This is an optimization exercise on Yosys and OpenROAD, whose aim is small area, a short achievable clock period and few clock cycles per item, not a production implementation. RTL that was checked went through simulation tests only; none was proved equivalent to the original. The series may have gaps, and a smaller design here may also do less where the tests do not look. For runs 2, 3, 6, 7, 10 to 13 and 20 to 22, only the layout was checked, not whether the RTL still works. No activity file was given, so power comes from the tool's default toggle rates.

===== flow/design.v =====
`timescale 1ns/10ps
module mpadd32_shift (CLK, RST_N, s_out, a_in, b_in, write, start, ready);
	input CLK, RST_N;
	input [255:0] a_in, b_in;
	input write, start;
	output [256:0] s_out;
	output ready;
	localparam K  = 8;
	localparam NB = 256 / K;
	reg [255:0]  q;
	reg [NB-1:0] g;      
	reg          cout;
	reg          ready;
	assign s_out = {cout, q};
	wire [NB-1:0] p;
	genvar j, i;
	generate
		for (j = 0; j < NB; j = j + 1) begin : blk
			assign p[j] = &q[j*K +: K];
		end
	endgenerate
	localparam L = 5;   
	wire [NB-1:0] pg [0:L];
	wire [NB-1:0] pp [0:L];
	assign pg[0] = g;
	assign pp[0] = p;
	generate
		for (j = 0; j < L; j = j + 1) begin : lvl
			for (i = 0; i < NB; i = i + 1) begin : node
				if ((i >> j) & 1) begin : comb
					localparam integer S = ((i >> j) << j) - 1;
					assign pg[j+1][i] = pg[j][i] | (pp[j][i] & pg[j][S]);
					assign pp[j+1][i] = pp[j][i] & pp[j][S];
				end else begin : pass
					assign pg[j+1][i] = pg[j][i];
					assign pp[j+1][i] = pp[j][i];
				end
			end
		end
	endgenerate
	wire [NB:0] c = {pg[L], 1'b0} & {(NB+1){start}};
	wire [255:0] t;
	generate
		for (j = 0; j < NB; j = j + 1) begin : inc
			for (i = 0; i < K; i = i + 1) begin : bit_
				if (j == 0) begin : first
					assign t[i] = 1'b0;
				end else if (i == 0) begin : lsb
					assign t[j*K] = c[j];
				end else begin : up
					assign t[j*K+i] = c[j] & (&q[j*K +: i]);
				end
			end
		end
	endgenerate
	wire [255:0]  ws;
	wire [NB-1:0] wg;
	generate
		for (j = 0; j < NB; j = j + 1) begin : add
			assign {wg[j], ws[j*K +: K]} = {1'b0, a_in[j*K +: K]} + {1'b0, b_in[j*K +: K]};
		end
	endgenerate
	always @(posedge CLK) begin
		q    <= write ? ws : q ^ t;
		g    <= write ? wg : (start ? {NB{1'b0}} : g);
		cout <= write ? 1'b0 : cout | c[NB];
		if (~RST_N)
			ready <= 1'b0;
		else
			ready <= start;
	end
endmodule

===== flow/run.sh =====
#!/bin/bash
# synth_recipe.tcl (not shown) runs the flow's synth.tcl, then flattens the netlist and writes it again
# the make line also repeats each setting of config.mk as NAME=value (left out here)
make -C /OpenROAD-flow-scripts/flow DESIGN_CONFIG=/design/flow/config.mk WORK_HOME=/design/flow/orfs CLKGATE_MAP_FILE= SYNTH_SCRIPT=/design/flow/synth_recipe.tcl finish

===== flow/config.mk =====
export PLATFORM = sky130hd
export DESIGN_NAME = mpadd32_shift
export DESIGN_NICKNAME = mpadd32_shift
export VERILOG_FILES = /design/flow/design.v
export SDC_FILE = /design/flow/constraint.sdc
export NUM_CORES = 4
export LEC_CHECK = 0
export CAP_MARGIN = 20
export CORE_MARGIN = 2
export CORE_UTILIZATION = 40
export SLEW_MARGIN = 20

===== flow/constraint.sdc =====
create_clock -name core_clock -period 5.0 [get_ports {CLK}]
set_input_delay 1.0000 -clock core_clock [delete_from_list [all_inputs] [get_ports {CLK}]]
set_output_delay 1.0000 -clock core_clock [all_outputs]
set_load 0.01 [all_outputs]

==> impl_metrics.env, run 1 <==
export IMPL_status="complete, no violations"
export IMPL_dominant_cell_class="multi-input combinational cells"
export IMPL_ys_ff_latch=290
export IMPL_min_from="q[119]"
export IMPL_cts_tree="done"
export IMPL_post_dp_cell_area_um2=31150
export IMPL_yosysWarnings=1
export IMPL_syn_area_um2=22660
export IMPL_hold_slack_ps=574.0
export IMPL_grtUsageMet2=0.5304
export IMPL_nClkBuffers=52
export IMPL_r2r_start="q[82]"
export IMPL_seqCellArea_um2=6206
export IMPL_synth_cell_types=71
export IMPL_relSlewSlack=0.4120
export IMPL_inv_count=218
export IMPL_mostFrequentLayoutCell="clkdlybuf4s50_1"
export IMPL_synth_seq_area_share=0.2739
export IMPL_finalCritPeriodShare=0.6991
export IMPL_tap_cells=756
export IMPL_yosys_top_cells_count="ha_1, nand2_1, dfxtp_1, a21oi_1, inv_1"
export IMPL_synth_xor_xnor_area_share=0.1577
export IMPL_clk_pin_slew_ps=60
export IMPL_finalPower_mw=10.00
export IMPL_comb_multi_input_count=2067
export IMPL_ff2ff_path_depth=10
export IMPL_signal_buffers=779
export IMPL_htree_levels=2
export IMPL_setup_ws_ps=1504
export IMPL_ant_nets=0
export IMPL_synth_largest_area_cell="dfxtp_1"
export IMPL_maxCapViolCount=0
export IMPL_nonClkBufAreaFrac=0.2405
export IMPL_dr_wl_met2_um=44010
export IMPL_start_util=0.4035
export IMPL_whs_path_depth=2
export IMPL_multi_input_area_share=0.4747
export IMPL_reg_top3="q: 256 flops, g: 32 flops"
export IMPL_seq_cells=290
export IMPL_sw_frac_of_total=0.3497
export IMPL_grt_max_degree=174
export IMPL_power_leader="combinational logic"
export IMPL_drtPass1Iterations=5
export IMPL_synth_top_family_by_area="adder cells"
export IMPL_synth_most_common_cell="ha_1"
export IMPL_clk_latency_ps=560
export IMPL_tns_ps=0
export IMPL_clockPowerShare=0.277
export IMPL_p_clk_mw=2.77
Testbench counts for the RTL of run 1, summed over its fixed seeds: cycles 1,032, items 512.
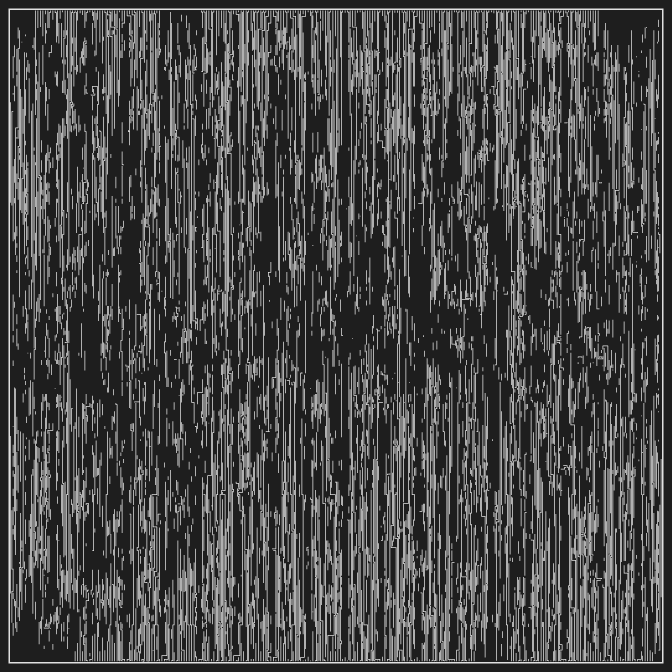
Run 1: the metal 2 layer
share of all routed wire: 49%
longest straight run: 93.2 um
nets with wire on the layer: 3,657
wire length on this layer: 44.0 mm
main direction: vertical

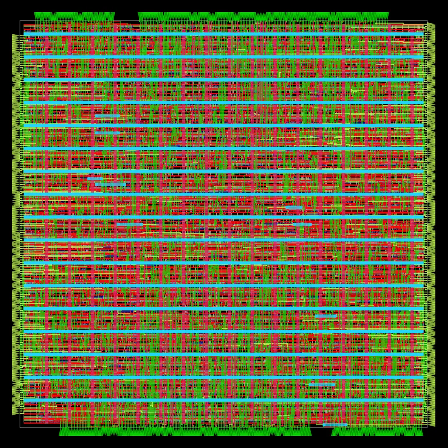
Run 1: finished layout with every layer on
DIE HEIGHT: 242.0 um
fin area: 32,410 um^2
fin cells: 4,187

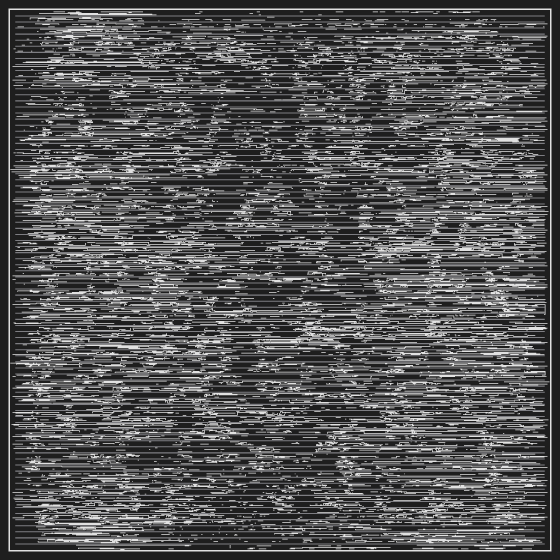
Run 1: met1 routing
Supply wires on this layer in grey.
share of all routed wire: 40%
nets with wire on the layer: 3,938
longest straight run: 81.9 um
wire length on this layer: 35.5 mm
Routed WL: 89,580 um
grt met1 use: 0.3364
via count: 21,660

==> run 1 -> run 2 <==
--- a/flow/design.v
+++ b/flow/design.v
@@ -19,7 +19,7 @@
 			assign p[j] = &q[j*K +: K];
 		end
 	endgenerate
-	localparam L = 5;   
+	localparam L = $clog2(NB);
 	wire [NB-1:0] pg [0:L];
 	wire [NB-1:0] pp [0:L];
 	assign pg[0] = g;
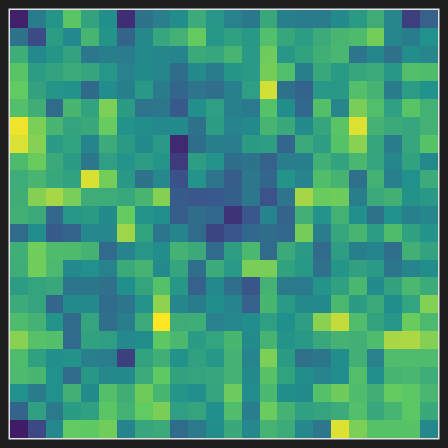
Run 2: signal metal coverage by tile
The die is cut into 24 by 24 equal tiles; dark purple is low, yellow is high, scaled to the fullest tile. Values are wire area over tile area, all layers added.
fullest tile: 0.46
tiles over half the peak: 60%
densest ninth of the die: south-east
emptiest ninth of the die: centre

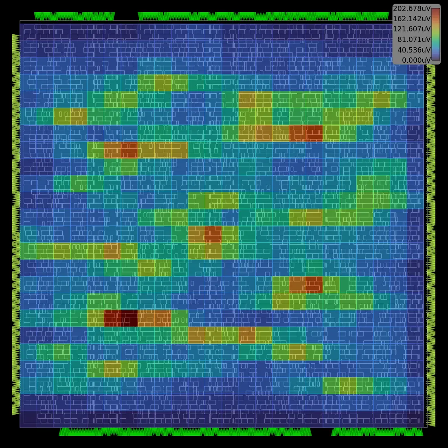
Run 2: IR drop map
Net Switching: 3.498 mW
Pwr Density: 308.7 nW/um^2
Final Power: 10.00 mW
Internal: 6.506 mW

==> impl_metrics.env, run 2 <==
export IMPL_status="complete, no violations"
export IMPL_ys_ff_latch=290
export IMPL_start_util=0.4035
export IMPL_dr_wl_met2_um=44010
export IMPL_cts_tree="done"
export IMPL_postLayoutCellArea_um2=32410
export IMPL_comb_multi_input_count=2067
export IMPL_seqCellArea_um2=6206
export IMPL_relSlewSlack=0.4120
export IMPL_finalNonFillerCells=4187
export IMPL_nonClkBufAreaFrac=0.2405
export IMPL_maxCapViolCount=0
export IMPL_nClkBuffers=52
export IMPL_synth_most_common_cell="ha_1"
export IMPL_die_y_um=242.0
export IMPL_ff2ff_path_depth=10
export IMPL_synth_top_family_by_area="adder cells"
export IMPL_signal_buffers=779
export IMPL_tap_cells=756
export IMPL_use_met1=0.3364
export IMPL_yosys_top_cells_count="ha_1, nand2_1, dfxtp_1, a21oi_1, inv_1"
export IMPL_sw_frac_of_total=0.3497
export IMPL_r2r_start="q[82]"
export IMPL_vias=21660
export IMPL_grtUsageMet2=0.5304
export IMPL_min_from="q[119]"
export IMPL_drtPass1Iterations=5
export IMPL_htree_levels=2
export IMPL_seq_cells=290
export IMPL_ant_nets=0
export IMPL_setup_ws_ps=1504
export IMPL_wl_um=89580
export IMPL_synth_largest_area_cell="dfxtp_1"
export IMPL_whs_path_depth=2
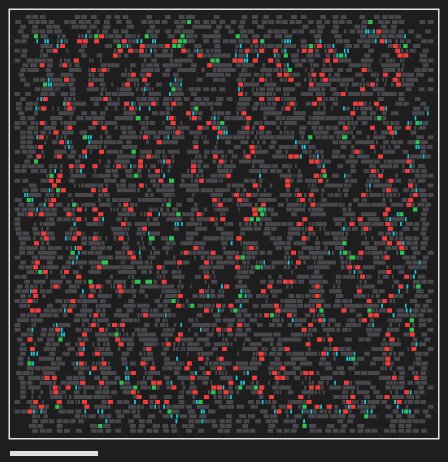
Run 2: logic cells by family
Scale bar: 50 um.
| colour | family | cells | where |
|---|---|---|---|
| red | xor and xnor cells | 408 | all over the die |
| cyan | inv cells | 218 | all over the die |
| green | non-inverting ao/oa cells | 90 | all over the die |

==> run 2 -> run 3 <==
==> flow/flow/run.sh (new file) <==
#!/bin/bash
# The standard layout, with the port buffers made from buf_1 cells
# instead of the default delay buffers.
set -euo pipefail
export BUFFER_PORTS_ARGS="-buffer_cell sky130_fd_sc_hd__buf_1"
bash standard.sh > standard.log 2>&1
==> flow/standard.sh (new file) <==
#!/bin/bash
# synth_recipe.tcl (not shown) runs the flow's synth.tcl, then flattens the netlist and writes it again
# the make line also repeats each setting of config.mk as NAME=value (left out here)
make -C /OpenROAD-flow-scripts/flow DESIGN_CONFIG=/design/flow/config.mk WORK_HOME=/design/flow/orfs CLKGATE_MAP_FILE= SYNTH_SCRIPT=/design/flow/synth_recipe.tcl "${@:-finish}"
removed: flow/run.sh
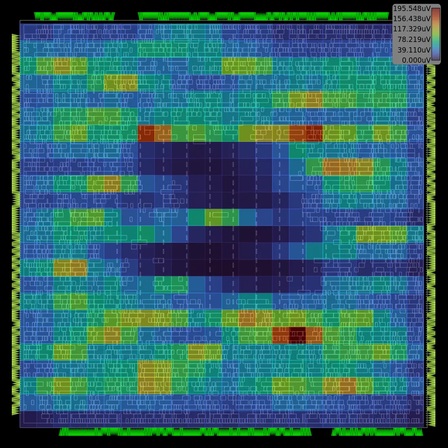
Run 3: IR drop map
Final Power: 9.031 mW
Internal: 5.749 mW
Pwr Density: 327.1 nW/um^2

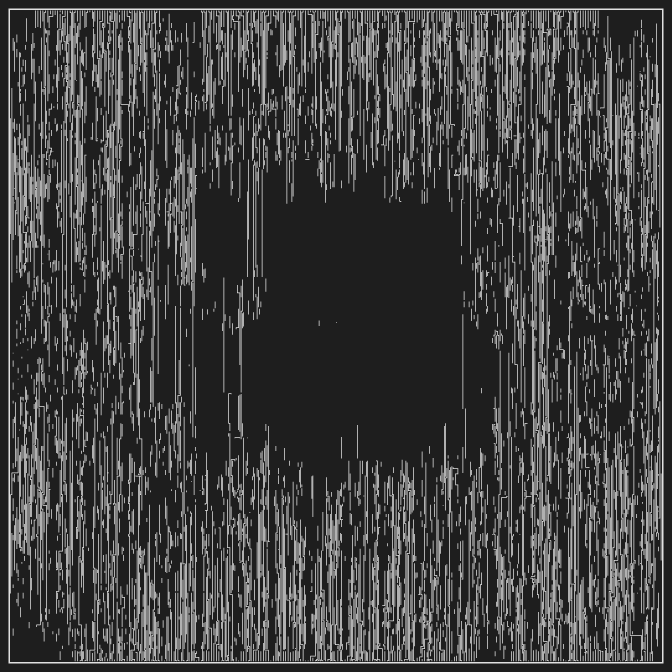
Run 3: the metal 2 layer
share of all routed wire: 49%
nets with wire on the layer: 3,497
wire length on this layer: 36.7 mm
main direction: vertical

==> impl_metrics.env, run 3 <==
export IMPL_htree_levels=2
export IMPL_clk_latency_ps=540
export IMPL_power_leader="registers"
export IMPL_seqCellArea_um2=6206
export IMPL_synth_top_family_by_area="adder cells"
export IMPL_comb_multi_input_count=2067
export IMPL_cts_tree="done"
export IMPL_synth_seq_area_share=0.2739
export IMPL_yosysWarnings=1
export IMPL_power_switching_mw=3.283
export IMPL_drtPass1Iterations=5
export IMPL_finalCritPeriodShare=0.6940
export IMPL_seq_cells=290
export IMPL_relSlewSlack=0.2404
export IMPL_tap_cells=756
export IMPL_signal_buffers=782
export IMPL_sw_frac_of_total=0.3635
export IMPL_multi_input_area_share=0.5571
export IMPL_syn_area_um2=22660
export IMPL_postLayoutCellArea_um2=27610
export IMPL_r2r_start="q[114]"
export IMPL_setup_ws_ps=1530
export IMPL_yosys_top_cells_count="ha_1, nand2_1, dfxtp_1, a21oi_1, inv_1"
export IMPL_ant_nets=0
export IMPL_inv_count=218
export IMPL_dr_wl_met2_um=36660
export IMPL_grtUsageMet2=0.4380
export IMPL_whs_path_depth=2
export IMPL_mostFrequentLayoutCell="buf_1"
export IMPL_nClkBuffers=54
export IMPL_finalNonFillerCells=4184
export IMPL_status="complete, no violations"
export IMPL_ys_ff_latch=290
export IMPL_tns_ps=0
export IMPL_die_y_um=242.0
export IMPL_use_met1=0.2944
export IMPL_dominant_cell_class="multi-input combinational cells"
export IMPL_synth_largest_area_cell="dfxtp_1"
export IMPL_reg_top3="q: 256 flops, g: 32 flops"
export IMPL_synth_most_common_cell="ha_1"
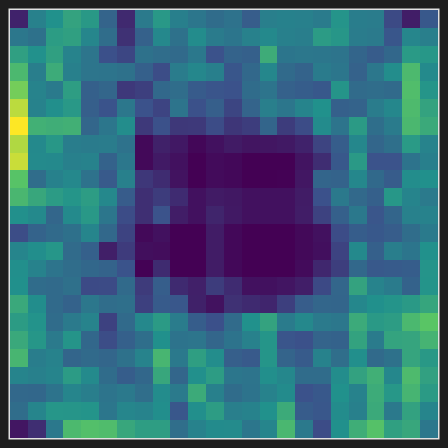
Run 3: signal metal coverage by tile
The die is cut into 24 by 24 equal tiles; dark purple is low, yellow is high, scaled to the fullest tile. Values are wire area over tile area, all layers added.
nearly empty tiles: 4.3%
tiles over half the peak: 19%
mean over tiles: 0.21
fullest tile: 0.58
emptiest ninth of the die: centre
wire per inst: 17.81 um
Routed WL: 74,510 um
via count: 20,740

==> run 3 -> run 4 <==
--- a/flow/design.v
+++ b/flow/design.v
@@ -19,7 +19,7 @@
 			assign p[j] = &q[j*K +: K];
 		end
 	endgenerate
-	localparam L = $clog2(NB);
+	localparam L = 5;   
 	wire [NB-1:0] pg [0:L];
 	wire [NB-1:0] pp [0:L];
 	assign pg[0] = g;
--- a/flow/config.mk
+++ b/flow/config.mk
@@ -8,4 +8,5 @@
 export CAP_MARGIN = 20
 export CORE_MARGIN = 2
 export CORE_UTILIZATION = 40
+export SETUP_SLACK_MARGIN = 2.5
 export SLEW_MARGIN = 20
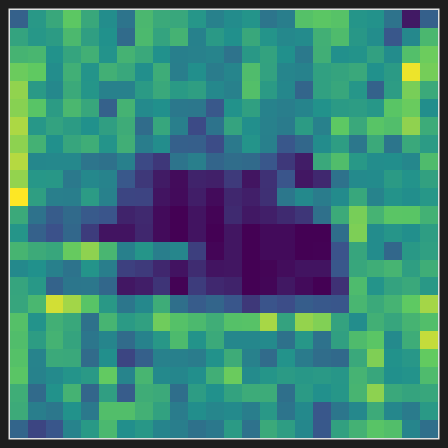
Run 4: signal metal coverage by tile
The die is cut into 24 by 24 equal tiles; dark purple is low, yellow is high, scaled to the fullest tile. Values are wire area over tile area, all layers added.
nearly empty tiles: 3.0%
tiles over half the peak: 48%
mean over tiles: 0.22
fullest tile: 0.47
emptiest ninth of the die: centre
GRT Overall Usage: 0.2537
Routed WL: 78,810 um
via count: 21,610

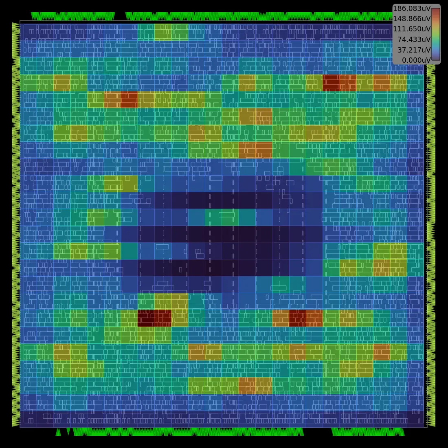
Run 4: IR drop map
Net Switching: 3.539 mW
Final Power: 9.567 mW
Pwr Density: 308.2 nW/um^2

==> impl_metrics.env, run 4 <==
export IMPL_multi_input_area_share=0.5602
export IMPL_yosys_top_cells_count="ha_1, nand2_1, dfxtp_1, a21oi_1, inv_1"
export IMPL_clk_latency_ps=550
export IMPL_dominant_cell_class="multi-input combinational cells"
export IMPL_cts_tree="done"
export IMPL_seqCellArea_um2=6405
export IMPL_hp_class="reg -> reg"
export IMPL_relSlewSlack=0.4162
export IMPL_grt_max_degree=141
export IMPL_synth_xor_xnor_area_share=0.1577
export IMPL_clk_pin_slew_ps=60
export IMPL_mostFrequentLayoutCell="buf_1"
export IMPL_htree_levels=2
export IMPL_tns_ps=0
export IMPL_yosysWarnings=1
export IMPL_use_met1=0.2957
export IMPL_nonClkBufAreaFrac=0.1372
export IMPL_intPower_mw=6.028
export IMPL_synth_top_family_by_area="adder cells"
export IMPL_async_flop_share=0
export IMPL_ys_ff_latch=290
export IMPL_status="complete, no violations"
export IMPL_synth_cell_types=71
export IMPL_seq_cells=290
export IMPL_synth_seq_area_share=0.2739
export IMPL_postLayoutCellArea_um2=31050
export IMPL_nClkBuffers=52
export IMPL_die_y_um=242.0
export IMPL_tap_cells=756
export IMPL_post_dp_cell_area_um2=27100
export IMPL_start_util=0.4035
export IMPL_path_max_fanout=5
export IMPL_signal_buffers=923
export IMPL_power_leader="registers"
export IMPL_cts_buffers=37
export IMPL_ant_nets=0
export IMPL_synth_most_common_cell="ha_1"
export IMPL_dr_wl_met2_um=40230
export IMPL_inv_count=218
export IMPL_comb_multi_input_count=2067
export IMPL_min_from="q[135]"
export IMPL_hold_slack_ps=541.2
export IMPL_whs_path_depth=2
export IMPL_finalCritPeriodShare=0.5674
export IMPL_drtPass1Iterations=5
export IMPL_grt_pass1_wl_um=116900
export IMPL_finalNonFillerCells=4320
export IMPL_p_clk_mw=2.71
export IMPL_setup_ws_ps=2163
export IMPL_maxCapViolCount=0
export IMPL_synth_largest_area_cell="dfxtp_1"
export IMPL_wire_per_inst_um=18.24
export IMPL_syn_area_um2=22660
export IMPL_sw_frac_of_total=0.3700
Testbench counts for the RTL of run 4, summed over its fixed seeds: cycles 1,032, items 512.
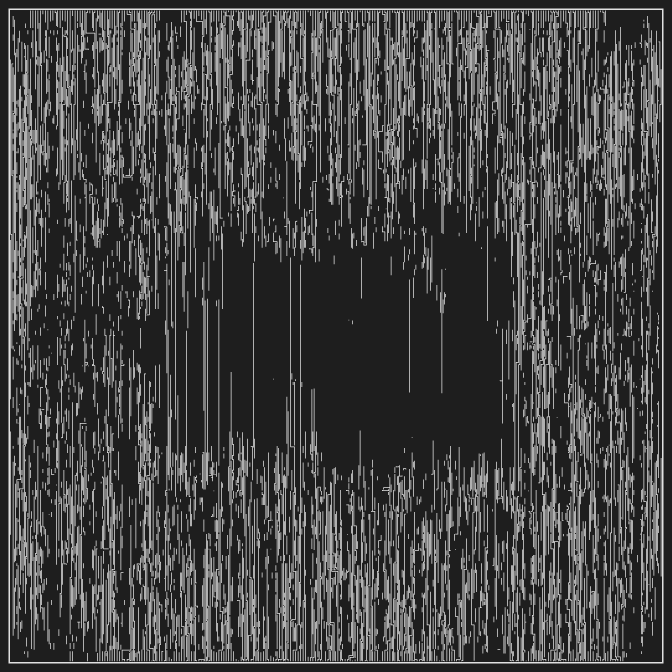
Run 4: the metal 2 layer
met2 Use GR: 0.4619

==> run 4 -> run 5 <==
--- a/flow/config.mk
+++ b/flow/config.mk
@@ -8,5 +8,5 @@
 export CAP_MARGIN = 20
 export CORE_MARGIN = 2
 export CORE_UTILIZATION = 40
-export SETUP_SLACK_MARGIN = 2.5
+export SETUP_SLACK_MARGIN = 3.0
 export SLEW_MARGIN = 20
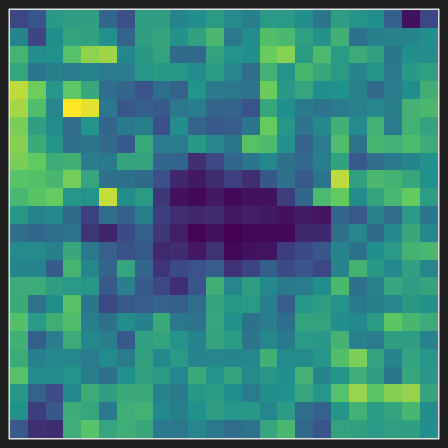
Run 5: signal metal coverage by tile
The die is cut into 24 by 24 equal tiles; dark purple is low, yellow is high, scaled to the fullest tile. Values are wire area over tile area, all layers added.
emptiest ninth of the die: centre
mean over tiles: 0.26
tiles over half the peak: 43%
fullest tile: 0.56
nearly empty tiles: 0.30%

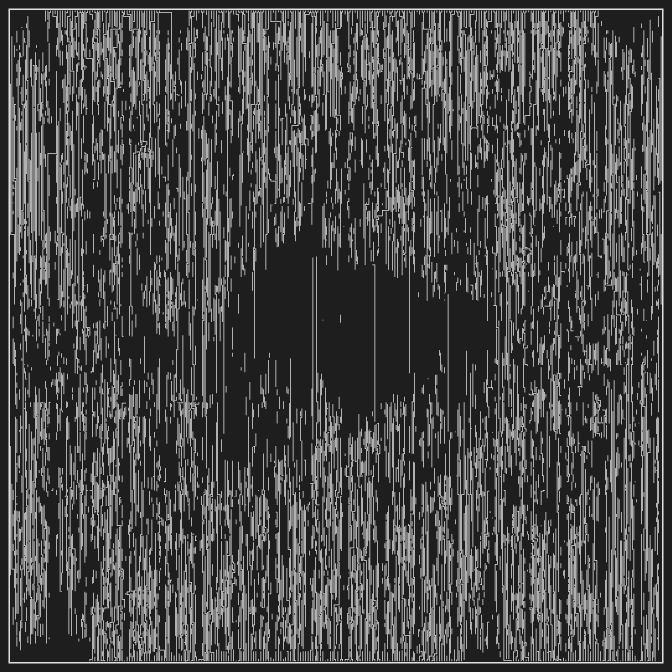
Run 5: the metal 2 layer
wire length on this layer: 45.3 mm
nets with wire on the layer: 4,074

==> impl_metrics.env, run 5 <==
export IMPL_status="complete, no violations"
export IMPL_syn_area_um2=22660
export IMPL_whs_path_depth=2
export IMPL_seq_cells=290
export IMPL_ys_ff_latch=290
export IMPL_path_max_fanout=7
export IMPL_drtPass1Iterations=5
export IMPL_p_clk_mw=2.51
export IMPL_power_leader="combinational logic"
export IMPL_intPower_mw=6.839
export IMPL_use_met1=0.3264
export IMPL_ant_nets=0
export IMPL_grt_max_degree=153
export IMPL_tap_cells=756
export IMPL_grt_pass1_wl_um=134200
export IMPL_postLayoutCellArea_um2=35510
export IMPL_start_util=0.4035
export IMPL_dominant_cell_class="multi-input combinational cells"
export IMPL_async_flop_share=0
export IMPL_ff2ff_path_depth=14
export IMPL_r2r_start="g[6]"
export IMPL_powerDensity_nw_per_um2=300.6
export IMPL_clk_pin_slew_ps=60
export IMPL_inv_count=218
export IMPL_hold_slack_ps=543.6
export IMPL_synth_seq_area_share=0.2739
export IMPL_relSlewSlack=0.5496
export IMPL_synth_xor_xnor_area_share=0.1577
export IMPL_clockPowerShare=0.236
export IMPL_synth_top_family_by_area="adder cells"
export IMPL_finalPower_mw=10.68
export IMPL_dr_wl_met2_um=45300
export IMPL_synth_cell_types=71
export IMPL_grtUsageMet2=0.5255
export IMPL_cts_tree="done"
export IMPL_sw_frac_of_total=0.3594
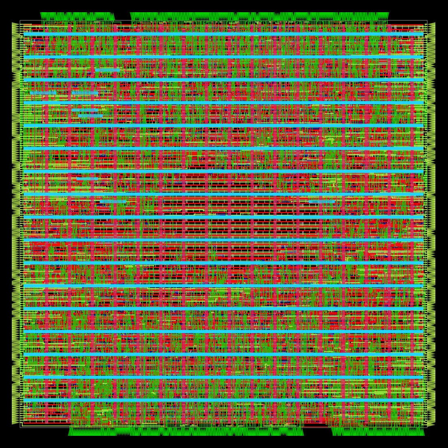
Run 5: finished layout with every layer on
Final Util: 0.6323
Routed WL: 90,410 um
die width: 242.0 um

==> run 5 -> run 6 <==
--- a/flow/design.v
+++ b/flow/design.v
@@ -9,16 +9,11 @@
 	localparam NB = 256 / K;
 	reg [255:0]  q;
 	reg [NB-1:0] g;      
+	reg [NB-1:0] p;      
 	reg          cout;
 	reg          ready;
 	assign s_out = {cout, q};
-	wire [NB-1:0] p;
 	genvar j, i;
-	generate
-		for (j = 0; j < NB; j = j + 1) begin : blk
-			assign p[j] = &q[j*K +: K];
-		end
-	endgenerate
 	localparam L = 5;   
 	wire [NB-1:0] pg [0:L];
 	wire [NB-1:0] pp [0:L];
@@ -55,14 +50,18 @@
 	endgenerate
 	wire [255:0]  ws;
 	wire [NB-1:0] wg;
+	wire [NB-1:0] wp;
 	generate
 		for (j = 0; j < NB; j = j + 1) begin : add
+			assign wp[j] = &(a_in[j*K +: K] ^ b_in[j*K +: K]);
 			assign {wg[j], ws[j*K +: K]} = {1'b0, a_in[j*K +: K]} + {1'b0, b_in[j*K +: K]};
 		end
 	endgenerate
 	always @(posedge CLK) begin
 		q    <= write ? ws : q ^ t;
 		g    <= write ? wg : (start ? {NB{1'b0}} : g);
+		if (write)
+			p <= wp;
 		cout <= write ? 1'b0 : cout | c[NB];
 		if (~RST_N)
 			ready <= 1'b0;
--- a/flow/config.mk
+++ b/flow/config.mk
@@ -8,5 +8,5 @@
 export CAP_MARGIN = 20
 export CORE_MARGIN = 2
 export CORE_UTILIZATION = 40
-export SETUP_SLACK_MARGIN = 3.0
+export SETUP_SLACK_MARGIN = 2.5
 export SLEW_MARGIN = 20
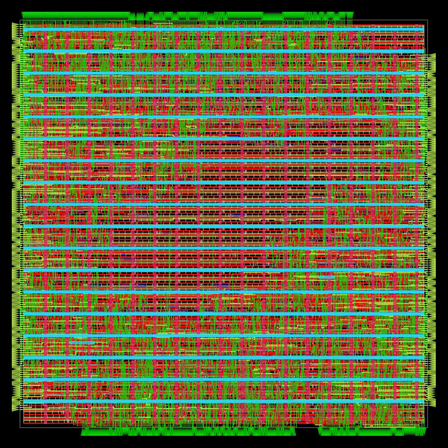
Run 6: finished layout with every layer on
fin cells: 4,607
die area: 64,180 um^2
die width: 253.3 um

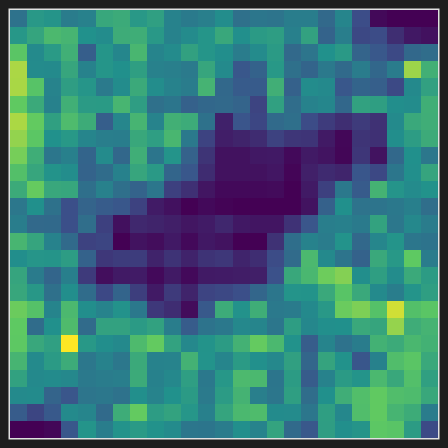
Run 6: signal metal coverage by tile
The die is cut into 25 by 25 equal tiles; dark purple is low, yellow is high, scaled to the fullest tile. Values are wire area over tile area, all layers added.
emptiest ninth of the die: centre
fullest tile: 0.54
nearly empty tiles: 3.0%
tiles over half the peak: 36%

==> impl_metrics.env, run 6 <==
export IMPL_signal_buffers=852
export IMPL_status="complete, no violations"
export IMPL_maxCapViolCount=0
export IMPL_start_util=0.4037
export IMPL_postLayoutCellArea_um2=31380
export IMPL_cts_buffers=40
export IMPL_tap_cells=837
export IMPL_synth_xor_xnor_area_share=0.1208
export IMPL_drtPass1Iterations=5
export IMPL_hold_slack_ps=512.8
export IMPL_clockPowerShare=0.285
export IMPL_min_from="q[151]"
export IMPL_tns_ps=0
export IMPL_finalPower_mw=10.26
export IMPL_dominant_cell_class="multi-input combinational cells"
export IMPL_yosysWarnings=1
export IMPL_synth_largest_area_cell="dfxtp_1"
export IMPL_final_core_util=0.5095
export IMPL_wire_per_inst_um=19.10
export IMPL_dr_wl_met2_um=42800
export IMPL_p_clk_mw=2.93
export IMPL_intPower_mw=6.421
export IMPL_grtUsageMet2=0.4492
export IMPL_clk_latency_ps=560
export IMPL_post_dp_cell_area_um2=28770
export IMPL_grt_pass1_wl_um=128800
export IMPL_reg_top3="q: 256 flops, g: 32 flops, p: 31 flops"
export IMPL_async_flop_share=0
export IMPL_syn_area_um2=24870
export IMPL_synth_top_family_by_area="compound AO/OA/AOI/OAI gates"
export IMPL_comb_multi_input_count=2291
export IMPL_cts_tree="done"
export IMPL_power_switching_mw=3.843
export IMPL_seq_cells=321
export IMPL_hp_class="reg -> reg"
export IMPL_ant_nets=0
export IMPL_nonClkBufAreaFrac=0.1174
export IMPL_grtUsageTotal=0.2590
export IMPL_inv_count=224
export IMPL_wl_um=88000
export IMPL_yosys_top_cells_count="ha_1, o21ai_0, nand2_1, dfxtp_1, a21oi_1"
export IMPL_setup_ws_ps=2444
export IMPL_finalCritPeriodShare=0.5112
export IMPL_grt_max_degree=163
export IMPL_synth_cell_types=78
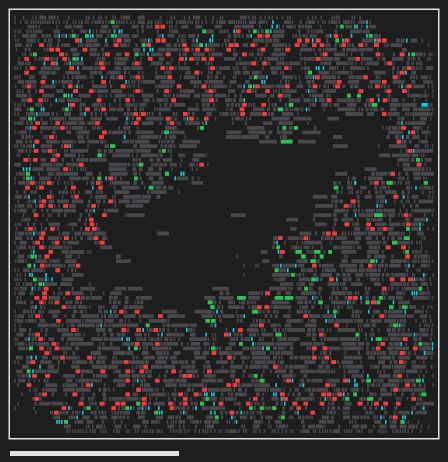
Run 6: logic cells by family
Scale bar: 100 um.
multi-input combinational area share: 0.5522
most common cell after layout, fill and taps aside: buf_1

==> run 6 -> run 7 <==
--- a/flow/design.v
+++ b/flow/design.v
@@ -5,7 +5,7 @@
 	input write, start;
 	output [256:0] s_out;
 	output ready;
-	localparam K  = 8;
+	localparam K  = 16;
 	localparam NB = 256 / K;
 	reg [255:0]  q;
 	reg [NB-1:0] g;      
@@ -14,7 +14,7 @@
 	reg          ready;
 	assign s_out = {cout, q};
 	genvar j, i;
-	localparam L = 5;   
+	localparam L = 4;   
 	wire [NB-1:0] pg [0:L];
 	wire [NB-1:0] pp [0:L];
 	assign pg[0] = g;
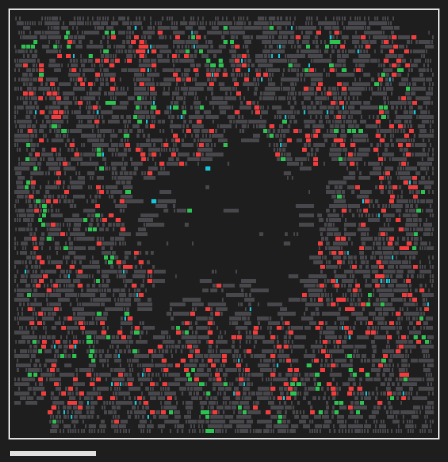
Run 7: logic cells by family
Scale bar: 50 um.
multi-input combinational area share: 0.5911
fin cells: 4,579

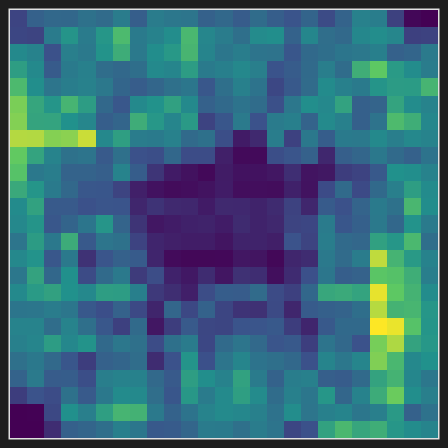
Run 7: signal metal coverage by tile
The die is cut into 25 by 25 equal tiles; dark purple is low, yellow is high, scaled to the fullest tile. Values are wire area over tile area, all layers added.
nearly empty tiles: 1.0%
emptiest ninth of the die: centre
fullest tile: 0.69
tiles over half the peak: 18%

==> impl_metrics.env, run 7 <==
export IMPL_status="complete, no violations"
export IMPL_cts_buffers=37
export IMPL_power_leader="combinational logic"
export IMPL_yosys_top_cells_count="nand2_1, ha_1, o21ai_0, dfxtp_1, xnor2_1"
export IMPL_finalPower_mw=10.15
export IMPL_grt_max_degree=242
export IMPL_ys_ff_latch=289
export IMPL_drtPass1Iterations=5
export IMPL_wire_per_inst_um=20.43
export IMPL_tns_ps=0
export IMPL_intPower_mw=6.287
export IMPL_syn_area_um2=23890
export IMPL_grt_pass1_wl_um=135200
export IMPL_dominant_cell_class="multi-input combinational cells"
export IMPL_start_util=0.4048
export IMPL_yosysWarnings=1
export IMPL_powerDensity_nw_per_um2=310.6
export IMPL_ff2ff_path_depth=9
export IMPL_tap_cells=773
export IMPL_finalCritPeriodShare=0.5723
export IMPL_use_met1=0.3289
export IMPL_dieArea_um2=61690
export IMPL_setup_ws_ps=2139
export IMPL_r2r_start="p[8]"
export IMPL_ant_nets=0
export IMPL_grtUsageTotal=0.2820
export IMPL_comb_multi_input_count=2446
export IMPL_path_max_fanout=3
export IMPL_reg_top3="q: 256 flops, g: 16 flops, p: 15 flops"
export IMPL_power_switching_mw=3.861
export IMPL_hp_class="reg -> reg"
export IMPL_die_y_um=248.4
export IMPL_htree_levels=2
export IMPL_nonClkBufAreaFrac=0.1402
export IMPL_mostFrequentLayoutCell="buf_1"
export IMPL_synth_seq_area_share=0.2619
export IMPL_synth_top_family_by_area="compound AO/OA/AOI/OAI gates"
export IMPL_async_flop_share=0
export IMPL_nClkBuffers=57
export IMPL_maxCapViolCount=0
export IMPL_clk_pin_slew_ps=50
export IMPL_clk_latency_ps=550
export IMPL_min_from="q[219]"
export IMPL_die_x_um=248.4
export IMPL_synth_most_common_cell="nand2_1"
export IMPL_inv_count=70
export IMPL_clockPowerShare=0.276
export IMPL_hold_slack_ps=492.1
export IMPL_synth_xor_xnor_area_share=0.1456
export IMPL_postLayoutCellArea_um2=32670
export IMPL_synth_largest_area_cell="dfxtp_1"
export IMPL_synth_cell_types=75
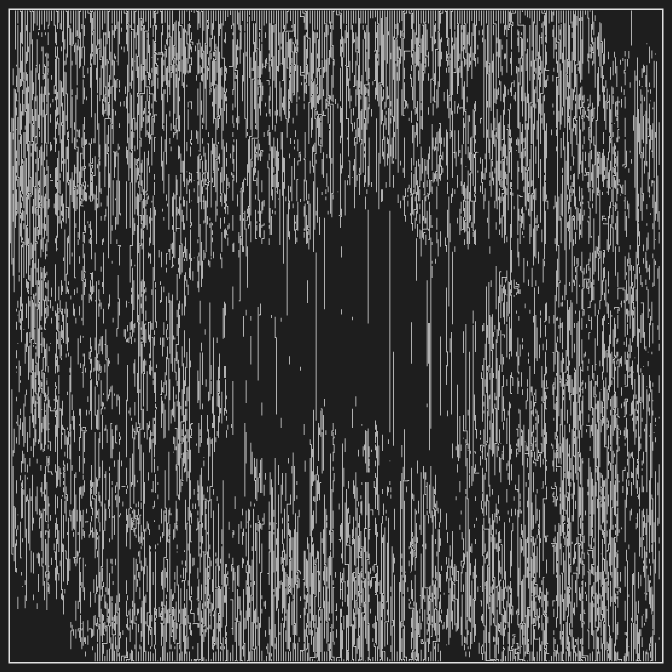
Run 7: the metal 2 layer
wire length on this layer: 44.7 mm
nets with wire on the layer: 3,895
main direction: vertical
longest straight run: 99.6 um
share of all routed wire: 48%
met2 Use GR: 0.4832
via count: 25,030
Routed WL: 93,550 um

==> run 7 -> run 8 <==
--- a/flow/design.v
+++ b/flow/design.v
@@ -5,8 +5,9 @@
 	input write, start;
 	output [256:0] s_out;
 	output ready;
-	localparam K  = 16;
+	localparam K  = 8;
 	localparam NB = 256 / K;
+	localparam L  = 5;   
 	reg [255:0]  q;
 	reg [NB-1:0] g;      
 	reg [NB-1:0] p;      
@@ -14,7 +15,6 @@
 	reg          ready;
 	assign s_out = {cout, q};
 	genvar j, i;
-	localparam L = 4;   
 	wire [NB-1:0] pg [0:L];
 	wire [NB-1:0] pp [0:L];
 	assign pg[0] = g;
@@ -33,7 +33,7 @@
 			end
 		end
 	endgenerate
-	wire [NB:0] c = {pg[L], 1'b0} & {(NB+1){start}};
+	wire [NB:0] c = {pg[L], 1'b0};
 	wire [255:0] t;
 	generate
 		for (j = 0; j < NB; j = j + 1) begin : inc
@@ -53,16 +53,16 @@
 	wire [NB-1:0] wp;
 	generate
 		for (j = 0; j < NB; j = j + 1) begin : add
+			assign {wg[j], ws[j*K +: K]} = {1'b0, a_in[j*K +: K]} + {1'b0, b_in[j*K +: K]};
 			assign wp[j] = &(a_in[j*K +: K] ^ b_in[j*K +: K]);
-			assign {wg[j], ws[j*K +: K]} = {1'b0, a_in[j*K +: K]} + {1'b0, b_in[j*K +: K]};
 		end
 	endgenerate
 	always @(posedge CLK) begin
 		q    <= write ? ws : q ^ t;
-		g    <= write ? wg : (start ? {NB{1'b0}} : g);
+		g    <= write ? wg : {NB{1'b0}};
+		cout <= write ? 1'b0 : cout | c[NB];
 		if (write)
 			p <= wp;
-		cout <= write ? 1'b0 : cout | c[NB];
 		if (~RST_N)
 			ready <= 1'b0;
 		else
--- a/flow/config.mk
+++ b/flow/config.mk
@@ -7,6 +7,6 @@
 export LEC_CHECK = 0
 export CAP_MARGIN = 20
 export CORE_MARGIN = 2
-export CORE_UTILIZATION = 40
+export CORE_UTILIZATION = 55
 export SETUP_SLACK_MARGIN = 2.5
 export SLEW_MARGIN = 20
==> impl_metrics.env, run 8 <==
export IMPL_yosys_area_share_simple=0.1345
export IMPL_die_y_um=210.3
export IMPL_synth_xor_xnor_area_share=0.1500
export IMPL_syn_inst=2752
export IMPL_yosys_area_share_adder=0.1807
export IMPL_async_flop_share=0
export IMPL_ys_flop_type="dfxtp_1"
export IMPL_ys_ff_latch=321
export IMPL_start_util=0.5582
export IMPL_synth_largest_area_cell="dfxtp_1"
export IMPL_yosysWarnings=1
export IMPL_lastStage="I/O pin placement"
export IMPL_tool_error="[ERROR PPL-0024] Number of IO pins (774) exceeds maximum number of available positions (756). Increase the die perimeter from 841.32um to 1052.64um."
export IMPL_synth_most_common_cell="nand2_1"
export IMPL_status="did not finish"
export IMPL_yosys_top_cells_count="nand2_1, ha_1, dfxtp_1, a21oi_1, o21ai_0"
export IMPL_synth_mux_area_frac=0.01683
export IMPL_synthTopCellsByArea="dfxtp_1, ha_1, xor2_1"
export IMPL_avgSynthCellArea_um2=8.508
export IMPL_synth_top_area_frac=0.2411
export IMPL_syn_area_um2=23410
export IMPL_synth_cell_types=63
export IMPL_die_x_um=210.3
export IMPL_synth_compound_area_frac=0.1832
export IMPL_synth_top_family_by_area="compound AO/OA/AOI/OAI gates"
export IMPL_synth_edff_count=39
export IMPL_rows=75
export IMPL_synth_nets=3587
export IMPL_synth_seq_area_share=0.2911
Testbench counts for the RTL of run 8, summed over its fixed seeds: cycles 1,032, items 512.
==> run 8 -> run 9 <==
--- a/flow/config.mk
+++ b/flow/config.mk
@@ -7,6 +7,6 @@
 export LEC_CHECK = 0
 export CAP_MARGIN = 20
 export CORE_MARGIN = 2
-export CORE_UTILIZATION = 55
+export CORE_UTILIZATION = 40
 export SETUP_SLACK_MARGIN = 2.5
 export SLEW_MARGIN = 20
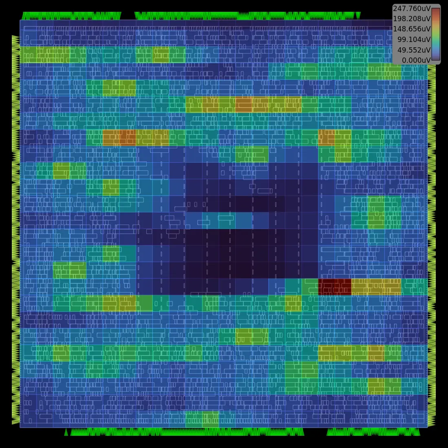
Run 9: IR drop map
Final Power: 9.976 mW
Internal: 6.274 mW
Pwr Density: 341.0 nW/um^2
Net Switching: 3.702 mW

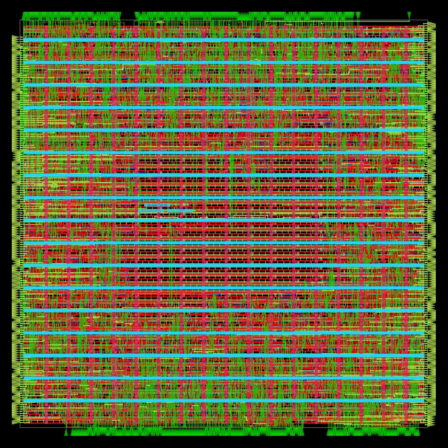
Run 9: finished layout with every layer on
die area: 60,490 um^2
DIE HEIGHT: 245.9 um
# IOs: 774
die width: 245.9 um

==> impl_metrics.env, run 9 <==
export IMPL_status="complete, no violations"
export IMPL_avgSynthCellArea_um2=8.508
export IMPL_seq_cells=321
export IMPL_yosysWarnings=1
export IMPL_synth_nets=3587
export IMPL_mostFrequentLayoutCell="buf_1"
export IMPL_post_dp_cell_area_um2=27120
export IMPL_setup_ws_ps=2416
export IMPL_dominant_cell_class="multi-input combinational cells"
export IMPL_multi_input_area_share=0.5500
export IMPL_r2r_start="p[8]"
export IMPL_drtPass1Iterations=5
export IMPL_yosys_top_cells_count="nand2_1, ha_1, dfxtp_1, a21oi_1, o21ai_0"
export IMPL_synth_seq_area_share=0.2911
export IMPL_hold_slack_ps=451.2
export IMPL_clk_pin_slew_ps=60
export IMPL_synth_mux_area_frac=0.01683
export IMPL_signal_buffers=817
export IMPL_cts_buffers=41
export IMPL_dr_wl_met2_um=40160
export IMPL_grt_max_degree=157
export IMPL_synth_xor_xnor_area_share=0.1500
export IMPL_grtUsageTotal=0.2548
export IMPL_hp_class="reg -> reg"
export IMPL_clk_latency_ps=550
export IMPL_reg_top3="q: 256 flops, g: 32 flops, p: 31 flops"
export IMPL_ant_nets=0
export IMPL_nonClkBufAreaFrac=0.1146
export IMPL_yosys_area_share_simple=0.1345
export IMPL_use_met1=0.2968
export IMPL_nClkBuffers=63
export IMPL_min_from="g[31]"
export IMPL_wl_um=81180
export IMPL_whs_path_depth=2
export IMPL_ys_flop_type="dfxtp_1"
export IMPL_final_core_util=0.5060
export IMPL_syn_area_um2=23410
export IMPL_synth_top_family_by_area="compound AO/OA/AOI/OAI gates"
export IMPL_synth_largest_area_cell="dfxtp_1"
export IMPL_ff2ff_path_depth=8
export IMPL_seqCellArea_um2=6817
export IMPL_clockPowerShare=0.285
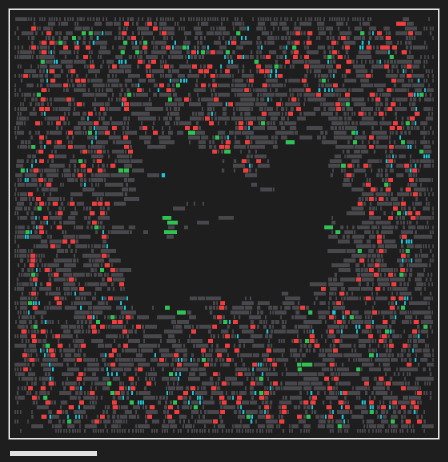
Run 9: logic cells by family
Scale bar: 50 um.
| colour | family | cells | where |
|---|---|---|---|
| green | non-inverting ao/oa cells | 93 | all over the die |
| red | xor and xnor cells | 401 | all over the die |
| cyan | inv cells | 207 | all over the die |

==> run 9 -> run 10 <==
--- a/flow/design.v
+++ b/flow/design.v
@@ -34,6 +34,7 @@
 		end
 	endgenerate
 	wire [NB:0] c = {pg[L], 1'b0};
+	wire [NB:0] cn = c & {(NB+1){~write}};
 	wire [255:0] t;
 	generate
 		for (j = 0; j < NB; j = j + 1) begin : inc
@@ -41,9 +42,9 @@
 				if (j == 0) begin : first
 					assign t[i] = 1'b0;
 				end else if (i == 0) begin : lsb
-					assign t[j*K] = c[j];
+					assign t[j*K] = cn[j];
 				end else begin : up
-					assign t[j*K+i] = c[j] & (&q[j*K +: i]);
+					assign t[j*K+i] = cn[j] & (&q[j*K +: i]);
 				end
 			end
 		end
@@ -58,7 +59,7 @@
 		end
 	endgenerate
 	always @(posedge CLK) begin
-		q    <= write ? ws : q ^ t;
+		q    <= (write ? ws : q) ^ t;
 		g    <= write ? wg : {NB{1'b0}};
 		cout <= write ? 1'b0 : cout | c[NB];
 		if (write)
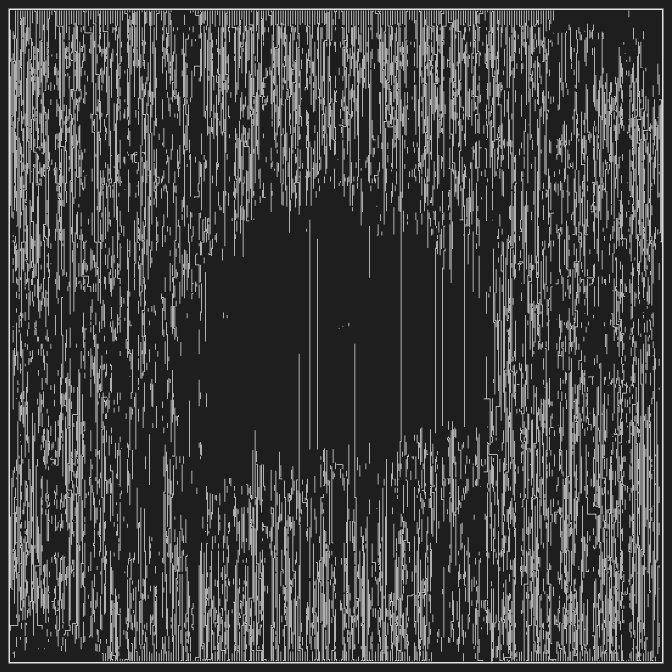
Run 10: the metal 2 layer
main direction: vertical
nets with wire on the layer: 3,634
longest straight run: 103 um

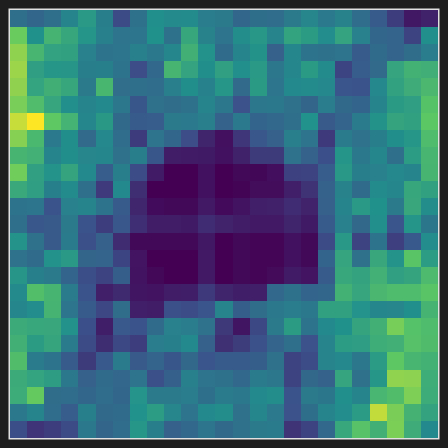
Run 10: signal metal coverage by tile
The die is cut into 25 by 25 equal tiles; dark purple is low, yellow is high, scaled to the fullest tile. Values are wire area over tile area, all layers added.
nearly empty tiles: 3.5%
emptiest ninth of the die: centre
tiles over half the peak: 25%

==> impl_metrics.env, run 10 <==
export IMPL_status="complete, no violations"
export IMPL_reg_top3="q: 256 flops, g: 32 flops, p: 31 flops"
export IMPL_clockPowerShare=0.305
export IMPL_start_util=0.4060
export IMPL_synth_xor_xnor_area_share=0.1479
export IMPL_yosys_area_share_simple=0.1473
export IMPL_synth_top_family_by_area="compound AO/OA/AOI/OAI gates"
export IMPL_hold_slack_ps=467.0
export IMPL_use_met1=0.3043
export IMPL_mostFrequentLayoutCell="buf_1"
export IMPL_avgSynthCellArea_um2=8.468
export IMPL_nonClkBufAreaFrac=0.1133
export IMPL_whs_path_depth=2
export IMPL_syn_area_um2=23520
export IMPL_path_max_fanout=6
export IMPL_seq_cells=321
export IMPL_r2r_start="p[13]"
export IMPL_yosys_top_cells_count="nand2_1, dfxtp_1, ha_1, o21ai_0, a21oi_1"
export IMPL_clk_latency_ps=560
export IMPL_die_x_um=246.5
export IMPL_sw_frac_of_total=0.3678
export IMPL_relSlewSlack=0.2563
export IMPL_ff2ff_path_depth=9
export IMPL_cts_tree="done"
export IMPL_power_switching_mw=3.710
export IMPL_synth_most_common_cell="nand2_1"
export IMPL_powerDensity_nw_per_um2=341.5
export IMPL_signal_buffers=815
export IMPL_power_leader="registers"
export IMPL_synth_top_area_frac=0.2401
export IMPL_tns_ps=0
export IMPL_multi_input_area_share=0.5513
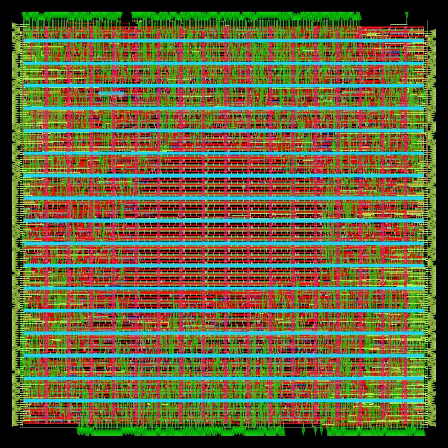
Run 10: finished layout with every layer on
Final Util: 0.5099
fin area: 29,530 um^2
Routed WL: 82,070 um
die area: 60,750 um^2
Placement Rows: 88

==> run 10 -> run 11 <==
--- a/flow/design.v
+++ b/flow/design.v
@@ -7,14 +7,19 @@
 	output ready;
 	localparam K  = 8;
 	localparam NB = 256 / K;
-	localparam L  = 5;   
 	reg [255:0]  q;
 	reg [NB-1:0] g;      
-	reg [NB-1:0] p;      
 	reg          cout;
 	reg          ready;
 	assign s_out = {cout, q};
+	wire [NB-1:0] p;
 	genvar j, i;
+	generate
+		for (j = 0; j < NB; j = j + 1) begin : blk
+			assign p[j] = &q[j*K +: K];
+		end
+	endgenerate
+	localparam L = $clog2(NB);
 	wire [NB-1:0] pg [0:L];
 	wire [NB-1:0] pp [0:L];
 	assign pg[0] = g;
@@ -33,8 +38,7 @@
 			end
 		end
 	endgenerate
-	wire [NB:0] c = {pg[L], 1'b0};
-	wire [NB:0] cn = c & {(NB+1){~write}};
+	wire [NB:0] c = {pg[L], 1'b0} & {(NB+1){start}};
 	wire [255:0] t;
 	generate
 		for (j = 0; j < NB; j = j + 1) begin : inc
@@ -42,28 +46,31 @@
 				if (j == 0) begin : first
 					assign t[i] = 1'b0;
 				end else if (i == 0) begin : lsb
-					assign t[j*K] = cn[j];
+					assign t[j*K] = c[j];
 				end else begin : up
-					assign t[j*K+i] = cn[j] & (&q[j*K +: i]);
+					assign t[j*K+i] = c[j] & (&q[j*K +: i]);
 				end
 			end
 		end
 	endgenerate
 	wire [255:0]  ws;
 	wire [NB-1:0] wg;
-	wire [NB-1:0] wp;
 	generate
 		for (j = 0; j < NB; j = j + 1) begin : add
-			assign {wg[j], ws[j*K +: K]} = {1'b0, a_in[j*K +: K]} + {1'b0, b_in[j*K +: K]};
-			assign wp[j] = &(a_in[j*K +: K] ^ b_in[j*K +: K]);
+			wire [K:0] cc;
+			assign cc[0] = 1'b0;
+			for (i = 0; i < K; i = i + 1) begin : fa
+				wire x = a_in[j*K+i] ^ b_in[j*K+i];
+				assign ws[j*K+i] = x ^ cc[i];
+				assign cc[i+1] = (a_in[j*K+i] & b_in[j*K+i]) | (cc[i] & x);
+			end
+			assign wg[j] = cc[K];
 		end
 	endgenerate
 	always @(posedge CLK) begin
-		q    <= (write ? ws : q) ^ t;
-		g    <= write ? wg : {NB{1'b0}};
+		q    <= write ? ws : q ^ t;
+		g    <= write ? wg : (start ? {NB{1'b0}} : g);
 		cout <= write ? 1'b0 : cout | c[NB];
-		if (write)
-			p <= wp;
 		if (~RST_N)
 			ready <= 1'b0;
 		else
==> flow/run.sh (new file) <==
#!/bin/bash
# synth_recipe.tcl (not shown) runs the flow's synth.tcl, then flattens the netlist and writes it again
# the make line also repeats each setting of config.mk as NAME=value (left out here)
make -C /OpenROAD-flow-scripts/flow DESIGN_CONFIG=/design/flow/config.mk WORK_HOME=/design/flow/orfs CLKGATE_MAP_FILE= SYNTH_SCRIPT=/design/flow/synth_recipe.tcl finish
--- a/flow/config.mk
+++ b/flow/config.mk
@@ -8,5 +8,4 @@
 export CAP_MARGIN = 20
 export CORE_MARGIN = 2
 export CORE_UTILIZATION = 40
-export SETUP_SLACK_MARGIN = 2.5
 export SLEW_MARGIN = 20
removed: flow/flow/run.sh
removed: flow/standard.sh
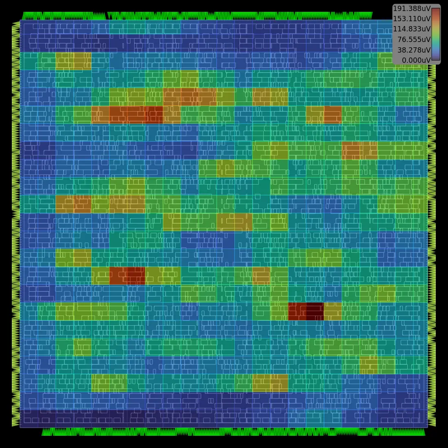
Run 11: IR drop map
Net Switching: 3.268 mW
Final Power: 9.724 mW
Pwr Density: 326.9 nW/um^2

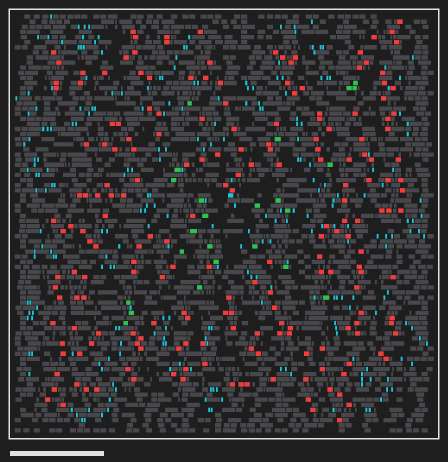
Run 11: logic cells by family
Scale bar: 50 um.
| colour | family | cells |
|---|---|---|
| red | xor and xnor cells | 201 |
| cyan | inv cells | 263 |
| green | non-inverting ao/oa cells | 24 |

==> impl_metrics.env, run 11 <==
export IMPL_post_dp_cell_area_um2=28410
export IMPL_grtUsageMet2=0.5275
export IMPL_ant_nets=0
export IMPL_sw_frac_of_total=0.3361
export IMPL_grt_pass1_wl_um=117300
export IMPL_power_leader="registers"
export IMPL_hold_slack_ps=535.3
export IMPL_async_flop_share=0
export IMPL_multi_input_area_share=0.4231
export IMPL_yosysWarnings=1
export IMPL_use_met1=0.3343
export IMPL_inv_count=263
export IMPL_finalCritPeriodShare=0.8629
export IMPL_clk_latency_ps=560
export IMPL_seq_cells=290
export IMPL_clk_pin_slew_ps=60
export IMPL_status="complete, no violations"
export IMPL_die_x_um=227.9
export IMPL_synth_cell_types=75
export IMPL_reg_top3="q: 256 flops, g: 32 flops"
export IMPL_synth_seq_area_share=0.3094
export IMPL_synth_compound_area_frac=0.08983
export IMPL_clockPowerShare=0.297
export IMPL_path_max_fanout=1
export IMPL_comb_multi_input_count=1436
export IMPL_nClkBuffers=52
export IMPL_cts_tree="done"
export IMPL_signal_buffers=777
export IMPL_ff2ff_path_depth=9
export IMPL_relSlewSlack=0.3022
export IMPL_dr_wl_met2_um=39190
export IMPL_synthTopCellsByArea="dfxtp_1, fa_1, edfxtp_1"
export IMPL_synth_largest_area_cell="dfxtp_1"
export IMPL_mostFrequentLayoutCell="clkdlybuf4s50_1"
export IMPL_rows=82
export IMPL_yosys_top_cells_count="inv_1, dfxtp_1, nand2_1, fa_1, o21ai_0"
export IMPL_syn_area_um2=20060
export IMPL_wire_per_inst_um=22.41
export IMPL_syn_inst=2060
export IMPL_dominant_cell_class="multi-input combinational cells"
export IMPL_synth_top_family_by_area="adder cells"
export IMPL_p_clk_mw=2.89
export IMPL_postLayoutCellArea_um2=29750
export IMPL_r2r_start="q[18]"
export IMPL_yosys_area_share_simple=0.1435
export IMPL_synth_top_area_frac=0.2495
export IMPL_min_from="q[255]"
export IMPL_cts_buffers=37
export IMPL_synth_edff_count=40
export IMPL_maxCapViolCount=0
export IMPL_drtPass1Iterations=6
export IMPL_grt_max_degree=214
export IMPL_vias=17640
export IMPL_tap_cells=672
export IMPL_nonClkBufAreaFrac=0.2616
export IMPL_start_util=0.4023
export IMPL_setup_ws_ps=685.4
export IMPL_yosys_area_share_adder=0.2629
export IMPL_intPower_mw=6.456
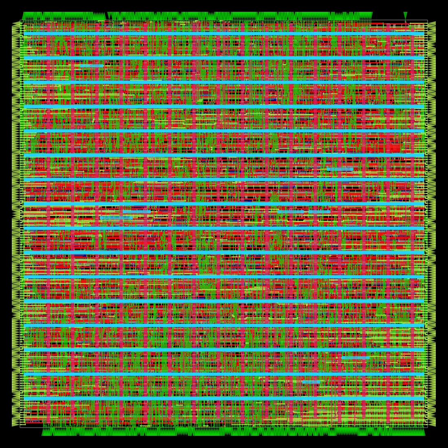
Run 11: finished layout with every layer on
die area: 51,950 um^2
fin cells: 3,522
Routed WL: 78,930 um
Final Util: 0.5966

==> run 11 -> run 12 <==
==> flow/design.v (replaced) <==
`timescale 1ns/10ps
module mpadd32_shift (CLK, RST_N, s_out, a_in, b_in, write, start, ready);
	input CLK, RST_N;
	input [255:0] a_in, b_in;
	input write, start;
	output [256:0] s_out;
	output ready;
	localparam K  = 8;
	localparam NB = 256 / K;
	localparam L  = 5;   
	localparam LW = 3;   
	reg [255:0]  q;
	reg [NB-1:0] g;      
	reg [NB-1:0] p;      
	reg          cout;
	reg          ready;
	assign s_out = {cout, q};
	genvar j, i;
	wire [255:0]  ws;
	wire [NB-1:0] bg;
	wire [NB-1:0] bp;
	generate
		for (j = 0; j < NB; j = j + 1) begin : add
			assign {bg[j], ws[j*K +: K]} = {1'b0, a_in[j*K +: K]} + {1'b0, b_in[j*K +: K]};
			assign bp[j] = &(a_in[j*K +: K] ^ b_in[j*K +: K]);
		end
	endgenerate
	wire [NB-1:0] pg [0:L];
	wire [NB-1:0] pp [0:L];
	generate
		for (j = 0; j < L; j = j + 1) begin : lvl
			wire [NB-1:0] gi, pi;
			if (j == 0) begin : in0
				assign gi = bg;
				assign pi = bp;
			end else if (j == LW) begin : inr
				assign gi = g;
				assign pi = p;
			end else begin : inl
				assign gi = pg[j];
				assign pi = pp[j];
			end
			for (i = 0; i < NB; i = i + 1) begin : node
				if (i >= (1 << j)) begin : comb
					assign pg[j+1][i] = gi[i] | (pi[i] & gi[i - (1 << j)]);
					assign pp[j+1][i] = pi[i] & pi[i - (1 << j)];
				end else begin : pass
					assign pg[j+1][i] = gi[i];
					assign pp[j+1][i] = pi[i];
				end
			end
		end
	endgenerate
	wire [NB:0] c = {pg[L], 1'b0};
	wire [255:0] t;
	generate
		for (j = 0; j < NB; j = j + 1) begin : inc
			for (i = 0; i < K; i = i + 1) begin : bit_
				if (j == 0) begin : first
					assign t[i] = 1'b0;
				end else if (i == 0) begin : lsb
					assign t[j*K] = c[j];
				end else begin : up
					assign t[j*K+i] = c[j] & (&q[j*K +: i]);
				end
			end
		end
	endgenerate
	always @(posedge CLK) begin
		q    <= write ? ws : q ^ t;
		g    <= write ? pg[LW] : {NB{1'b0}};
		p    <= pp[LW];
		cout <= write ? 1'b0 : cout | c[NB];
		if (~RST_N)
			ready <= 1'b0;
		else
			ready <= start;
	end
endmodule
==> flow/flow/run.sh (new file) <==
#!/bin/bash
# The standard layout, with the port buffers made from buf_1 cells
# instead of the default delay buffers.
set -euo pipefail
export BUFFER_PORTS_ARGS="-buffer_cell sky130_fd_sc_hd__buf_1"
bash standard.sh > standard.log 2>&1
==> flow/standard.sh (new file) <==
#!/bin/bash
# synth_recipe.tcl (not shown) runs the flow's synth.tcl, then flattens the netlist and writes it again
# the make line also repeats each setting of config.mk as NAME=value (left out here)
make -C /OpenROAD-flow-scripts/flow DESIGN_CONFIG=/design/flow/config.mk WORK_HOME=/design/flow/orfs CLKGATE_MAP_FILE= SYNTH_SCRIPT=/design/flow/synth_recipe.tcl "${@:-finish}"
--- a/flow/config.mk
+++ b/flow/config.mk
@@ -8,4 +8,5 @@
 export CAP_MARGIN = 20
 export CORE_MARGIN = 2
 export CORE_UTILIZATION = 40
+export SETUP_SLACK_MARGIN = 2.5
 export SLEW_MARGIN = 20
removed: flow/run.sh
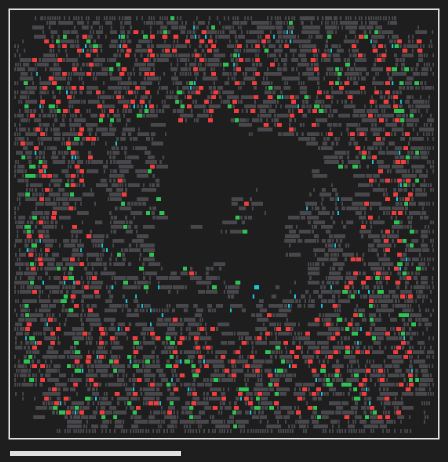
Run 12: logic cells by family
Scale bar: 100 um.
| colour | family | cells | where |
|---|---|---|---|
| cyan | inv cells | 95 | all over the die |
| green | non-inverting ao/oa cells | 179 | all over the die |
| red | xor and xnor cells | 367 | all over the die |
fin cells: 4,358
multi-input combinational area share: 0.5950

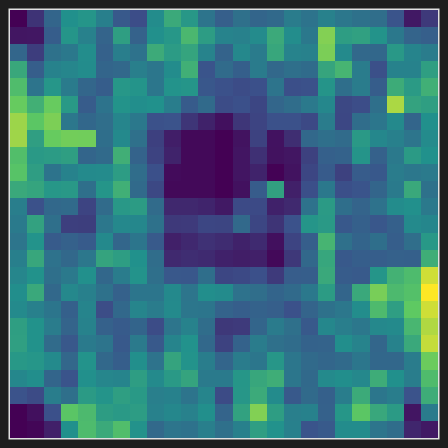
Run 12: signal metal coverage by tile
The die is cut into 25 by 25 equal tiles; dark purple is low, yellow is high, scaled to the fullest tile. Values are wire area over tile area, all layers added.
via count: 23,470
GRT Overall Usage: 0.2686
wire per inst: 20.20 um

==> impl_metrics.env, run 12 <==
export IMPL_status="complete, no violations"
export IMPL_grtUsageMet2=0.4854
export IMPL_die_y_um=251.0
export IMPL_nonClkBufAreaFrac=0.09981
export IMPL_yosys_top_cells_count="dfxtp_1, ha_1, nand2_1, o21ai_0, xor2_1"
export IMPL_dieArea_um2=62990
export IMPL_reg_top3="q: 256 flops, g: 32 flops, p: 24 flops"
export IMPL_synth_mux_area_frac=0.02374
export IMPL_async_flop_share=0
export IMPL_yosysWarnings=1
export IMPL_synth_largest_area_cell="dfxtp_1"
export IMPL_dr_wl_met2_um=43900
export IMPL_r2r_start="g[6]"
export IMPL_grt_pass1_wl_um=131500
export IMPL_hp_class="reg -> reg"
export IMPL_ys_flop_type="dfxtp_1"
export IMPL_ant_nets=0
export IMPL_cts_buffers=42
export IMPL_yosys_area_share_adder=0.1734
export IMPL_tns_ps=0
export IMPL_signal_buffers=783
export IMPL_maxCapViolCount=0
export IMPL_nClkBuffers=60
export IMPL_relSlewSlack=0.3854
export IMPL_pin_count=774
export IMPL_power_leader="registers"
export IMPL_cts_tree="done"
export IMPL_powerDensity_nw_per_um2=333.1
export IMPL_synth_nets=3611
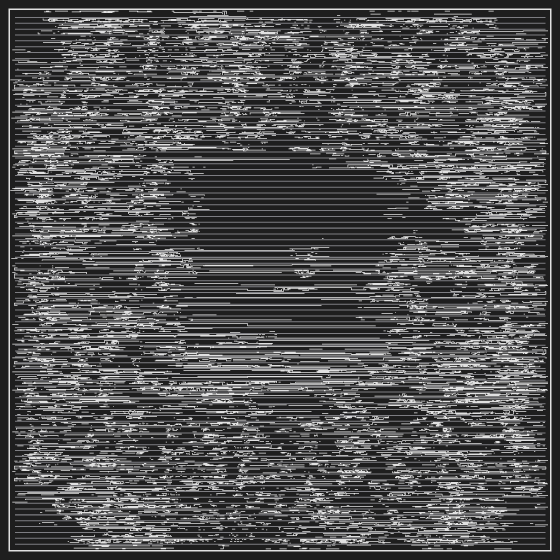
Run 12: met1 routing
Supply wires on this layer in grey.
share of all routed wire: 40%
wire length on this layer: 35.5 mm
longest straight run: 97.5 um
main direction: horizontal
Routed WL: 88,010 um
grt met1 use: 0.3111

==> run 12 -> run 13 <==
--- a/flow/config.mk
+++ b/flow/config.mk
@@ -8,5 +8,5 @@
 export CAP_MARGIN = 20
 export CORE_MARGIN = 2
 export CORE_UTILIZATION = 40
-export SETUP_SLACK_MARGIN = 2.5
+export SETUP_SLACK_MARGIN = 2.8
 export SLEW_MARGIN = 20
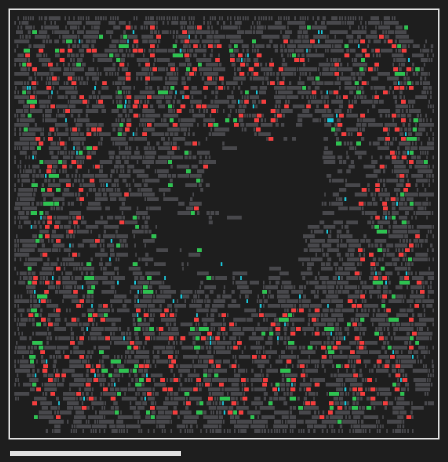
Run 13: logic cells by family
Scale bar: 100 um.
| colour | family | cells | where |
|---|---|---|---|
| cyan | inv cells | 95 | all over the die |
| red | xor and xnor cells | 367 | all over the die |
| green | non-inverting ao/oa cells | 179 | all over the die |

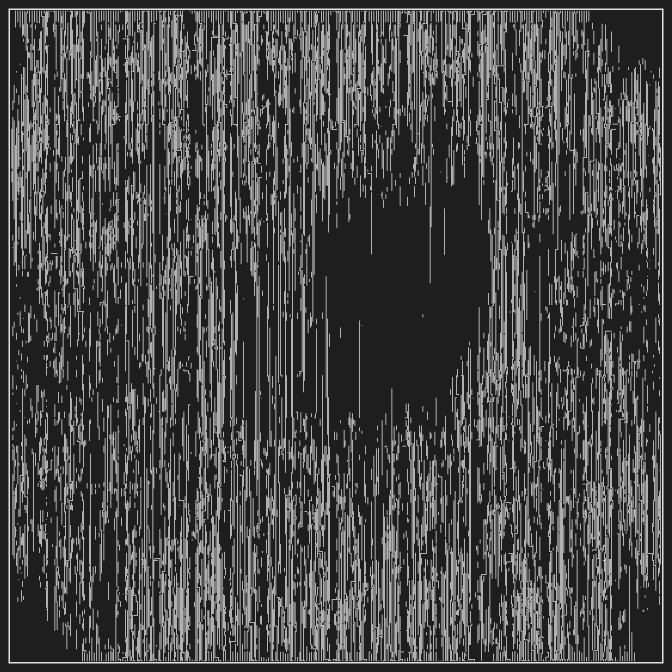
Run 13: the metal 2 layer
Routed WL: 92,130 um
met2 Use GR: 0.5106

==> impl_metrics.env, run 13 <==
export IMPL_mostFrequentLayoutCell="buf_1"
export IMPL_powerDensity_nw_per_um2=303.0
export IMPL_dominant_cell_class="multi-input combinational cells"
export IMPL_ff2ff_path_depth=6
export IMPL_pin_count=774
export IMPL_yosys_area_share_adder=0.1734
export IMPL_ys_ff_latch=314
export IMPL_yosys_top_cells_count="dfxtp_1, ha_1, nand2_1, o21ai_0, xor2_1"
export IMPL_whs_path_depth=2
export IMPL_multi_input_area_share=0.6004
export IMPL_power_leader="combinational logic"
export IMPL_avgSynthCellArea_um2=8.789
export IMPL_ant_nets=0
export IMPL_vias=24110
export IMPL_final_core_util=0.5602
export IMPL_dr_wl_met2_um=46510
export IMPL_drtPass1Iterations=5
export IMPL_synth_compound_area_frac=0.2101
export IMPL_path_max_fanout=3
export IMPL_tap_cells=782
export IMPL_p_clk_mw=2.87
export IMPL_clk_pin_slew_ps=60
export IMPL_clockPowerShare=0.280
export IMPL_synthTopCellsByArea="dfxtp_1, ha_1, xor2_1"
export IMPL_status="complete, no violations"
export IMPL_synth_top_area_frac=0.2511
export IMPL_synth_seq_area_share=0.2609
export IMPL_finalCritPeriodShare=0.4608
export IMPL_comb_multi_input_count=2308
export IMPL_reg_top3="q: 256 flops, g: 32 flops, p: 24 flops"
export IMPL_use_met1=0.3175
export IMPL_syn_inst=2776
export IMPL_async_flop_share=0
export IMPL_synth_largest_area_cell="dfxtp_1"
export IMPL_intPower_mw=6.415
export IMPL_power_switching_mw=3.831
export IMPL_yosys_area_share_simple=0.1746
export IMPL_synth_top_family_by_area="compound AO/OA/AOI/OAI gates"
export IMPL_tns_ps=0
export IMPL_min_from="g[31]"
export IMPL_nClkBuffers=61
export IMPL_synth_mux_area_frac=0.02374
export IMPL_synth_most_common_cell="dfxtp_1"
export IMPL_syn_area_um2=24400
export IMPL_grt_max_degree=198
export IMPL_seqCellArea_um2=6454
export IMPL_post_dp_cell_area_um2=29600
export IMPL_seq_cells=314
export IMPL_synth_cell_types=71
export IMPL_relSlewSlack=0.2837
export IMPL_sw_frac_of_total=0.3739
export IMPL_ys_flop_type="dfxtp_1"
export IMPL_clk_latency_ps=570
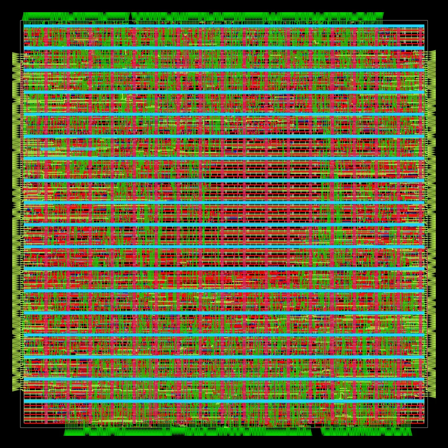
Run 13: finished layout with every layer on
Placement Rows: 90
DIE HEIGHT: 251.0 um
fin area: 33,810 um^2
die area: 62,990 um^2
fin cells: 4,482

==> run 13 -> run 14 <==
--- a/flow/design.v
+++ b/flow/design.v
@@ -8,7 +8,7 @@
 	localparam K  = 8;
 	localparam NB = 256 / K;
 	localparam L  = 5;   
-	localparam LW = 3;   
+	localparam LW = 2;   
 	reg [255:0]  q;
 	reg [NB-1:0] g;      
 	reg [NB-1:0] p;      
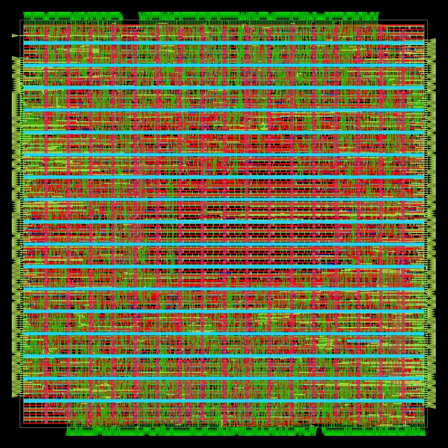
Run 14: finished layout with every layer on
DIE HEIGHT: 247.9 um
die area: 61,430 um^2
die width: 247.9 um

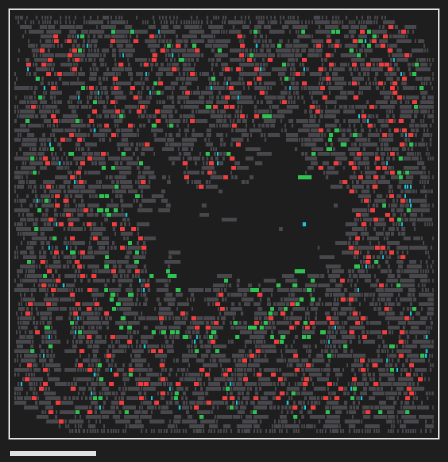
Run 14: logic cells by family
Scale bar: 50 um.
| colour | family | cells | where |
|---|---|---|---|
| cyan | inv cells | 79 | all over the die |
| red | xor and xnor cells | 325 | all over the die |
| green | non-inverting ao/oa cells | 167 | all over the die |

==> impl_metrics.env, run 14 <==
export IMPL_vias=24440
export IMPL_maxCapViolCount=0
export IMPL_grt_max_degree=99
export IMPL_start_util=0.4038
export IMPL_postLayoutCellArea_um2=32380
export IMPL_clockPowerShare=0.305
export IMPL_clk_pin_slew_ps=60
export IMPL_syn_inst=2805
export IMPL_synth_largest_area_cell="dfxtp_1"
export IMPL_finalNonFillerCells=4465
export IMPL_synth_top_area_frac=0.2609
export IMPL_htree_levels=2
export IMPL_synth_seq_area_share=0.2710
export IMPL_grtUsageTotal=0.2883
export IMPL_comb_multi_input_count=2351
export IMPL_yosys_area_share_adder=0.1779
export IMPL_power_leader="combinational logic"
export IMPL_synth_nets=3640
export IMPL_synth_mux_area_frac=0.02483
export IMPL_synthTopCellsByArea="dfxtp_1, ha_1, xor2_1"
export IMPL_seqCellArea_um2=6490
export IMPL_status="complete, no violations"
export IMPL_synth_edff_count=8
export IMPL_async_flop_share=0
export IMPL_synth_most_common_cell="dfxtp_1"
export IMPL_grt_pass1_wl_um=136000
export IMPL_multi_input_area_share=0.5899
export IMPL_ys_flop_type="dfxtp_1"
export IMPL_post_dp_cell_area_um2=29220
export IMPL_min_from="g[31]"
export IMPL_clk_latency_ps=560
export IMPL_ys_ff_latch=318
export IMPL_nonClkBufAreaFrac=0.1262
export IMPL_hold_slack_ps=489.7
export IMPL_synth_compound_area_frac=0.2193
export IMPL_synth_cell_types=76
export IMPL_cts_tree="done"
export IMPL_yosysWarnings=1
export IMPL_rows=89
export IMPL_ff2ff_path_depth=7
export IMPL_grtUsageMet2=0.4848
Testbench counts for the RTL of run 14, summed over its fixed seeds: cycles 1,032, items 512.
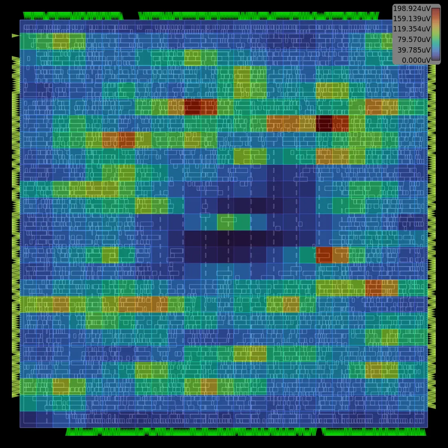
Run 14: IR drop map
Net Switching: 3.672 mW
Pwr Density: 314.2 nW/um^2
Final Power: 10.17 mW
Internal: 6.502 mW

==> run 14 -> run 15 <==
--- a/flow/config.mk
+++ b/flow/config.mk
@@ -8,5 +8,6 @@
 export CAP_MARGIN = 20
 export CORE_MARGIN = 2
 export CORE_UTILIZATION = 40
-export SETUP_SLACK_MARGIN = 2.8
+export CTS_BUF_LIST = sky130_fd_sc_hd__clkbuf_4 sky130_fd_sc_hd__clkbuf_8
+export SETUP_SLACK_MARGIN = 2.5
 export SLEW_MARGIN = 20
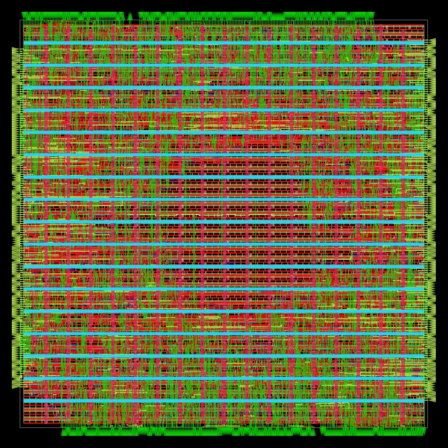
Run 15: finished layout with every layer on
Placement Rows: 89
fin cells: 4,429
Final Util: 0.5030
fin area: 29,630 um^2

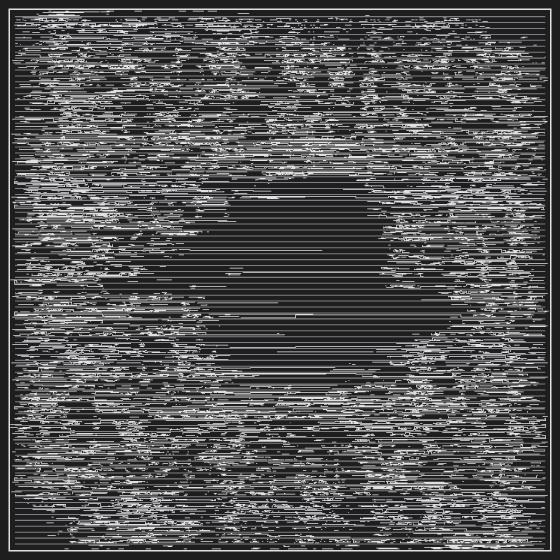
Run 15: met1 routing
Supply wires on this layer in grey.
wire length on this layer: 36.7 mm
main direction: horizontal
nets with wire on the layer: 4,056
share of all routed wire: 41%

==> impl_metrics.env, run 15 <==
export IMPL_nonClkBufAreaFrac=0.1032
export IMPL_tns_ps=0
export IMPL_power_switching_mw=3.534
export IMPL_htree_levels=2
export IMPL_reg_top3="q: 256 flops, g: 32 flops, p: 28 flops"
export IMPL_synth_largest_area_cell="dfxtp_1"
export IMPL_finalPower_mw=9.683
export IMPL_seq_cells=318
export IMPL_whs_path_depth=2
export IMPL_yosys_area_share_simple=0.1653
export IMPL_ant_nets=0
export IMPL_start_util=0.4038
export IMPL_sw_frac_of_total=0.3650
export IMPL_powerDensity_nw_per_um2=326.8
export IMPL_cts_tree="done"
export IMPL_grtUsageMet2=0.4829
export IMPL_wire_per_inst_um=20.11
export IMPL_status="complete, no violations"
export IMPL_grt_max_degree=91
export IMPL_inv_count=79
export IMPL_grtUsageTotal=0.2763
export IMPL_pin_count=774
export IMPL_nClkBuffers=96
export IMPL_intPower_mw=6.148
export IMPL_die_x_um=247.9
export IMPL_drtPass1Iterations=5
export IMPL_synth_top_area_frac=0.2609
export IMPL_power_leader="registers"
export IMPL_ff2ff_path_depth=6
export IMPL_setup_ws_ps=2539
export IMPL_synth_xor_xnor_area_share=0.1197
export IMPL_comb_multi_input_count=2351
export IMPL_dieArea_um2=61430
export IMPL_tap_cells=773
export IMPL_clk_pin_slew_ps=60
export IMPL_relSlewSlack=0.4051
export IMPL_synthTopCellsByArea="dfxtp_1, ha_1, xor2_1"
export IMPL_vias=23860
export IMPL_die_y_um=247.9
export IMPL_dr_wl_met2_um=43100
export IMPL_syn_inst=2805
export IMPL_cts_buffers=61
export IMPL_synth_edff_count=8
export IMPL_finalCritPeriodShare=0.4923
export IMPL_mostFrequentLayoutCell="buf_1"
export IMPL_multi_input_area_share=0.5866
export IMPL_signal_buffers=788
export IMPL_syn_area_um2=23790
export IMPL_use_met1=0.3339
export IMPL_clk_latency_ps=670
export IMPL_post_dp_cell_area_um2=28090
export IMPL_yosysWarnings=1
export IMPL_seqCellArea_um2=6446
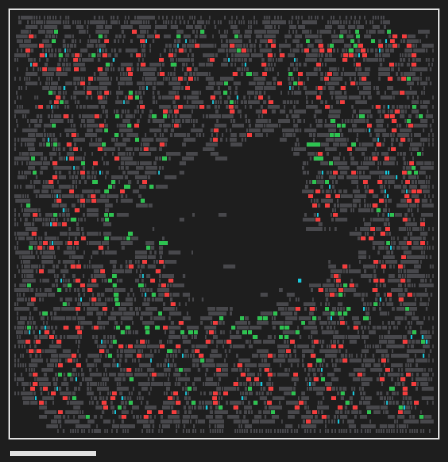
Run 15: logic cells by family
Scale bar: 50 um.
| colour | family | cells | where |
|---|---|---|---|
| red | xor and xnor cells | 325 | all over the die |
| green | non-inverting ao/oa cells | 167 | all over the die |
| cyan | inv cells | 79 | all over the die |

==> run 15 -> run 16 <==
--- a/flow/config.mk
+++ b/flow/config.mk
@@ -8,6 +8,7 @@
 export CAP_MARGIN = 20
 export CORE_MARGIN = 2
 export CORE_UTILIZATION = 40
-export CTS_BUF_LIST = sky130_fd_sc_hd__clkbuf_4 sky130_fd_sc_hd__clkbuf_8
+export CTS_CLUSTER_DIAMETER = 100
+export CTS_CLUSTER_SIZE = 20
 export SETUP_SLACK_MARGIN = 2.5
 export SLEW_MARGIN = 20
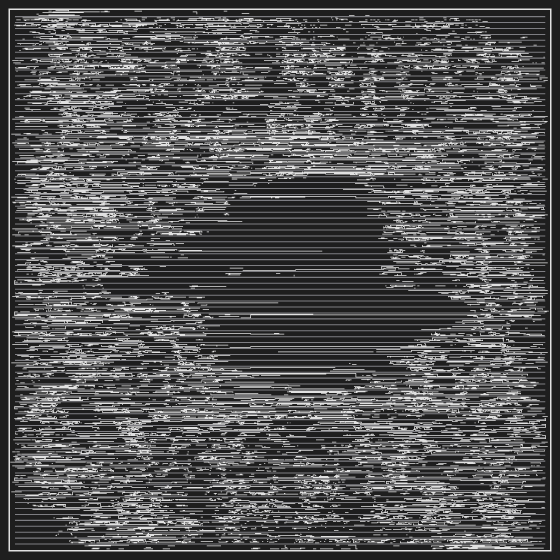
Run 16: met1 routing
Supply wires on this layer in grey.
nets with wire on the layer: 4,018
share of all routed wire: 41%
longest straight run: 110 um
wire length on this layer: 36.5 mm

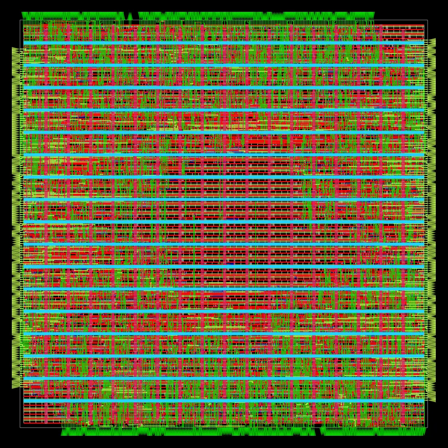
Run 16: finished layout with every layer on
fin cells: 4,349
fin area: 28,980 um^2

==> impl_metrics.env, run 16 <==
export IMPL_power_leader="registers"
export IMPL_syn_area_um2=23790
export IMPL_synth_largest_area_cell="dfxtp_1"
export IMPL_yosys_area_share_simple=0.1653
export IMPL_path_max_fanout=3
export IMPL_grt_pass1_wl_um=129300
export IMPL_pin_count=774
export IMPL_ys_flop_type="dfxtp_1"
export IMPL_grtUsageMet2=0.4789
export IMPL_hp_class="reg -> reg"
export IMPL_syn_inst=2805
export IMPL_tap_cells=773
export IMPL_wire_per_inst_um=20.24
export IMPL_synthTopCellsByArea="dfxtp_1, ha_1, xor2_1"
export IMPL_finalCritPeriodShare=0.4894
export IMPL_final_core_util=0.4919
export IMPL_mostFrequentLayoutCell="buf_1"
export IMPL_multi_input_area_share=0.6044
export IMPL_cts_tree="done"
export IMPL_tns_ps=0
export IMPL_powerDensity_nw_per_um2=294.0
export IMPL_synth_xor_xnor_area_share=0.1197
export IMPL_rows=89
export IMPL_nonClkBufAreaFrac=0.1057
export IMPL_grtUsageTotal=0.2723
export IMPL_synth_cell_types=76
export IMPL_avgSynthCellArea_um2=8.480
export IMPL_ys_ff_latch=318
export IMPL_async_flop_share=0
export IMPL_drtPass1Iterations=5
export IMPL_post_dp_cell_area_um2=28090
export IMPL_clk_pin_slew_ps=90
export IMPL_yosys_top_cells_count="dfxtp_1, ha_1, o21ai_0, nand2_1, nor2_1"
export IMPL_synth_edff_count=8
export IMPL_clk_latency_ps=560
export IMPL_hold_slack_ps=460.3
export IMPL_status="complete, no violations"
export IMPL_start_util=0.4038
export IMPL_cts_buffers=22
export IMPL_maxCapViolCount=0
export IMPL_grt_max_degree=91
export IMPL_whs_path_depth=2
export IMPL_dr_wl_met2_um=42880
export IMPL_die_x_um=247.9
export IMPL_synth_compound_area_frac=0.2193
export IMPL_p_clk_mw=1.90
export IMPL_relSlewSlack=0.3475
export IMPL_use_met1=0.3349
export IMPL_finalPower_mw=8.520
export IMPL_dominant_cell_class="multi-input combinational cells"
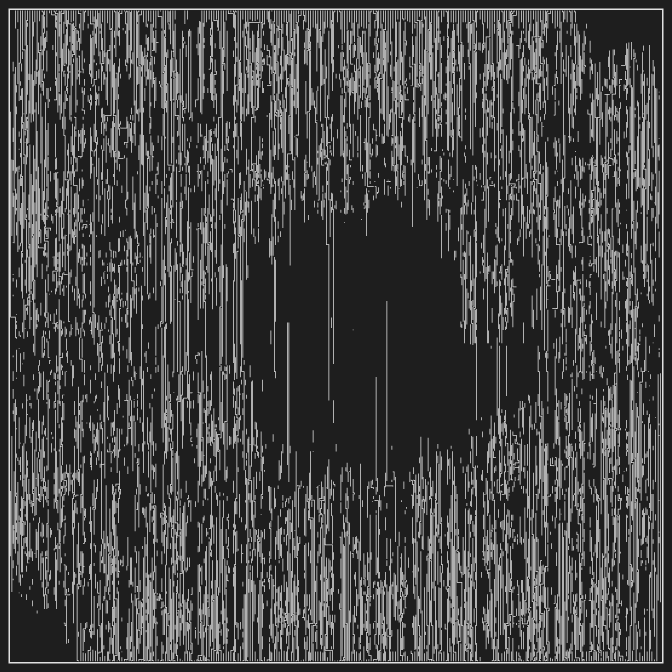
Run 16: the metal 2 layer
longest straight run: 111 um
share of all routed wire: 49%
Routed WL: 88,030 um
via count: 23,610

==> run 16 -> run 17 <==
--- a/flow/config.mk
+++ b/flow/config.mk
@@ -8,7 +8,7 @@
 export CAP_MARGIN = 20
 export CORE_MARGIN = 2
 export CORE_UTILIZATION = 40
-export CTS_CLUSTER_DIAMETER = 100
+export CTS_CLUSTER_DIAMETER = 150
 export CTS_CLUSTER_SIZE = 20
 export SETUP_SLACK_MARGIN = 2.5
 export SLEW_MARGIN = 20
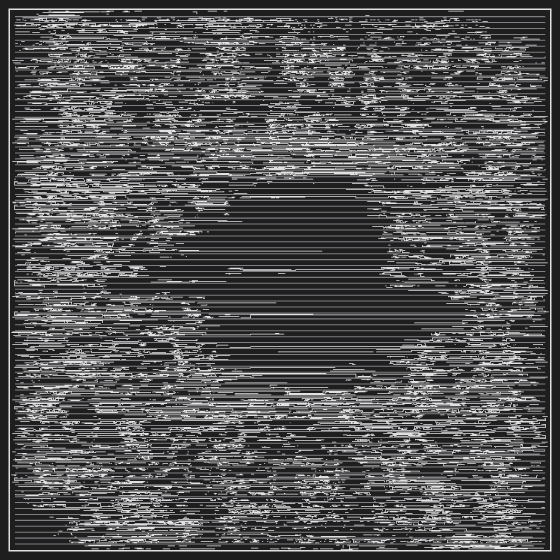
Run 17: met1 routing
Supply wires on this layer in grey.
via count: 23,540
Routed WL: 88,200 um
grt met1 use: 0.3339

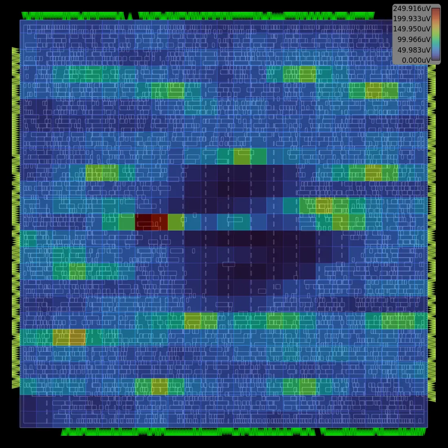
Run 17: IR drop map
Final Power: 8.252 mW
Net Switching: 3.232 mW

==> impl_metrics.env, run 17 <==
export IMPL_status="complete, no violations"
export IMPL_p_clk_mw=1.62
export IMPL_synth_seq_area_share=0.2710
export IMPL_r2r_start="g[3]"
export IMPL_finalCritPeriodShare=0.4940
export IMPL_final_core_util=0.4894
export IMPL_cts_buffers=19
export IMPL_synth_top_family_by_area="compound AO/OA/AOI/OAI gates"
export IMPL_rows=89
export IMPL_ff2ff_path_depth=6
export IMPL_cts_tree="done"
export IMPL_path_max_fanout=3
export IMPL_tns_ps=0
export IMPL_die_x_um=247.9
export IMPL_die_y_um=247.9
export IMPL_setup_ws_ps=2530
export IMPL_grtUsageMet2=0.4807
export IMPL_clk_pin_slew_ps=90
export IMPL_syn_inst=2805
export IMPL_intPower_mw=5.020
export IMPL_synth_cell_types=76
export IMPL_hp_class="reg -> reg"
export IMPL_ys_flop_type="dfxtp_1"
export IMPL_whs_path_depth=2
export IMPL_seq_cells=318
export IMPL_reg_top3="q: 256 flops, g: 32 flops, p: 28 flops"
export IMPL_maxCapViolCount=0
export IMPL_start_util=0.4038
export IMPL_htree_levels=1
export IMPL_nonClkBufAreaFrac=0.1065
export IMPL_yosys_top_cells_count="dfxtp_1, ha_1, o21ai_0, nand2_1, nor2_1"
export IMPL_min_from="g[31]"
export IMPL_clockPowerShare=0.197
export IMPL_multi_input_area_share=0.6086
export IMPL_ant_nets=0
export IMPL_seqCellArea_um2=6446
export IMPL_yosys_area_share_adder=0.1779
export IMPL_synth_largest_area_cell="dfxtp_1"
export IMPL_finalNonFillerCells=4335
export IMPL_synth_edff_count=8
export IMPL_dr_wl_met2_um=42840
export IMPL_async_flop_share=0
export IMPL_avgSynthCellArea_um2=8.480
export IMPL_powerDensity_nw_per_um2=286.2
export IMPL_synth_top_area_frac=0.2609
export IMPL_power_leader="registers"
export IMPL_grt_pass1_wl_um=129200
export IMPL_dominant_cell_class="multi-input combinational cells"
export IMPL_comb_multi_input_count=2351
export IMPL_postLayoutCellArea_um2=28830
export IMPL_inv_count=79
export IMPL_synthTopCellsByArea="dfxtp_1, ha_1, xor2_1"
export IMPL_synth_compound_area_frac=0.2193
export IMPL_dieArea_um2=61430
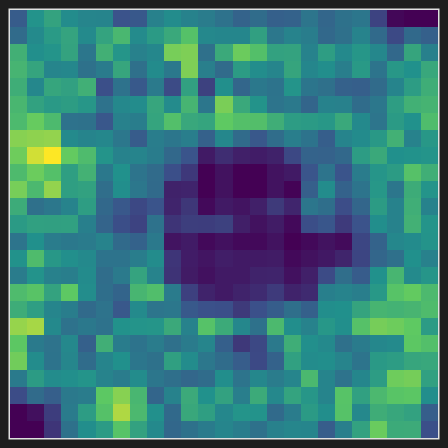
Run 17: signal metal coverage by tile
The die is cut into 25 by 25 equal tiles; dark purple is low, yellow is high, scaled to the fullest tile. Values are wire area over tile area, all layers added.
tiles over half the peak: 34%
fullest tile: 0.54
densest ninth of the die: south-east
mean over tiles: 0.23
wire per inst: 20.35 um
GRT Overall Usage: 0.2723

==> run 17 -> run 18 <==
--- a/flow/config.mk
+++ b/flow/config.mk
@@ -8,7 +8,5 @@
 export CAP_MARGIN = 20
 export CORE_MARGIN = 2
 export CORE_UTILIZATION = 40
-export CTS_CLUSTER_DIAMETER = 150
-export CTS_CLUSTER_SIZE = 20
 export SETUP_SLACK_MARGIN = 2.5
 export SLEW_MARGIN = 20
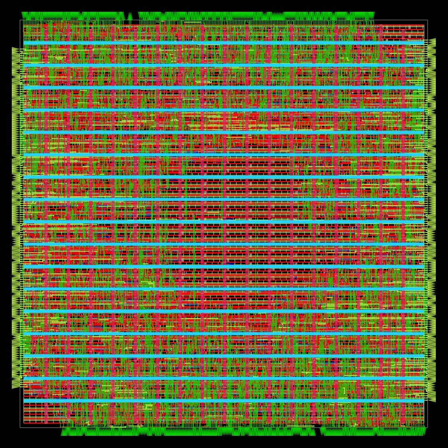
Run 18: finished layout with every layer on
fin cells: 4,385
Routed WL: 88,910 um
Final Util: 0.5050

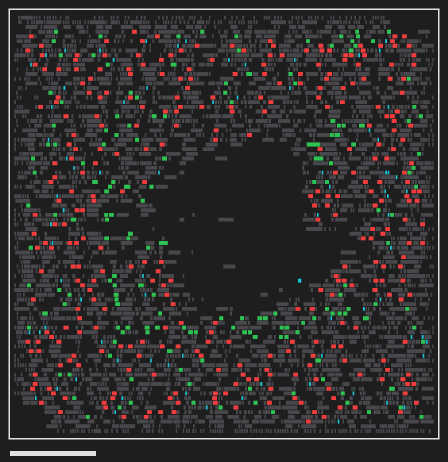
Run 18: logic cells by family
Scale bar: 50 um.
multi-input combinational area share: 0.5890

==> impl_metrics.env, run 18 <==
export IMPL_post_dp_cell_area_um2=28090
export IMPL_ant_nets=0
export IMPL_maxCapViolCount=0
export IMPL_mostFrequentLayoutCell="buf_1"
export IMPL_relSlewSlack=0.3960
export IMPL_pin_count=774
export IMPL_start_util=0.4038
export IMPL_nClkBuffers=58
export IMPL_inv_count=79
export IMPL_comb_multi_input_count=2351
export IMPL_die_y_um=247.9
export IMPL_tns_ps=0
export IMPL_ff2ff_path_depth=6
export IMPL_ys_flop_type="dfxtp_1"
export IMPL_grt_pass1_wl_um=130300
export IMPL_clk_latency_ps=560
export IMPL_finalPower_mw=9.850
export IMPL_whs_path_depth=2
export IMPL_dieArea_um2=61430
export IMPL_clockPowerShare=0.327
export IMPL_r2r_start="g[3]"
export IMPL_status="complete, no violations"
export IMPL_grt_max_degree=91
export IMPL_signal_buffers=789
export IMPL_p_clk_mw=3.22
export IMPL_power_switching_mw=3.505
export IMPL_syn_inst=2805
export IMPL_synth_compound_area_frac=0.2193
export IMPL_synth_edff_count=8
export IMPL_hold_slack_ps=452.1
export IMPL_reg_top3="q: 256 flops, g: 32 flops, p: 28 flops"
export IMPL_seqCellArea_um2=6446
export IMPL_grtUsageMet2=0.4810
export IMPL_htree_levels=2
export IMPL_rows=89
export IMPL_grtUsageTotal=0.2758
export IMPL_synth_seq_area_share=0.2710
export IMPL_synth_top_family_by_area="compound AO/OA/AOI/OAI gates"
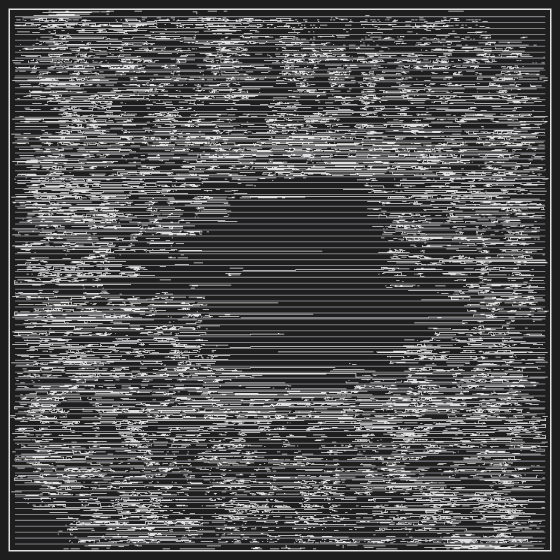
Run 18: met1 routing
Supply wires on this layer in grey.
grt met1 use: 0.3358
via count: 23,830

==> run 18 -> run 19 <==
--- a/flow/config.mk
+++ b/flow/config.mk
@@ -8,5 +8,7 @@
 export CAP_MARGIN = 20
 export CORE_MARGIN = 2
 export CORE_UTILIZATION = 40
+export CTS_CLUSTER_DIAMETER = 80
+export CTS_CLUSTER_SIZE = 25
 export SETUP_SLACK_MARGIN = 2.5
 export SLEW_MARGIN = 20
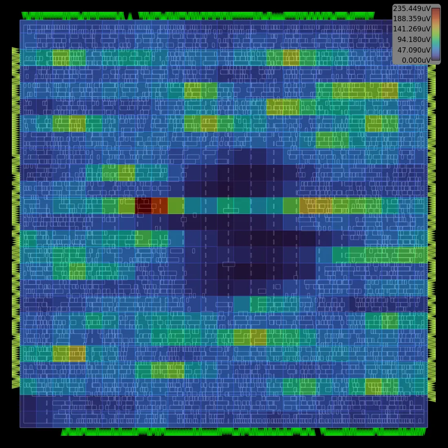
Run 19: IR drop map
Internal: 5.499 mW
Final Power: 8.997 mW
Pwr Density: 307.7 nW/um^2
Net Switching: 3.497 mW

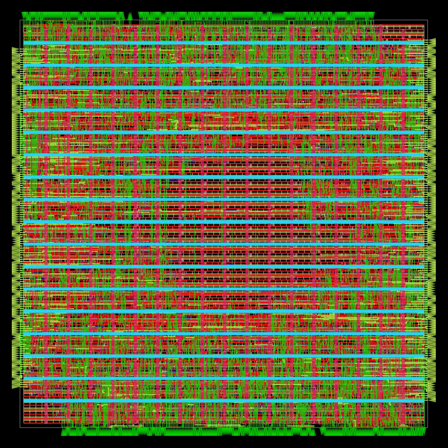
Run 19: finished layout with every layer on
fin cells: 4,367
Routed WL: 88,400 um
fin area: 29,240 um^2
Final Util: 0.4963

==> impl_metrics.env, run 19 <==
export IMPL_status="complete, no violations"
export IMPL_seqCellArea_um2=6446
export IMPL_comb_multi_input_count=2351
export IMPL_synth_top_area_frac=0.2609
export IMPL_avgSynthCellArea_um2=8.480
export IMPL_grt_pass1_wl_um=129800
export IMPL_clk_latency_ps=590
export IMPL_syn_area_um2=23790
export IMPL_whs_path_depth=2
export IMPL_p_clk_mw=2.38
export IMPL_grtUsageTotal=0.2729
export IMPL_sw_frac_of_total=0.3887
export IMPL_synth_mux_area_frac=0.02483
export IMPL_dieArea_um2=61430
export IMPL_dr_wl_met2_um=42800
export IMPL_reg_top3="q: 256 flops, g: 32 flops, p: 28 flops"
export IMPL_use_met1=0.3348
export IMPL_dominant_cell_class="multi-input combinational cells"
export IMPL_die_y_um=247.9
export IMPL_clk_pin_slew_ps=70
export IMPL_pin_count=774
export IMPL_clockPowerShare=0.264
export IMPL_synth_edff_count=8
export IMPL_synth_xor_xnor_area_share=0.1197
export IMPL_start_util=0.4038
export IMPL_cts_buffers=29
export IMPL_ys_flop_type="dfxtp_1"
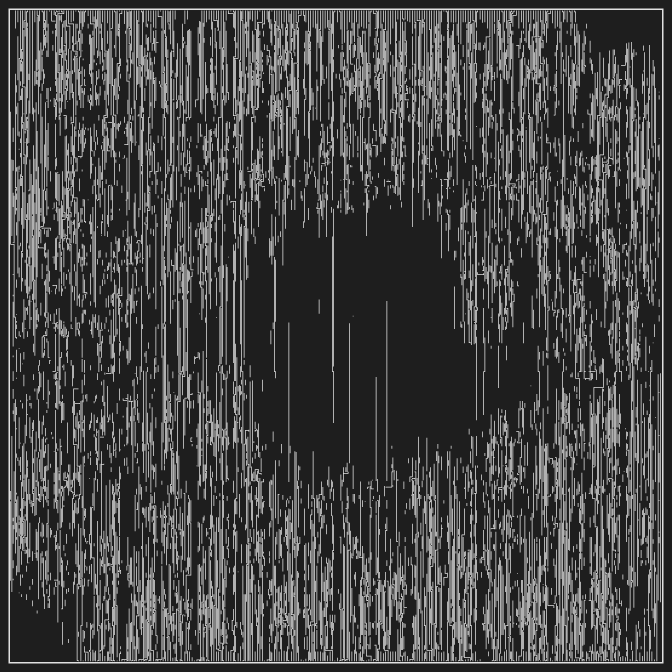
Run 19: the metal 2 layer
via count: 23,800
met2 Use GR: 0.4814

==> run 19 -> run 20 <==
--- a/flow/design.v
+++ b/flow/design.v
@@ -21,8 +21,39 @@
 	wire [NB-1:0] bp;
 	generate
 		for (j = 0; j < NB; j = j + 1) begin : add
-			assign {bg[j], ws[j*K +: K]} = {1'b0, a_in[j*K +: K]} + {1'b0, b_in[j*K +: K]};
-			assign bp[j] = &(a_in[j*K +: K] ^ b_in[j*K +: K]);
+			wire [K-1:0] x = a_in[j*K +: K] ^ b_in[j*K +: K];
+			wire [K-1:0] y = a_in[j*K +: K] & b_in[j*K +: K];
+			wire [K-1:0] G1, P1, G2, P2, G3, P3;
+			for (i = 0; i < K; i = i + 1) begin : l1
+				if (i % 2) begin : c1
+					assign G1[i] = y[i] | x[i] & y[i-1];
+					assign P1[i] = x[i] & x[i-1];
+				end else begin : n1
+					assign G1[i] = y[i];
+					assign P1[i] = x[i];
+				end
+			end
+			for (i = 0; i < K; i = i + 1) begin : l2
+				if (i % 4 >= 2) begin : c2
+					assign G2[i] = G1[i] | P1[i] & G1[(i/4)*4+1];
+					assign P2[i] = P1[i] & P1[(i/4)*4+1];
+				end else begin : n2
+					assign G2[i] = G1[i];
+					assign P2[i] = P1[i];
+				end
+			end
+			for (i = 0; i < K; i = i + 1) begin : l3
+				if (i >= 4) begin : c3
+					assign G3[i] = G2[i] | P2[i] & G2[3];
+					assign P3[i] = P2[i] & P2[3];
+				end else begin : n3
+					assign G3[i] = G2[i];
+					assign P3[i] = P2[i];
+				end
+			end
+			assign ws[j*K +: K] = x ^ {G3[K-2:0], 1'b0};
+			assign bg[j] = G3[K-1];
+			assign bp[j] = P3[K-1];
 		end
 	endgenerate
 	wire [NB-1:0] pg [0:L];
--- a/flow/config.mk
+++ b/flow/config.mk
@@ -8,7 +8,7 @@
 export CAP_MARGIN = 20
 export CORE_MARGIN = 2
 export CORE_UTILIZATION = 40
-export CTS_CLUSTER_DIAMETER = 80
-export CTS_CLUSTER_SIZE = 25
+export CTS_CLUSTER_DIAMETER = 100
+export CTS_CLUSTER_SIZE = 20
 export SETUP_SLACK_MARGIN = 2.5
 export SLEW_MARGIN = 20
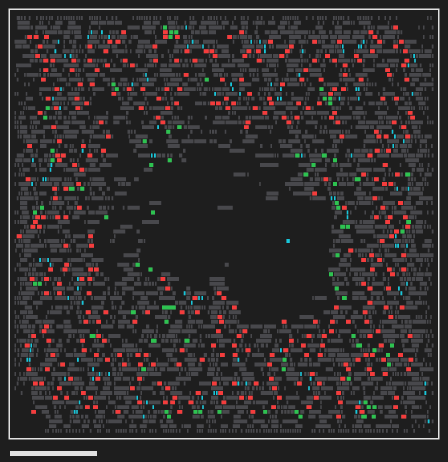
Run 20: logic cells by family
Scale bar: 50 um.
| colour | family | cells | where |
|---|---|---|---|
| cyan | inv cells | 119 | all over the die |
| red | xor and xnor cells | 341 | all over the die |
| green | non-inverting ao/oa cells | 77 | all over the die |

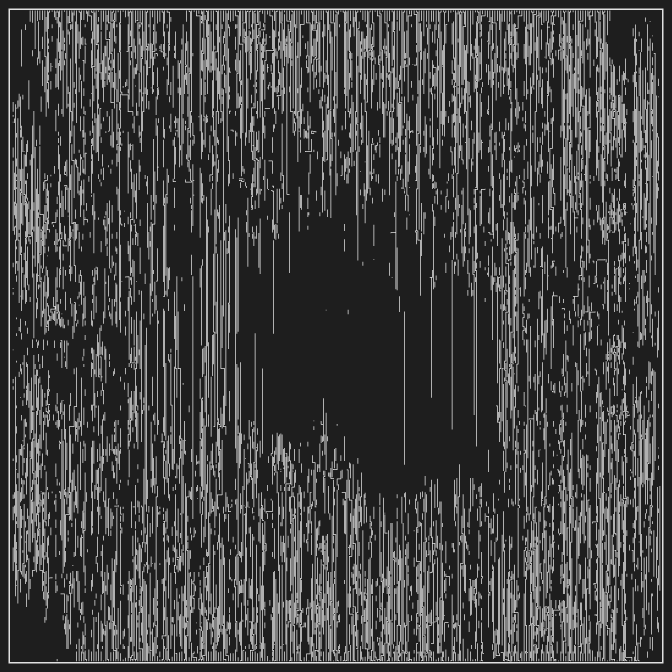
Run 20: the metal 2 layer
share of all routed wire: 48%
wire length on this layer: 39.5 mm
main direction: vertical
nets with wire on the layer: 3,538
longest straight run: 111 um

==> impl_metrics.env, run 20 <==
export IMPL_synth_cell_types=63
export IMPL_synth_top_area_frac=0.2665
export IMPL_ant_nets=0
export IMPL_seq_cells=318
export IMPL_yosys_area_share_simple=0.1535
export IMPL_wire_per_inst_um=19.89
export IMPL_ys_ff_latch=318
export IMPL_r2r_start="g[2]"
export IMPL_yosysWarnings=1
export IMPL_multi_input_area_share=0.5910
export IMPL_synth_mux_area_frac=0.03095
export IMPL_grt_pass1_wl_um=122000
export IMPL_whs_path_depth=2
export IMPL_finalCritPeriodShare=0.4868
export IMPL_die_y_um=245.3
export IMPL_clockPowerShare=0.224
export IMPL_async_flop_share=0
export IMPL_ff2ff_path_depth=6
export IMPL_avgSynthCellArea_um2=8.887
export IMPL_htree_levels=1
export IMPL_tns_ps=0
export IMPL_relSlewSlack=0.5145
export IMPL_cts_tree="done"
export IMPL_p_clk_mw=1.89
export IMPL_final_core_util=0.4889
export IMPL_mostFrequentLayoutCell="buf_1"
export IMPL_yosys_top_cells_count="nand2_1, dfxtp_1, ha_1, o21ai_0, xnor2_1"
export IMPL_clk_pin_slew_ps=90
export IMPL_synth_nets=3518
export IMPL_status="complete, no violations"
export IMPL_ys_flop_type="dfxtp_1"
export IMPL_maxCapViolCount=0
export IMPL_syn_inst=2620
export IMPL_signal_buffers=778
export IMPL_hp_class="reg -> reg"
export IMPL_synth_xor_xnor_area_share=0.1283
export IMPL_reg_top3="q: 256 flops, g: 32 flops, p: 28 flops"
export IMPL_grtUsageTotal=0.2629
export IMPL_synth_seq_area_share=0.2769
export IMPL_path_max_fanout=3
export IMPL_synth_edff_count=8
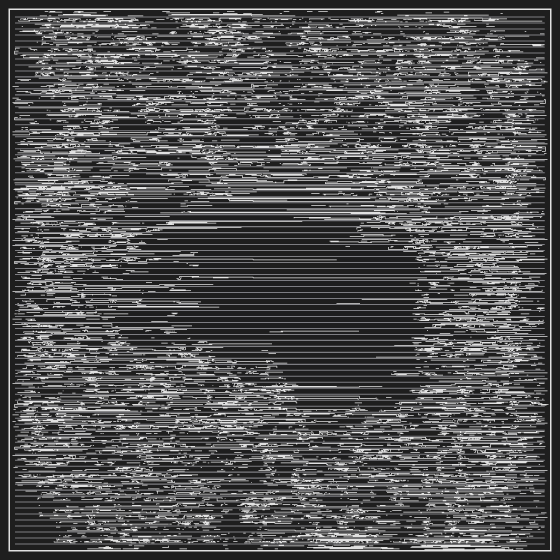
Run 20: met1 routing
Supply wires on this layer in grey.
longest straight run: 102 um
share of all routed wire: 43%
wire length on this layer: 35.1 mm
main direction: horizontal
Routed WL: 82,160 um
via count: 21,430
grt met1 use: 0.3348

==> run 20 -> run 21 <==
--- a/flow/config.mk
+++ b/flow/config.mk
@@ -10,5 +10,5 @@
 export CORE_UTILIZATION = 40
 export CTS_CLUSTER_DIAMETER = 100
 export CTS_CLUSTER_SIZE = 20
-export SETUP_SLACK_MARGIN = 2.5
+export SETUP_SLACK_MARGIN = 2.6
 export SLEW_MARGIN = 20
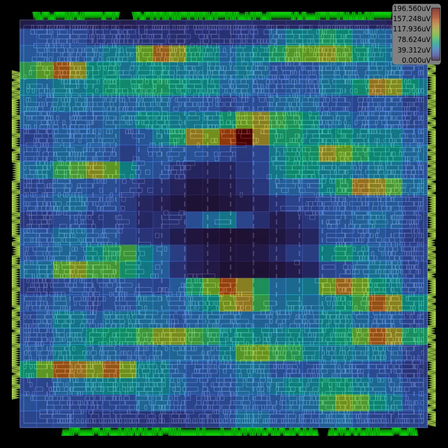
Run 21: IR drop map
Final Power: 8.691 mW
Internal: 5.353 mW
Net Switching: 3.338 mW
Pwr Density: 302.7 nW/um^2

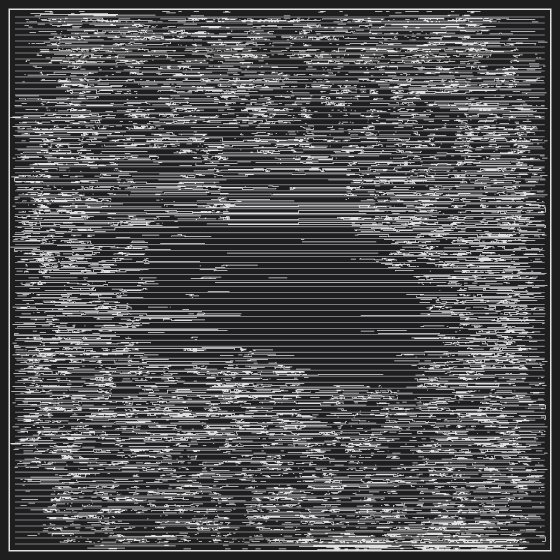
Run 21: met1 routing
Supply wires on this layer in grey.
main direction: horizontal
longest straight run: 105 um
grt met1 use: 0.3338
Routed WL: 82,950 um

==> impl_metrics.env, run 21 <==
export IMPL_pin_count=774
export IMPL_hp_class="reg -> reg"
export IMPL_clockPowerShare=0.240
export IMPL_syn_inst=2620
export IMPL_synth_mux_area_frac=0.03095
export IMPL_hold_slack_ps=459.9
export IMPL_drtPass1Iterations=5
export IMPL_seq_cells=318
export IMPL_grtUsageMet2=0.4625
export IMPL_yosys_top_cells_count="nand2_1, dfxtp_1, ha_1, o21ai_0, xnor2_1"
export IMPL_ys_flop_type="dfxtp_1"
export IMPL_post_dp_cell_area_um2=27640
export IMPL_rows=88
export IMPL_tns_ps=0
export IMPL_seqCellArea_um2=6446
export IMPL_ys_ff_latch=318
export IMPL_grt_pass1_wl_um=123000
export IMPL_dieArea_um2=60150
export IMPL_postLayoutCellArea_um2=28720
export IMPL_synthTopCellsByArea="dfxtp_1, ha_1, fa_1"
export IMPL_synth_top_family_by_area="adder cells"
export IMPL_tap_cells=765
export IMPL_cts_tree="done"
export IMPL_sw_frac_of_total=0.3841
export IMPL_clk_latency_ps=570
export IMPL_p_clk_mw=2.09
export IMPL_inv_count=119
export IMPL_finalNonFillerCells=4139
export IMPL_synth_edff_count=8
export IMPL_synth_compound_area_frac=0.1432
export IMPL_htree_levels=1
export IMPL_nClkBuffers=26
export IMPL_synth_nets=3518
export IMPL_ff2ff_path_depth=6
export IMPL_grt_max_degree=193
export IMPL_comb_multi_input_count=2111
export IMPL_reg_top3="q: 256 flops, g: 32 flops, p: 28 flops"
export IMPL_power_leader="registers"
export IMPL_yosysWarnings=1
export IMPL_clk_pin_slew_ps=90
export IMPL_die_y_um=245.3
export IMPL_ant_nets=0
export IMPL_min_from="g[31]"
export IMPL_synth_xor_xnor_area_share=0.1283
export IMPL_dominant_cell_class="multi-input combinational cells"
export IMPL_synth_largest_area_cell="dfxtp_1"
export IMPL_yosys_area_share_simple=0.1535
export IMPL_synth_top_area_frac=0.2665
export IMPL_dr_wl_met2_um=40340
export IMPL_status="complete, no violations"
export IMPL_whs_path_depth=2
export IMPL_nonClkBufAreaFrac=0.1048
export IMPL_signal_buffers=784
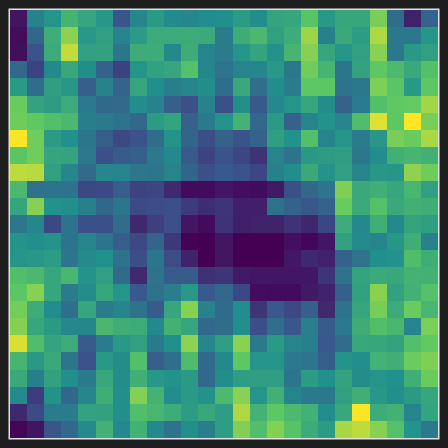
Run 21: signal metal coverage by tile
The die is cut into 25 by 25 equal tiles; dark purple is low, yellow is high, scaled to the fullest tile. Values are wire area over tile area, all layers added.
GRT Overall Usage: 0.2644
wire per inst: 20.04 um
via count: 21,470

==> run 21 -> run 22 <==
==> flow/design.v (replaced) <==
`timescale 1ns/10ps
module mpadd32_shift (CLK, RST_N, s_out, a_in, b_in, write, start, ready);
	input CLK, RST_N;
	input [255:0] a_in, b_in;
	input write, start;
	output [256:0] s_out;
	output ready;
	localparam K  = 8;
	localparam LK = 3;   
	localparam NB = 256 / K;
	localparam L  = 5;   
	localparam LW = 1;   
	reg [255:0]  q;
	reg [NB-1:0] g;      
	reg [NB-1:0] p;      
	reg          cout;
	reg          ready;
	assign s_out = {cout, q};
	genvar j, i, l;
	wire [255:0]  ws;
	wire [NB-1:0] bg;
	wire [NB-1:0] bp;
	generate
		for (j = 0; j < NB; j = j + 1) begin : add
			wire [K-1:0] x = a_in[j*K +: K] ^ b_in[j*K +: K];
			wire [K-1:0] y = a_in[j*K +: K] & b_in[j*K +: K];
			wire [K-1:0] G [0:LK];
			wire [K-1:0] P [0:LK];
			assign G[0] = y;
			assign P[0] = x;
			for (l = 0; l < LK; l = l + 1) begin : lvl
				for (i = 0; i < K; i = i + 1) begin : node
					if ((i >> l) & 1) begin : comb
						assign G[l+1][i] = G[l][i] | P[l][i] & G[l][((i >> l) << l) - 1];
						assign P[l+1][i] = P[l][i] & P[l][((i >> l) << l) - 1];
					end else begin : pass
						assign G[l+1][i] = G[l][i];
						assign P[l+1][i] = P[l][i];
					end
				end
			end
			assign ws[j*K +: K] = x ^ {G[LK][K-2:0], 1'b0};
			assign bg[j] = G[LK][K-1];
			assign bp[j] = P[LK][K-1];
		end
	endgenerate
	wire [NB-1:0] pg [0:L];
	wire [NB-1:0] pp [0:L];
	assign pg[0] = bg;
	assign pp[0] = bp;
	generate
		for (l = 0; l < L; l = l + 1) begin : lvl
			wire [NB-1:0] gi, pi;
			if (l == LW) begin : inr
				assign gi = g;
				assign pi = p;
			end else begin : inw
				assign gi = pg[l];
				assign pi = pp[l];
			end
			for (i = 0; i < NB; i = i + 1) begin : node
				if (i >= (1 << l)) begin : comb
					assign pg[l+1][i] = gi[i] | (pi[i] & gi[i - (1 << l)]);
					assign pp[l+1][i] = pi[i] & pi[i - (1 << l)];
				end else begin : pass
					assign pg[l+1][i] = gi[i];
					assign pp[l+1][i] = pi[i];
				end
			end
		end
	endgenerate
	wire [NB:0] c = {pg[L], 1'b0};
	wire [255:0] t;
	generate
		for (j = 0; j < NB; j = j + 1) begin : inc
			for (i = 0; i < K; i = i + 1) begin : bit_
				if (j == 0) begin : first
					assign t[i] = 1'b0;
				end else if (i == 0) begin : lsb
					assign t[j*K] = c[j];
				end else begin : up
					assign t[j*K+i] = c[j] & (&q[j*K +: i]);
				end
			end
		end
	endgenerate
	always @(posedge CLK) begin
		q    <= write ? ws : q ^ t;
		g    <= write ? pg[LW] : {NB{1'b0}};
		p    <= pp[LW];
		cout <= write ? 1'b0 : cout | c[NB];
		if (~RST_N)
			ready <= 1'b0;
		else
			ready <= start;
	end
endmodule
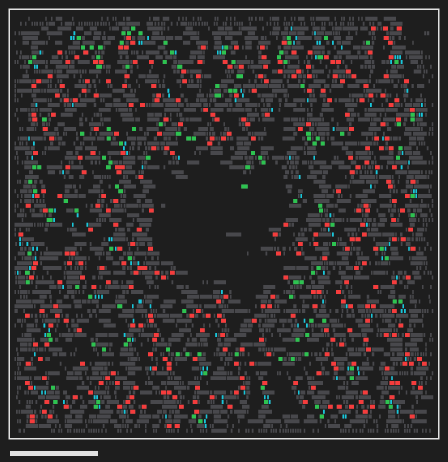
Run 22: logic cells by family
Scale bar: 50 um.
| colour | family | cells | where |
|---|---|---|---|
| red | xor and xnor cells | 332 | all over the die |
| cyan | inv cells | 153 | all over the die |
| green | non-inverting ao/oa cells | 134 | all over the die |
fin cells: 4,059
multi-input combinational area share: 0.5825

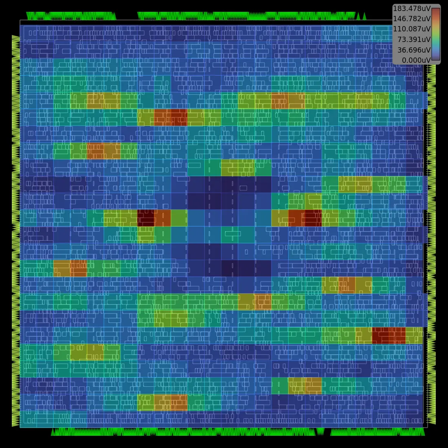
Run 22: IR drop map
Net Switching: 3.276 mW
Pwr Density: 294.3 nW/um^2
Final Power: 8.370 mW

==> impl_metrics.env, run 22 <==
export IMPL_status="complete, no violations"
export IMPL_drtPass1Iterations=5
export IMPL_dieArea_um2=59060
export IMPL_relSlewSlack=0.3791
export IMPL_seq_cells=320
export IMPL_grt_max_degree=206
export IMPL_avgSynthCellArea_um2=9.048
export IMPL_nonClkBufAreaFrac=0.1147
export IMPL_cts_buffers=20
export IMPL_syn_inst=2526
export IMPL_whs_path_depth=2
export IMPL_yosys_area_share_adder=0.2407
export IMPL_async_flop_share=0
export IMPL_post_dp_cell_area_um2=27280
export IMPL_clk_pin_slew_ps=90
export IMPL_finalCritPeriodShare=0.4927
export IMPL_syn_area_um2=22850
export IMPL_ys_flop_type="dfxtp_1"
export IMPL_intPower_mw=5.094
export IMPL_grtUsageTotal=0.2836
export IMPL_final_core_util=0.5043
export IMPL_tap_cells=756
export IMPL_vias=21330
export IMPL_synth_top_area_frac=0.2733
export IMPL_tns_ps=0
export IMPL_maxCapViolCount=0
export IMPL_use_met1=0.3327
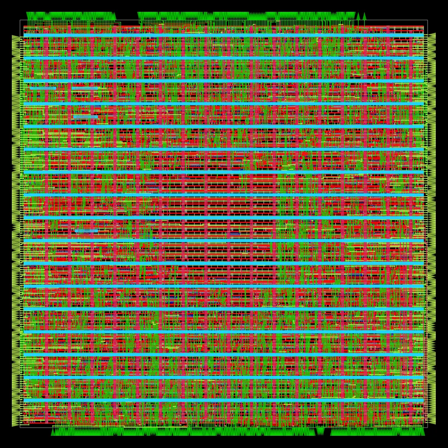
Run 22: finished layout with every layer on
die width: 243.0 um
fin area: 28,440 um^2
DIE HEIGHT: 243.0 um


==> layout pictures side by side <==
IR drop map.
image #1
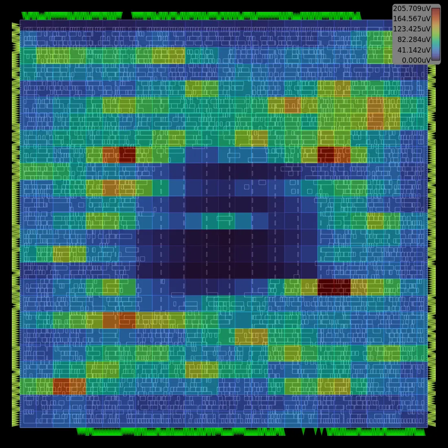
image #2
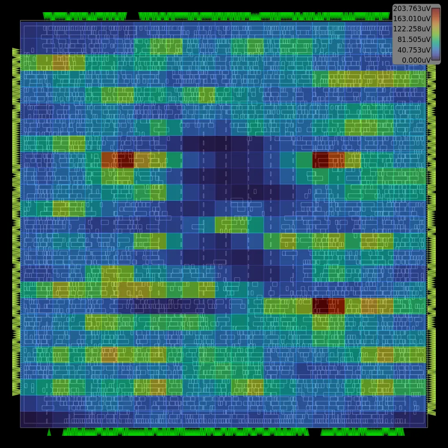
image #3
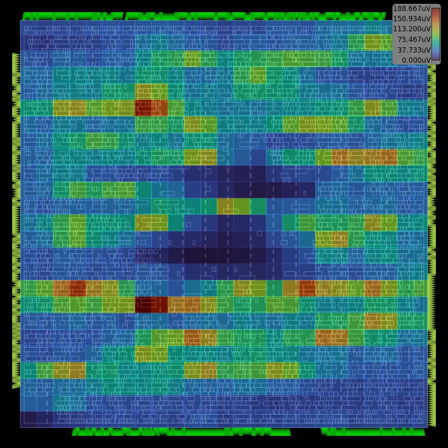
image #4
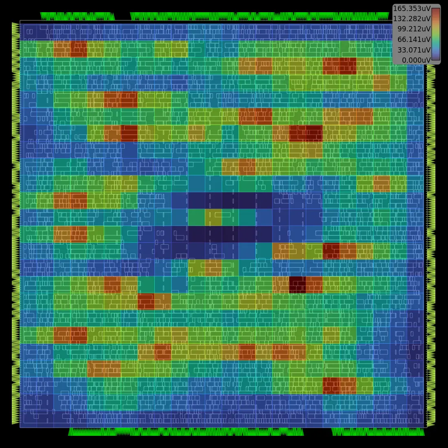
image #5
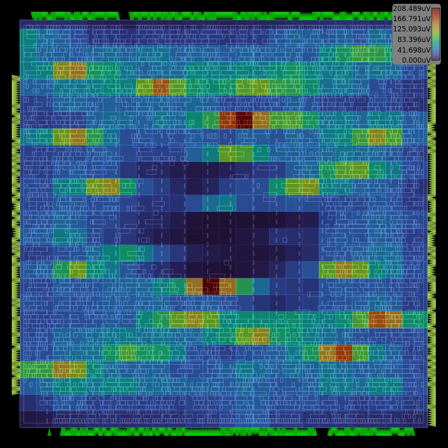
image #6
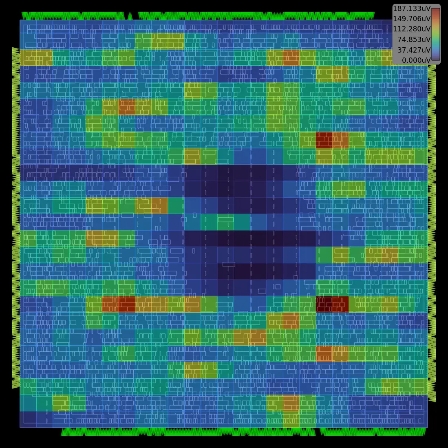
Run 7 is image #3.
Run 10 is image #1.
Run 12 is image #2.
Run 5 is image #4.
Run 20 is image #5.
Run 18 is image #6.

port drivers added, routing unchanged:
The results above use ideal ports. As a check the final layouts listed here were re-extracted and re-timed, cells and wires unchanged.
Step 1 assumes that a clkbuf_16 drives the clock port and a buf_2 every other input.
Step 2 also shifts input and output timing later by t, the mid clock arrival at the registers, as if the neighbouring blocks saw the same clock.
Slacks: ideal / step 1 / step 2; pairs: ideal / step 1.
run | shift t [ns] | setup slack, ns | worst setup path at the end | latest minus earliest clock arrival (ns) | worst slew at a driven data input, ns
run 1 | 0.606 | 1.504 / 1.504 / 1.458 | input to register | 0.021 / 0.020 | 0.21
run 2 | 0.606 | 1.504 / 1.504 / 1.458 | input to register | 0.021 / 0.020 | 0.21
run 3 | 0.597 | 1.530 / 1.530 / 1.530 | register to register | 0.018 / 0.019 | 0.14
run 4 | 0.602 | 2.163 / 2.163 / 1.902 | input to register | 0.018 / 0.018 | 0.14
run 5 | 0.595 | 2.077 / 2.077 / 1.977 | input to register | 0.016 / 0.016 | 0.17
run 6 | 0.613 | 2.444 / 2.444 / 1.876 | input to register | 0.029 / 0.029 | 0.19
run 7 | 0.605 | 2.138 / 2.159 / 1.554 | input to register | 0.022 / 0.022 | 0.13
run 9 | 0.598 | 2.416 / 2.416 / 2.090 | input to register | 0.019 / 0.018 | 0.15
run 10 | 0.608 | 2.397 / 2.397 / 2.071 | input to register | 0.028 / 0.028 | 0.11
run 11 | 0.607 | 0.685 / 0.713 / 0.106 | input to register | 0.026 / 0.027 | 0.20
run 12 | 0.615 | 2.549 / 2.579 / 1.964 | input to register | 0.013 / 0.013 | 0.16
run 13 | 0.628 | 2.696 / 2.715 / 2.087 | input to register | 0.019 / 0.020 | 0.09
run 14 | 0.616 | 2.627 / 2.654 / 2.038 | input to register | 0.024 / 0.024 | 0.10
run 15 | 0.718 | 2.539 / 2.539 / 1.882 | input to register | 0.030 / 0.029 | 0.11
run 16 | 0.611 | 2.553 / 2.580 / 1.982 | input to register | 0.026 / 0.026 | 0.12
run 17 | 0.596 | 2.530 / 2.560 / 1.964 | input to register | 0.016 / 0.016 | 0.11
run 18 | 0.617 | 2.562 / 2.564 / 1.984 | input to register | 0.015 / 0.016 | 0.12
run 19 | 0.647 | 2.554 / 2.541 / 1.938 | input to register | 0.016 / 0.017 | 0.12
run 20 | 0.611 | 2.566 / 2.602 / 1.991 | input to register | 0.022 / 0.023 | 0.13
run 21 | 0.615 | 2.639 / 2.659 / 2.064 | input to register | 0.021 / 0.021 | 0.14
run 22 | 0.594 | 2.536 / 2.557 / 1.963 | input to register | 0.020 / 0.020 | 0.14
After both steps setup and hold are still met in every run listed. For run 15, which loses most, drivers alone change the setup slack by 0.000 ns; drivers and shift together by -0.657 ns.
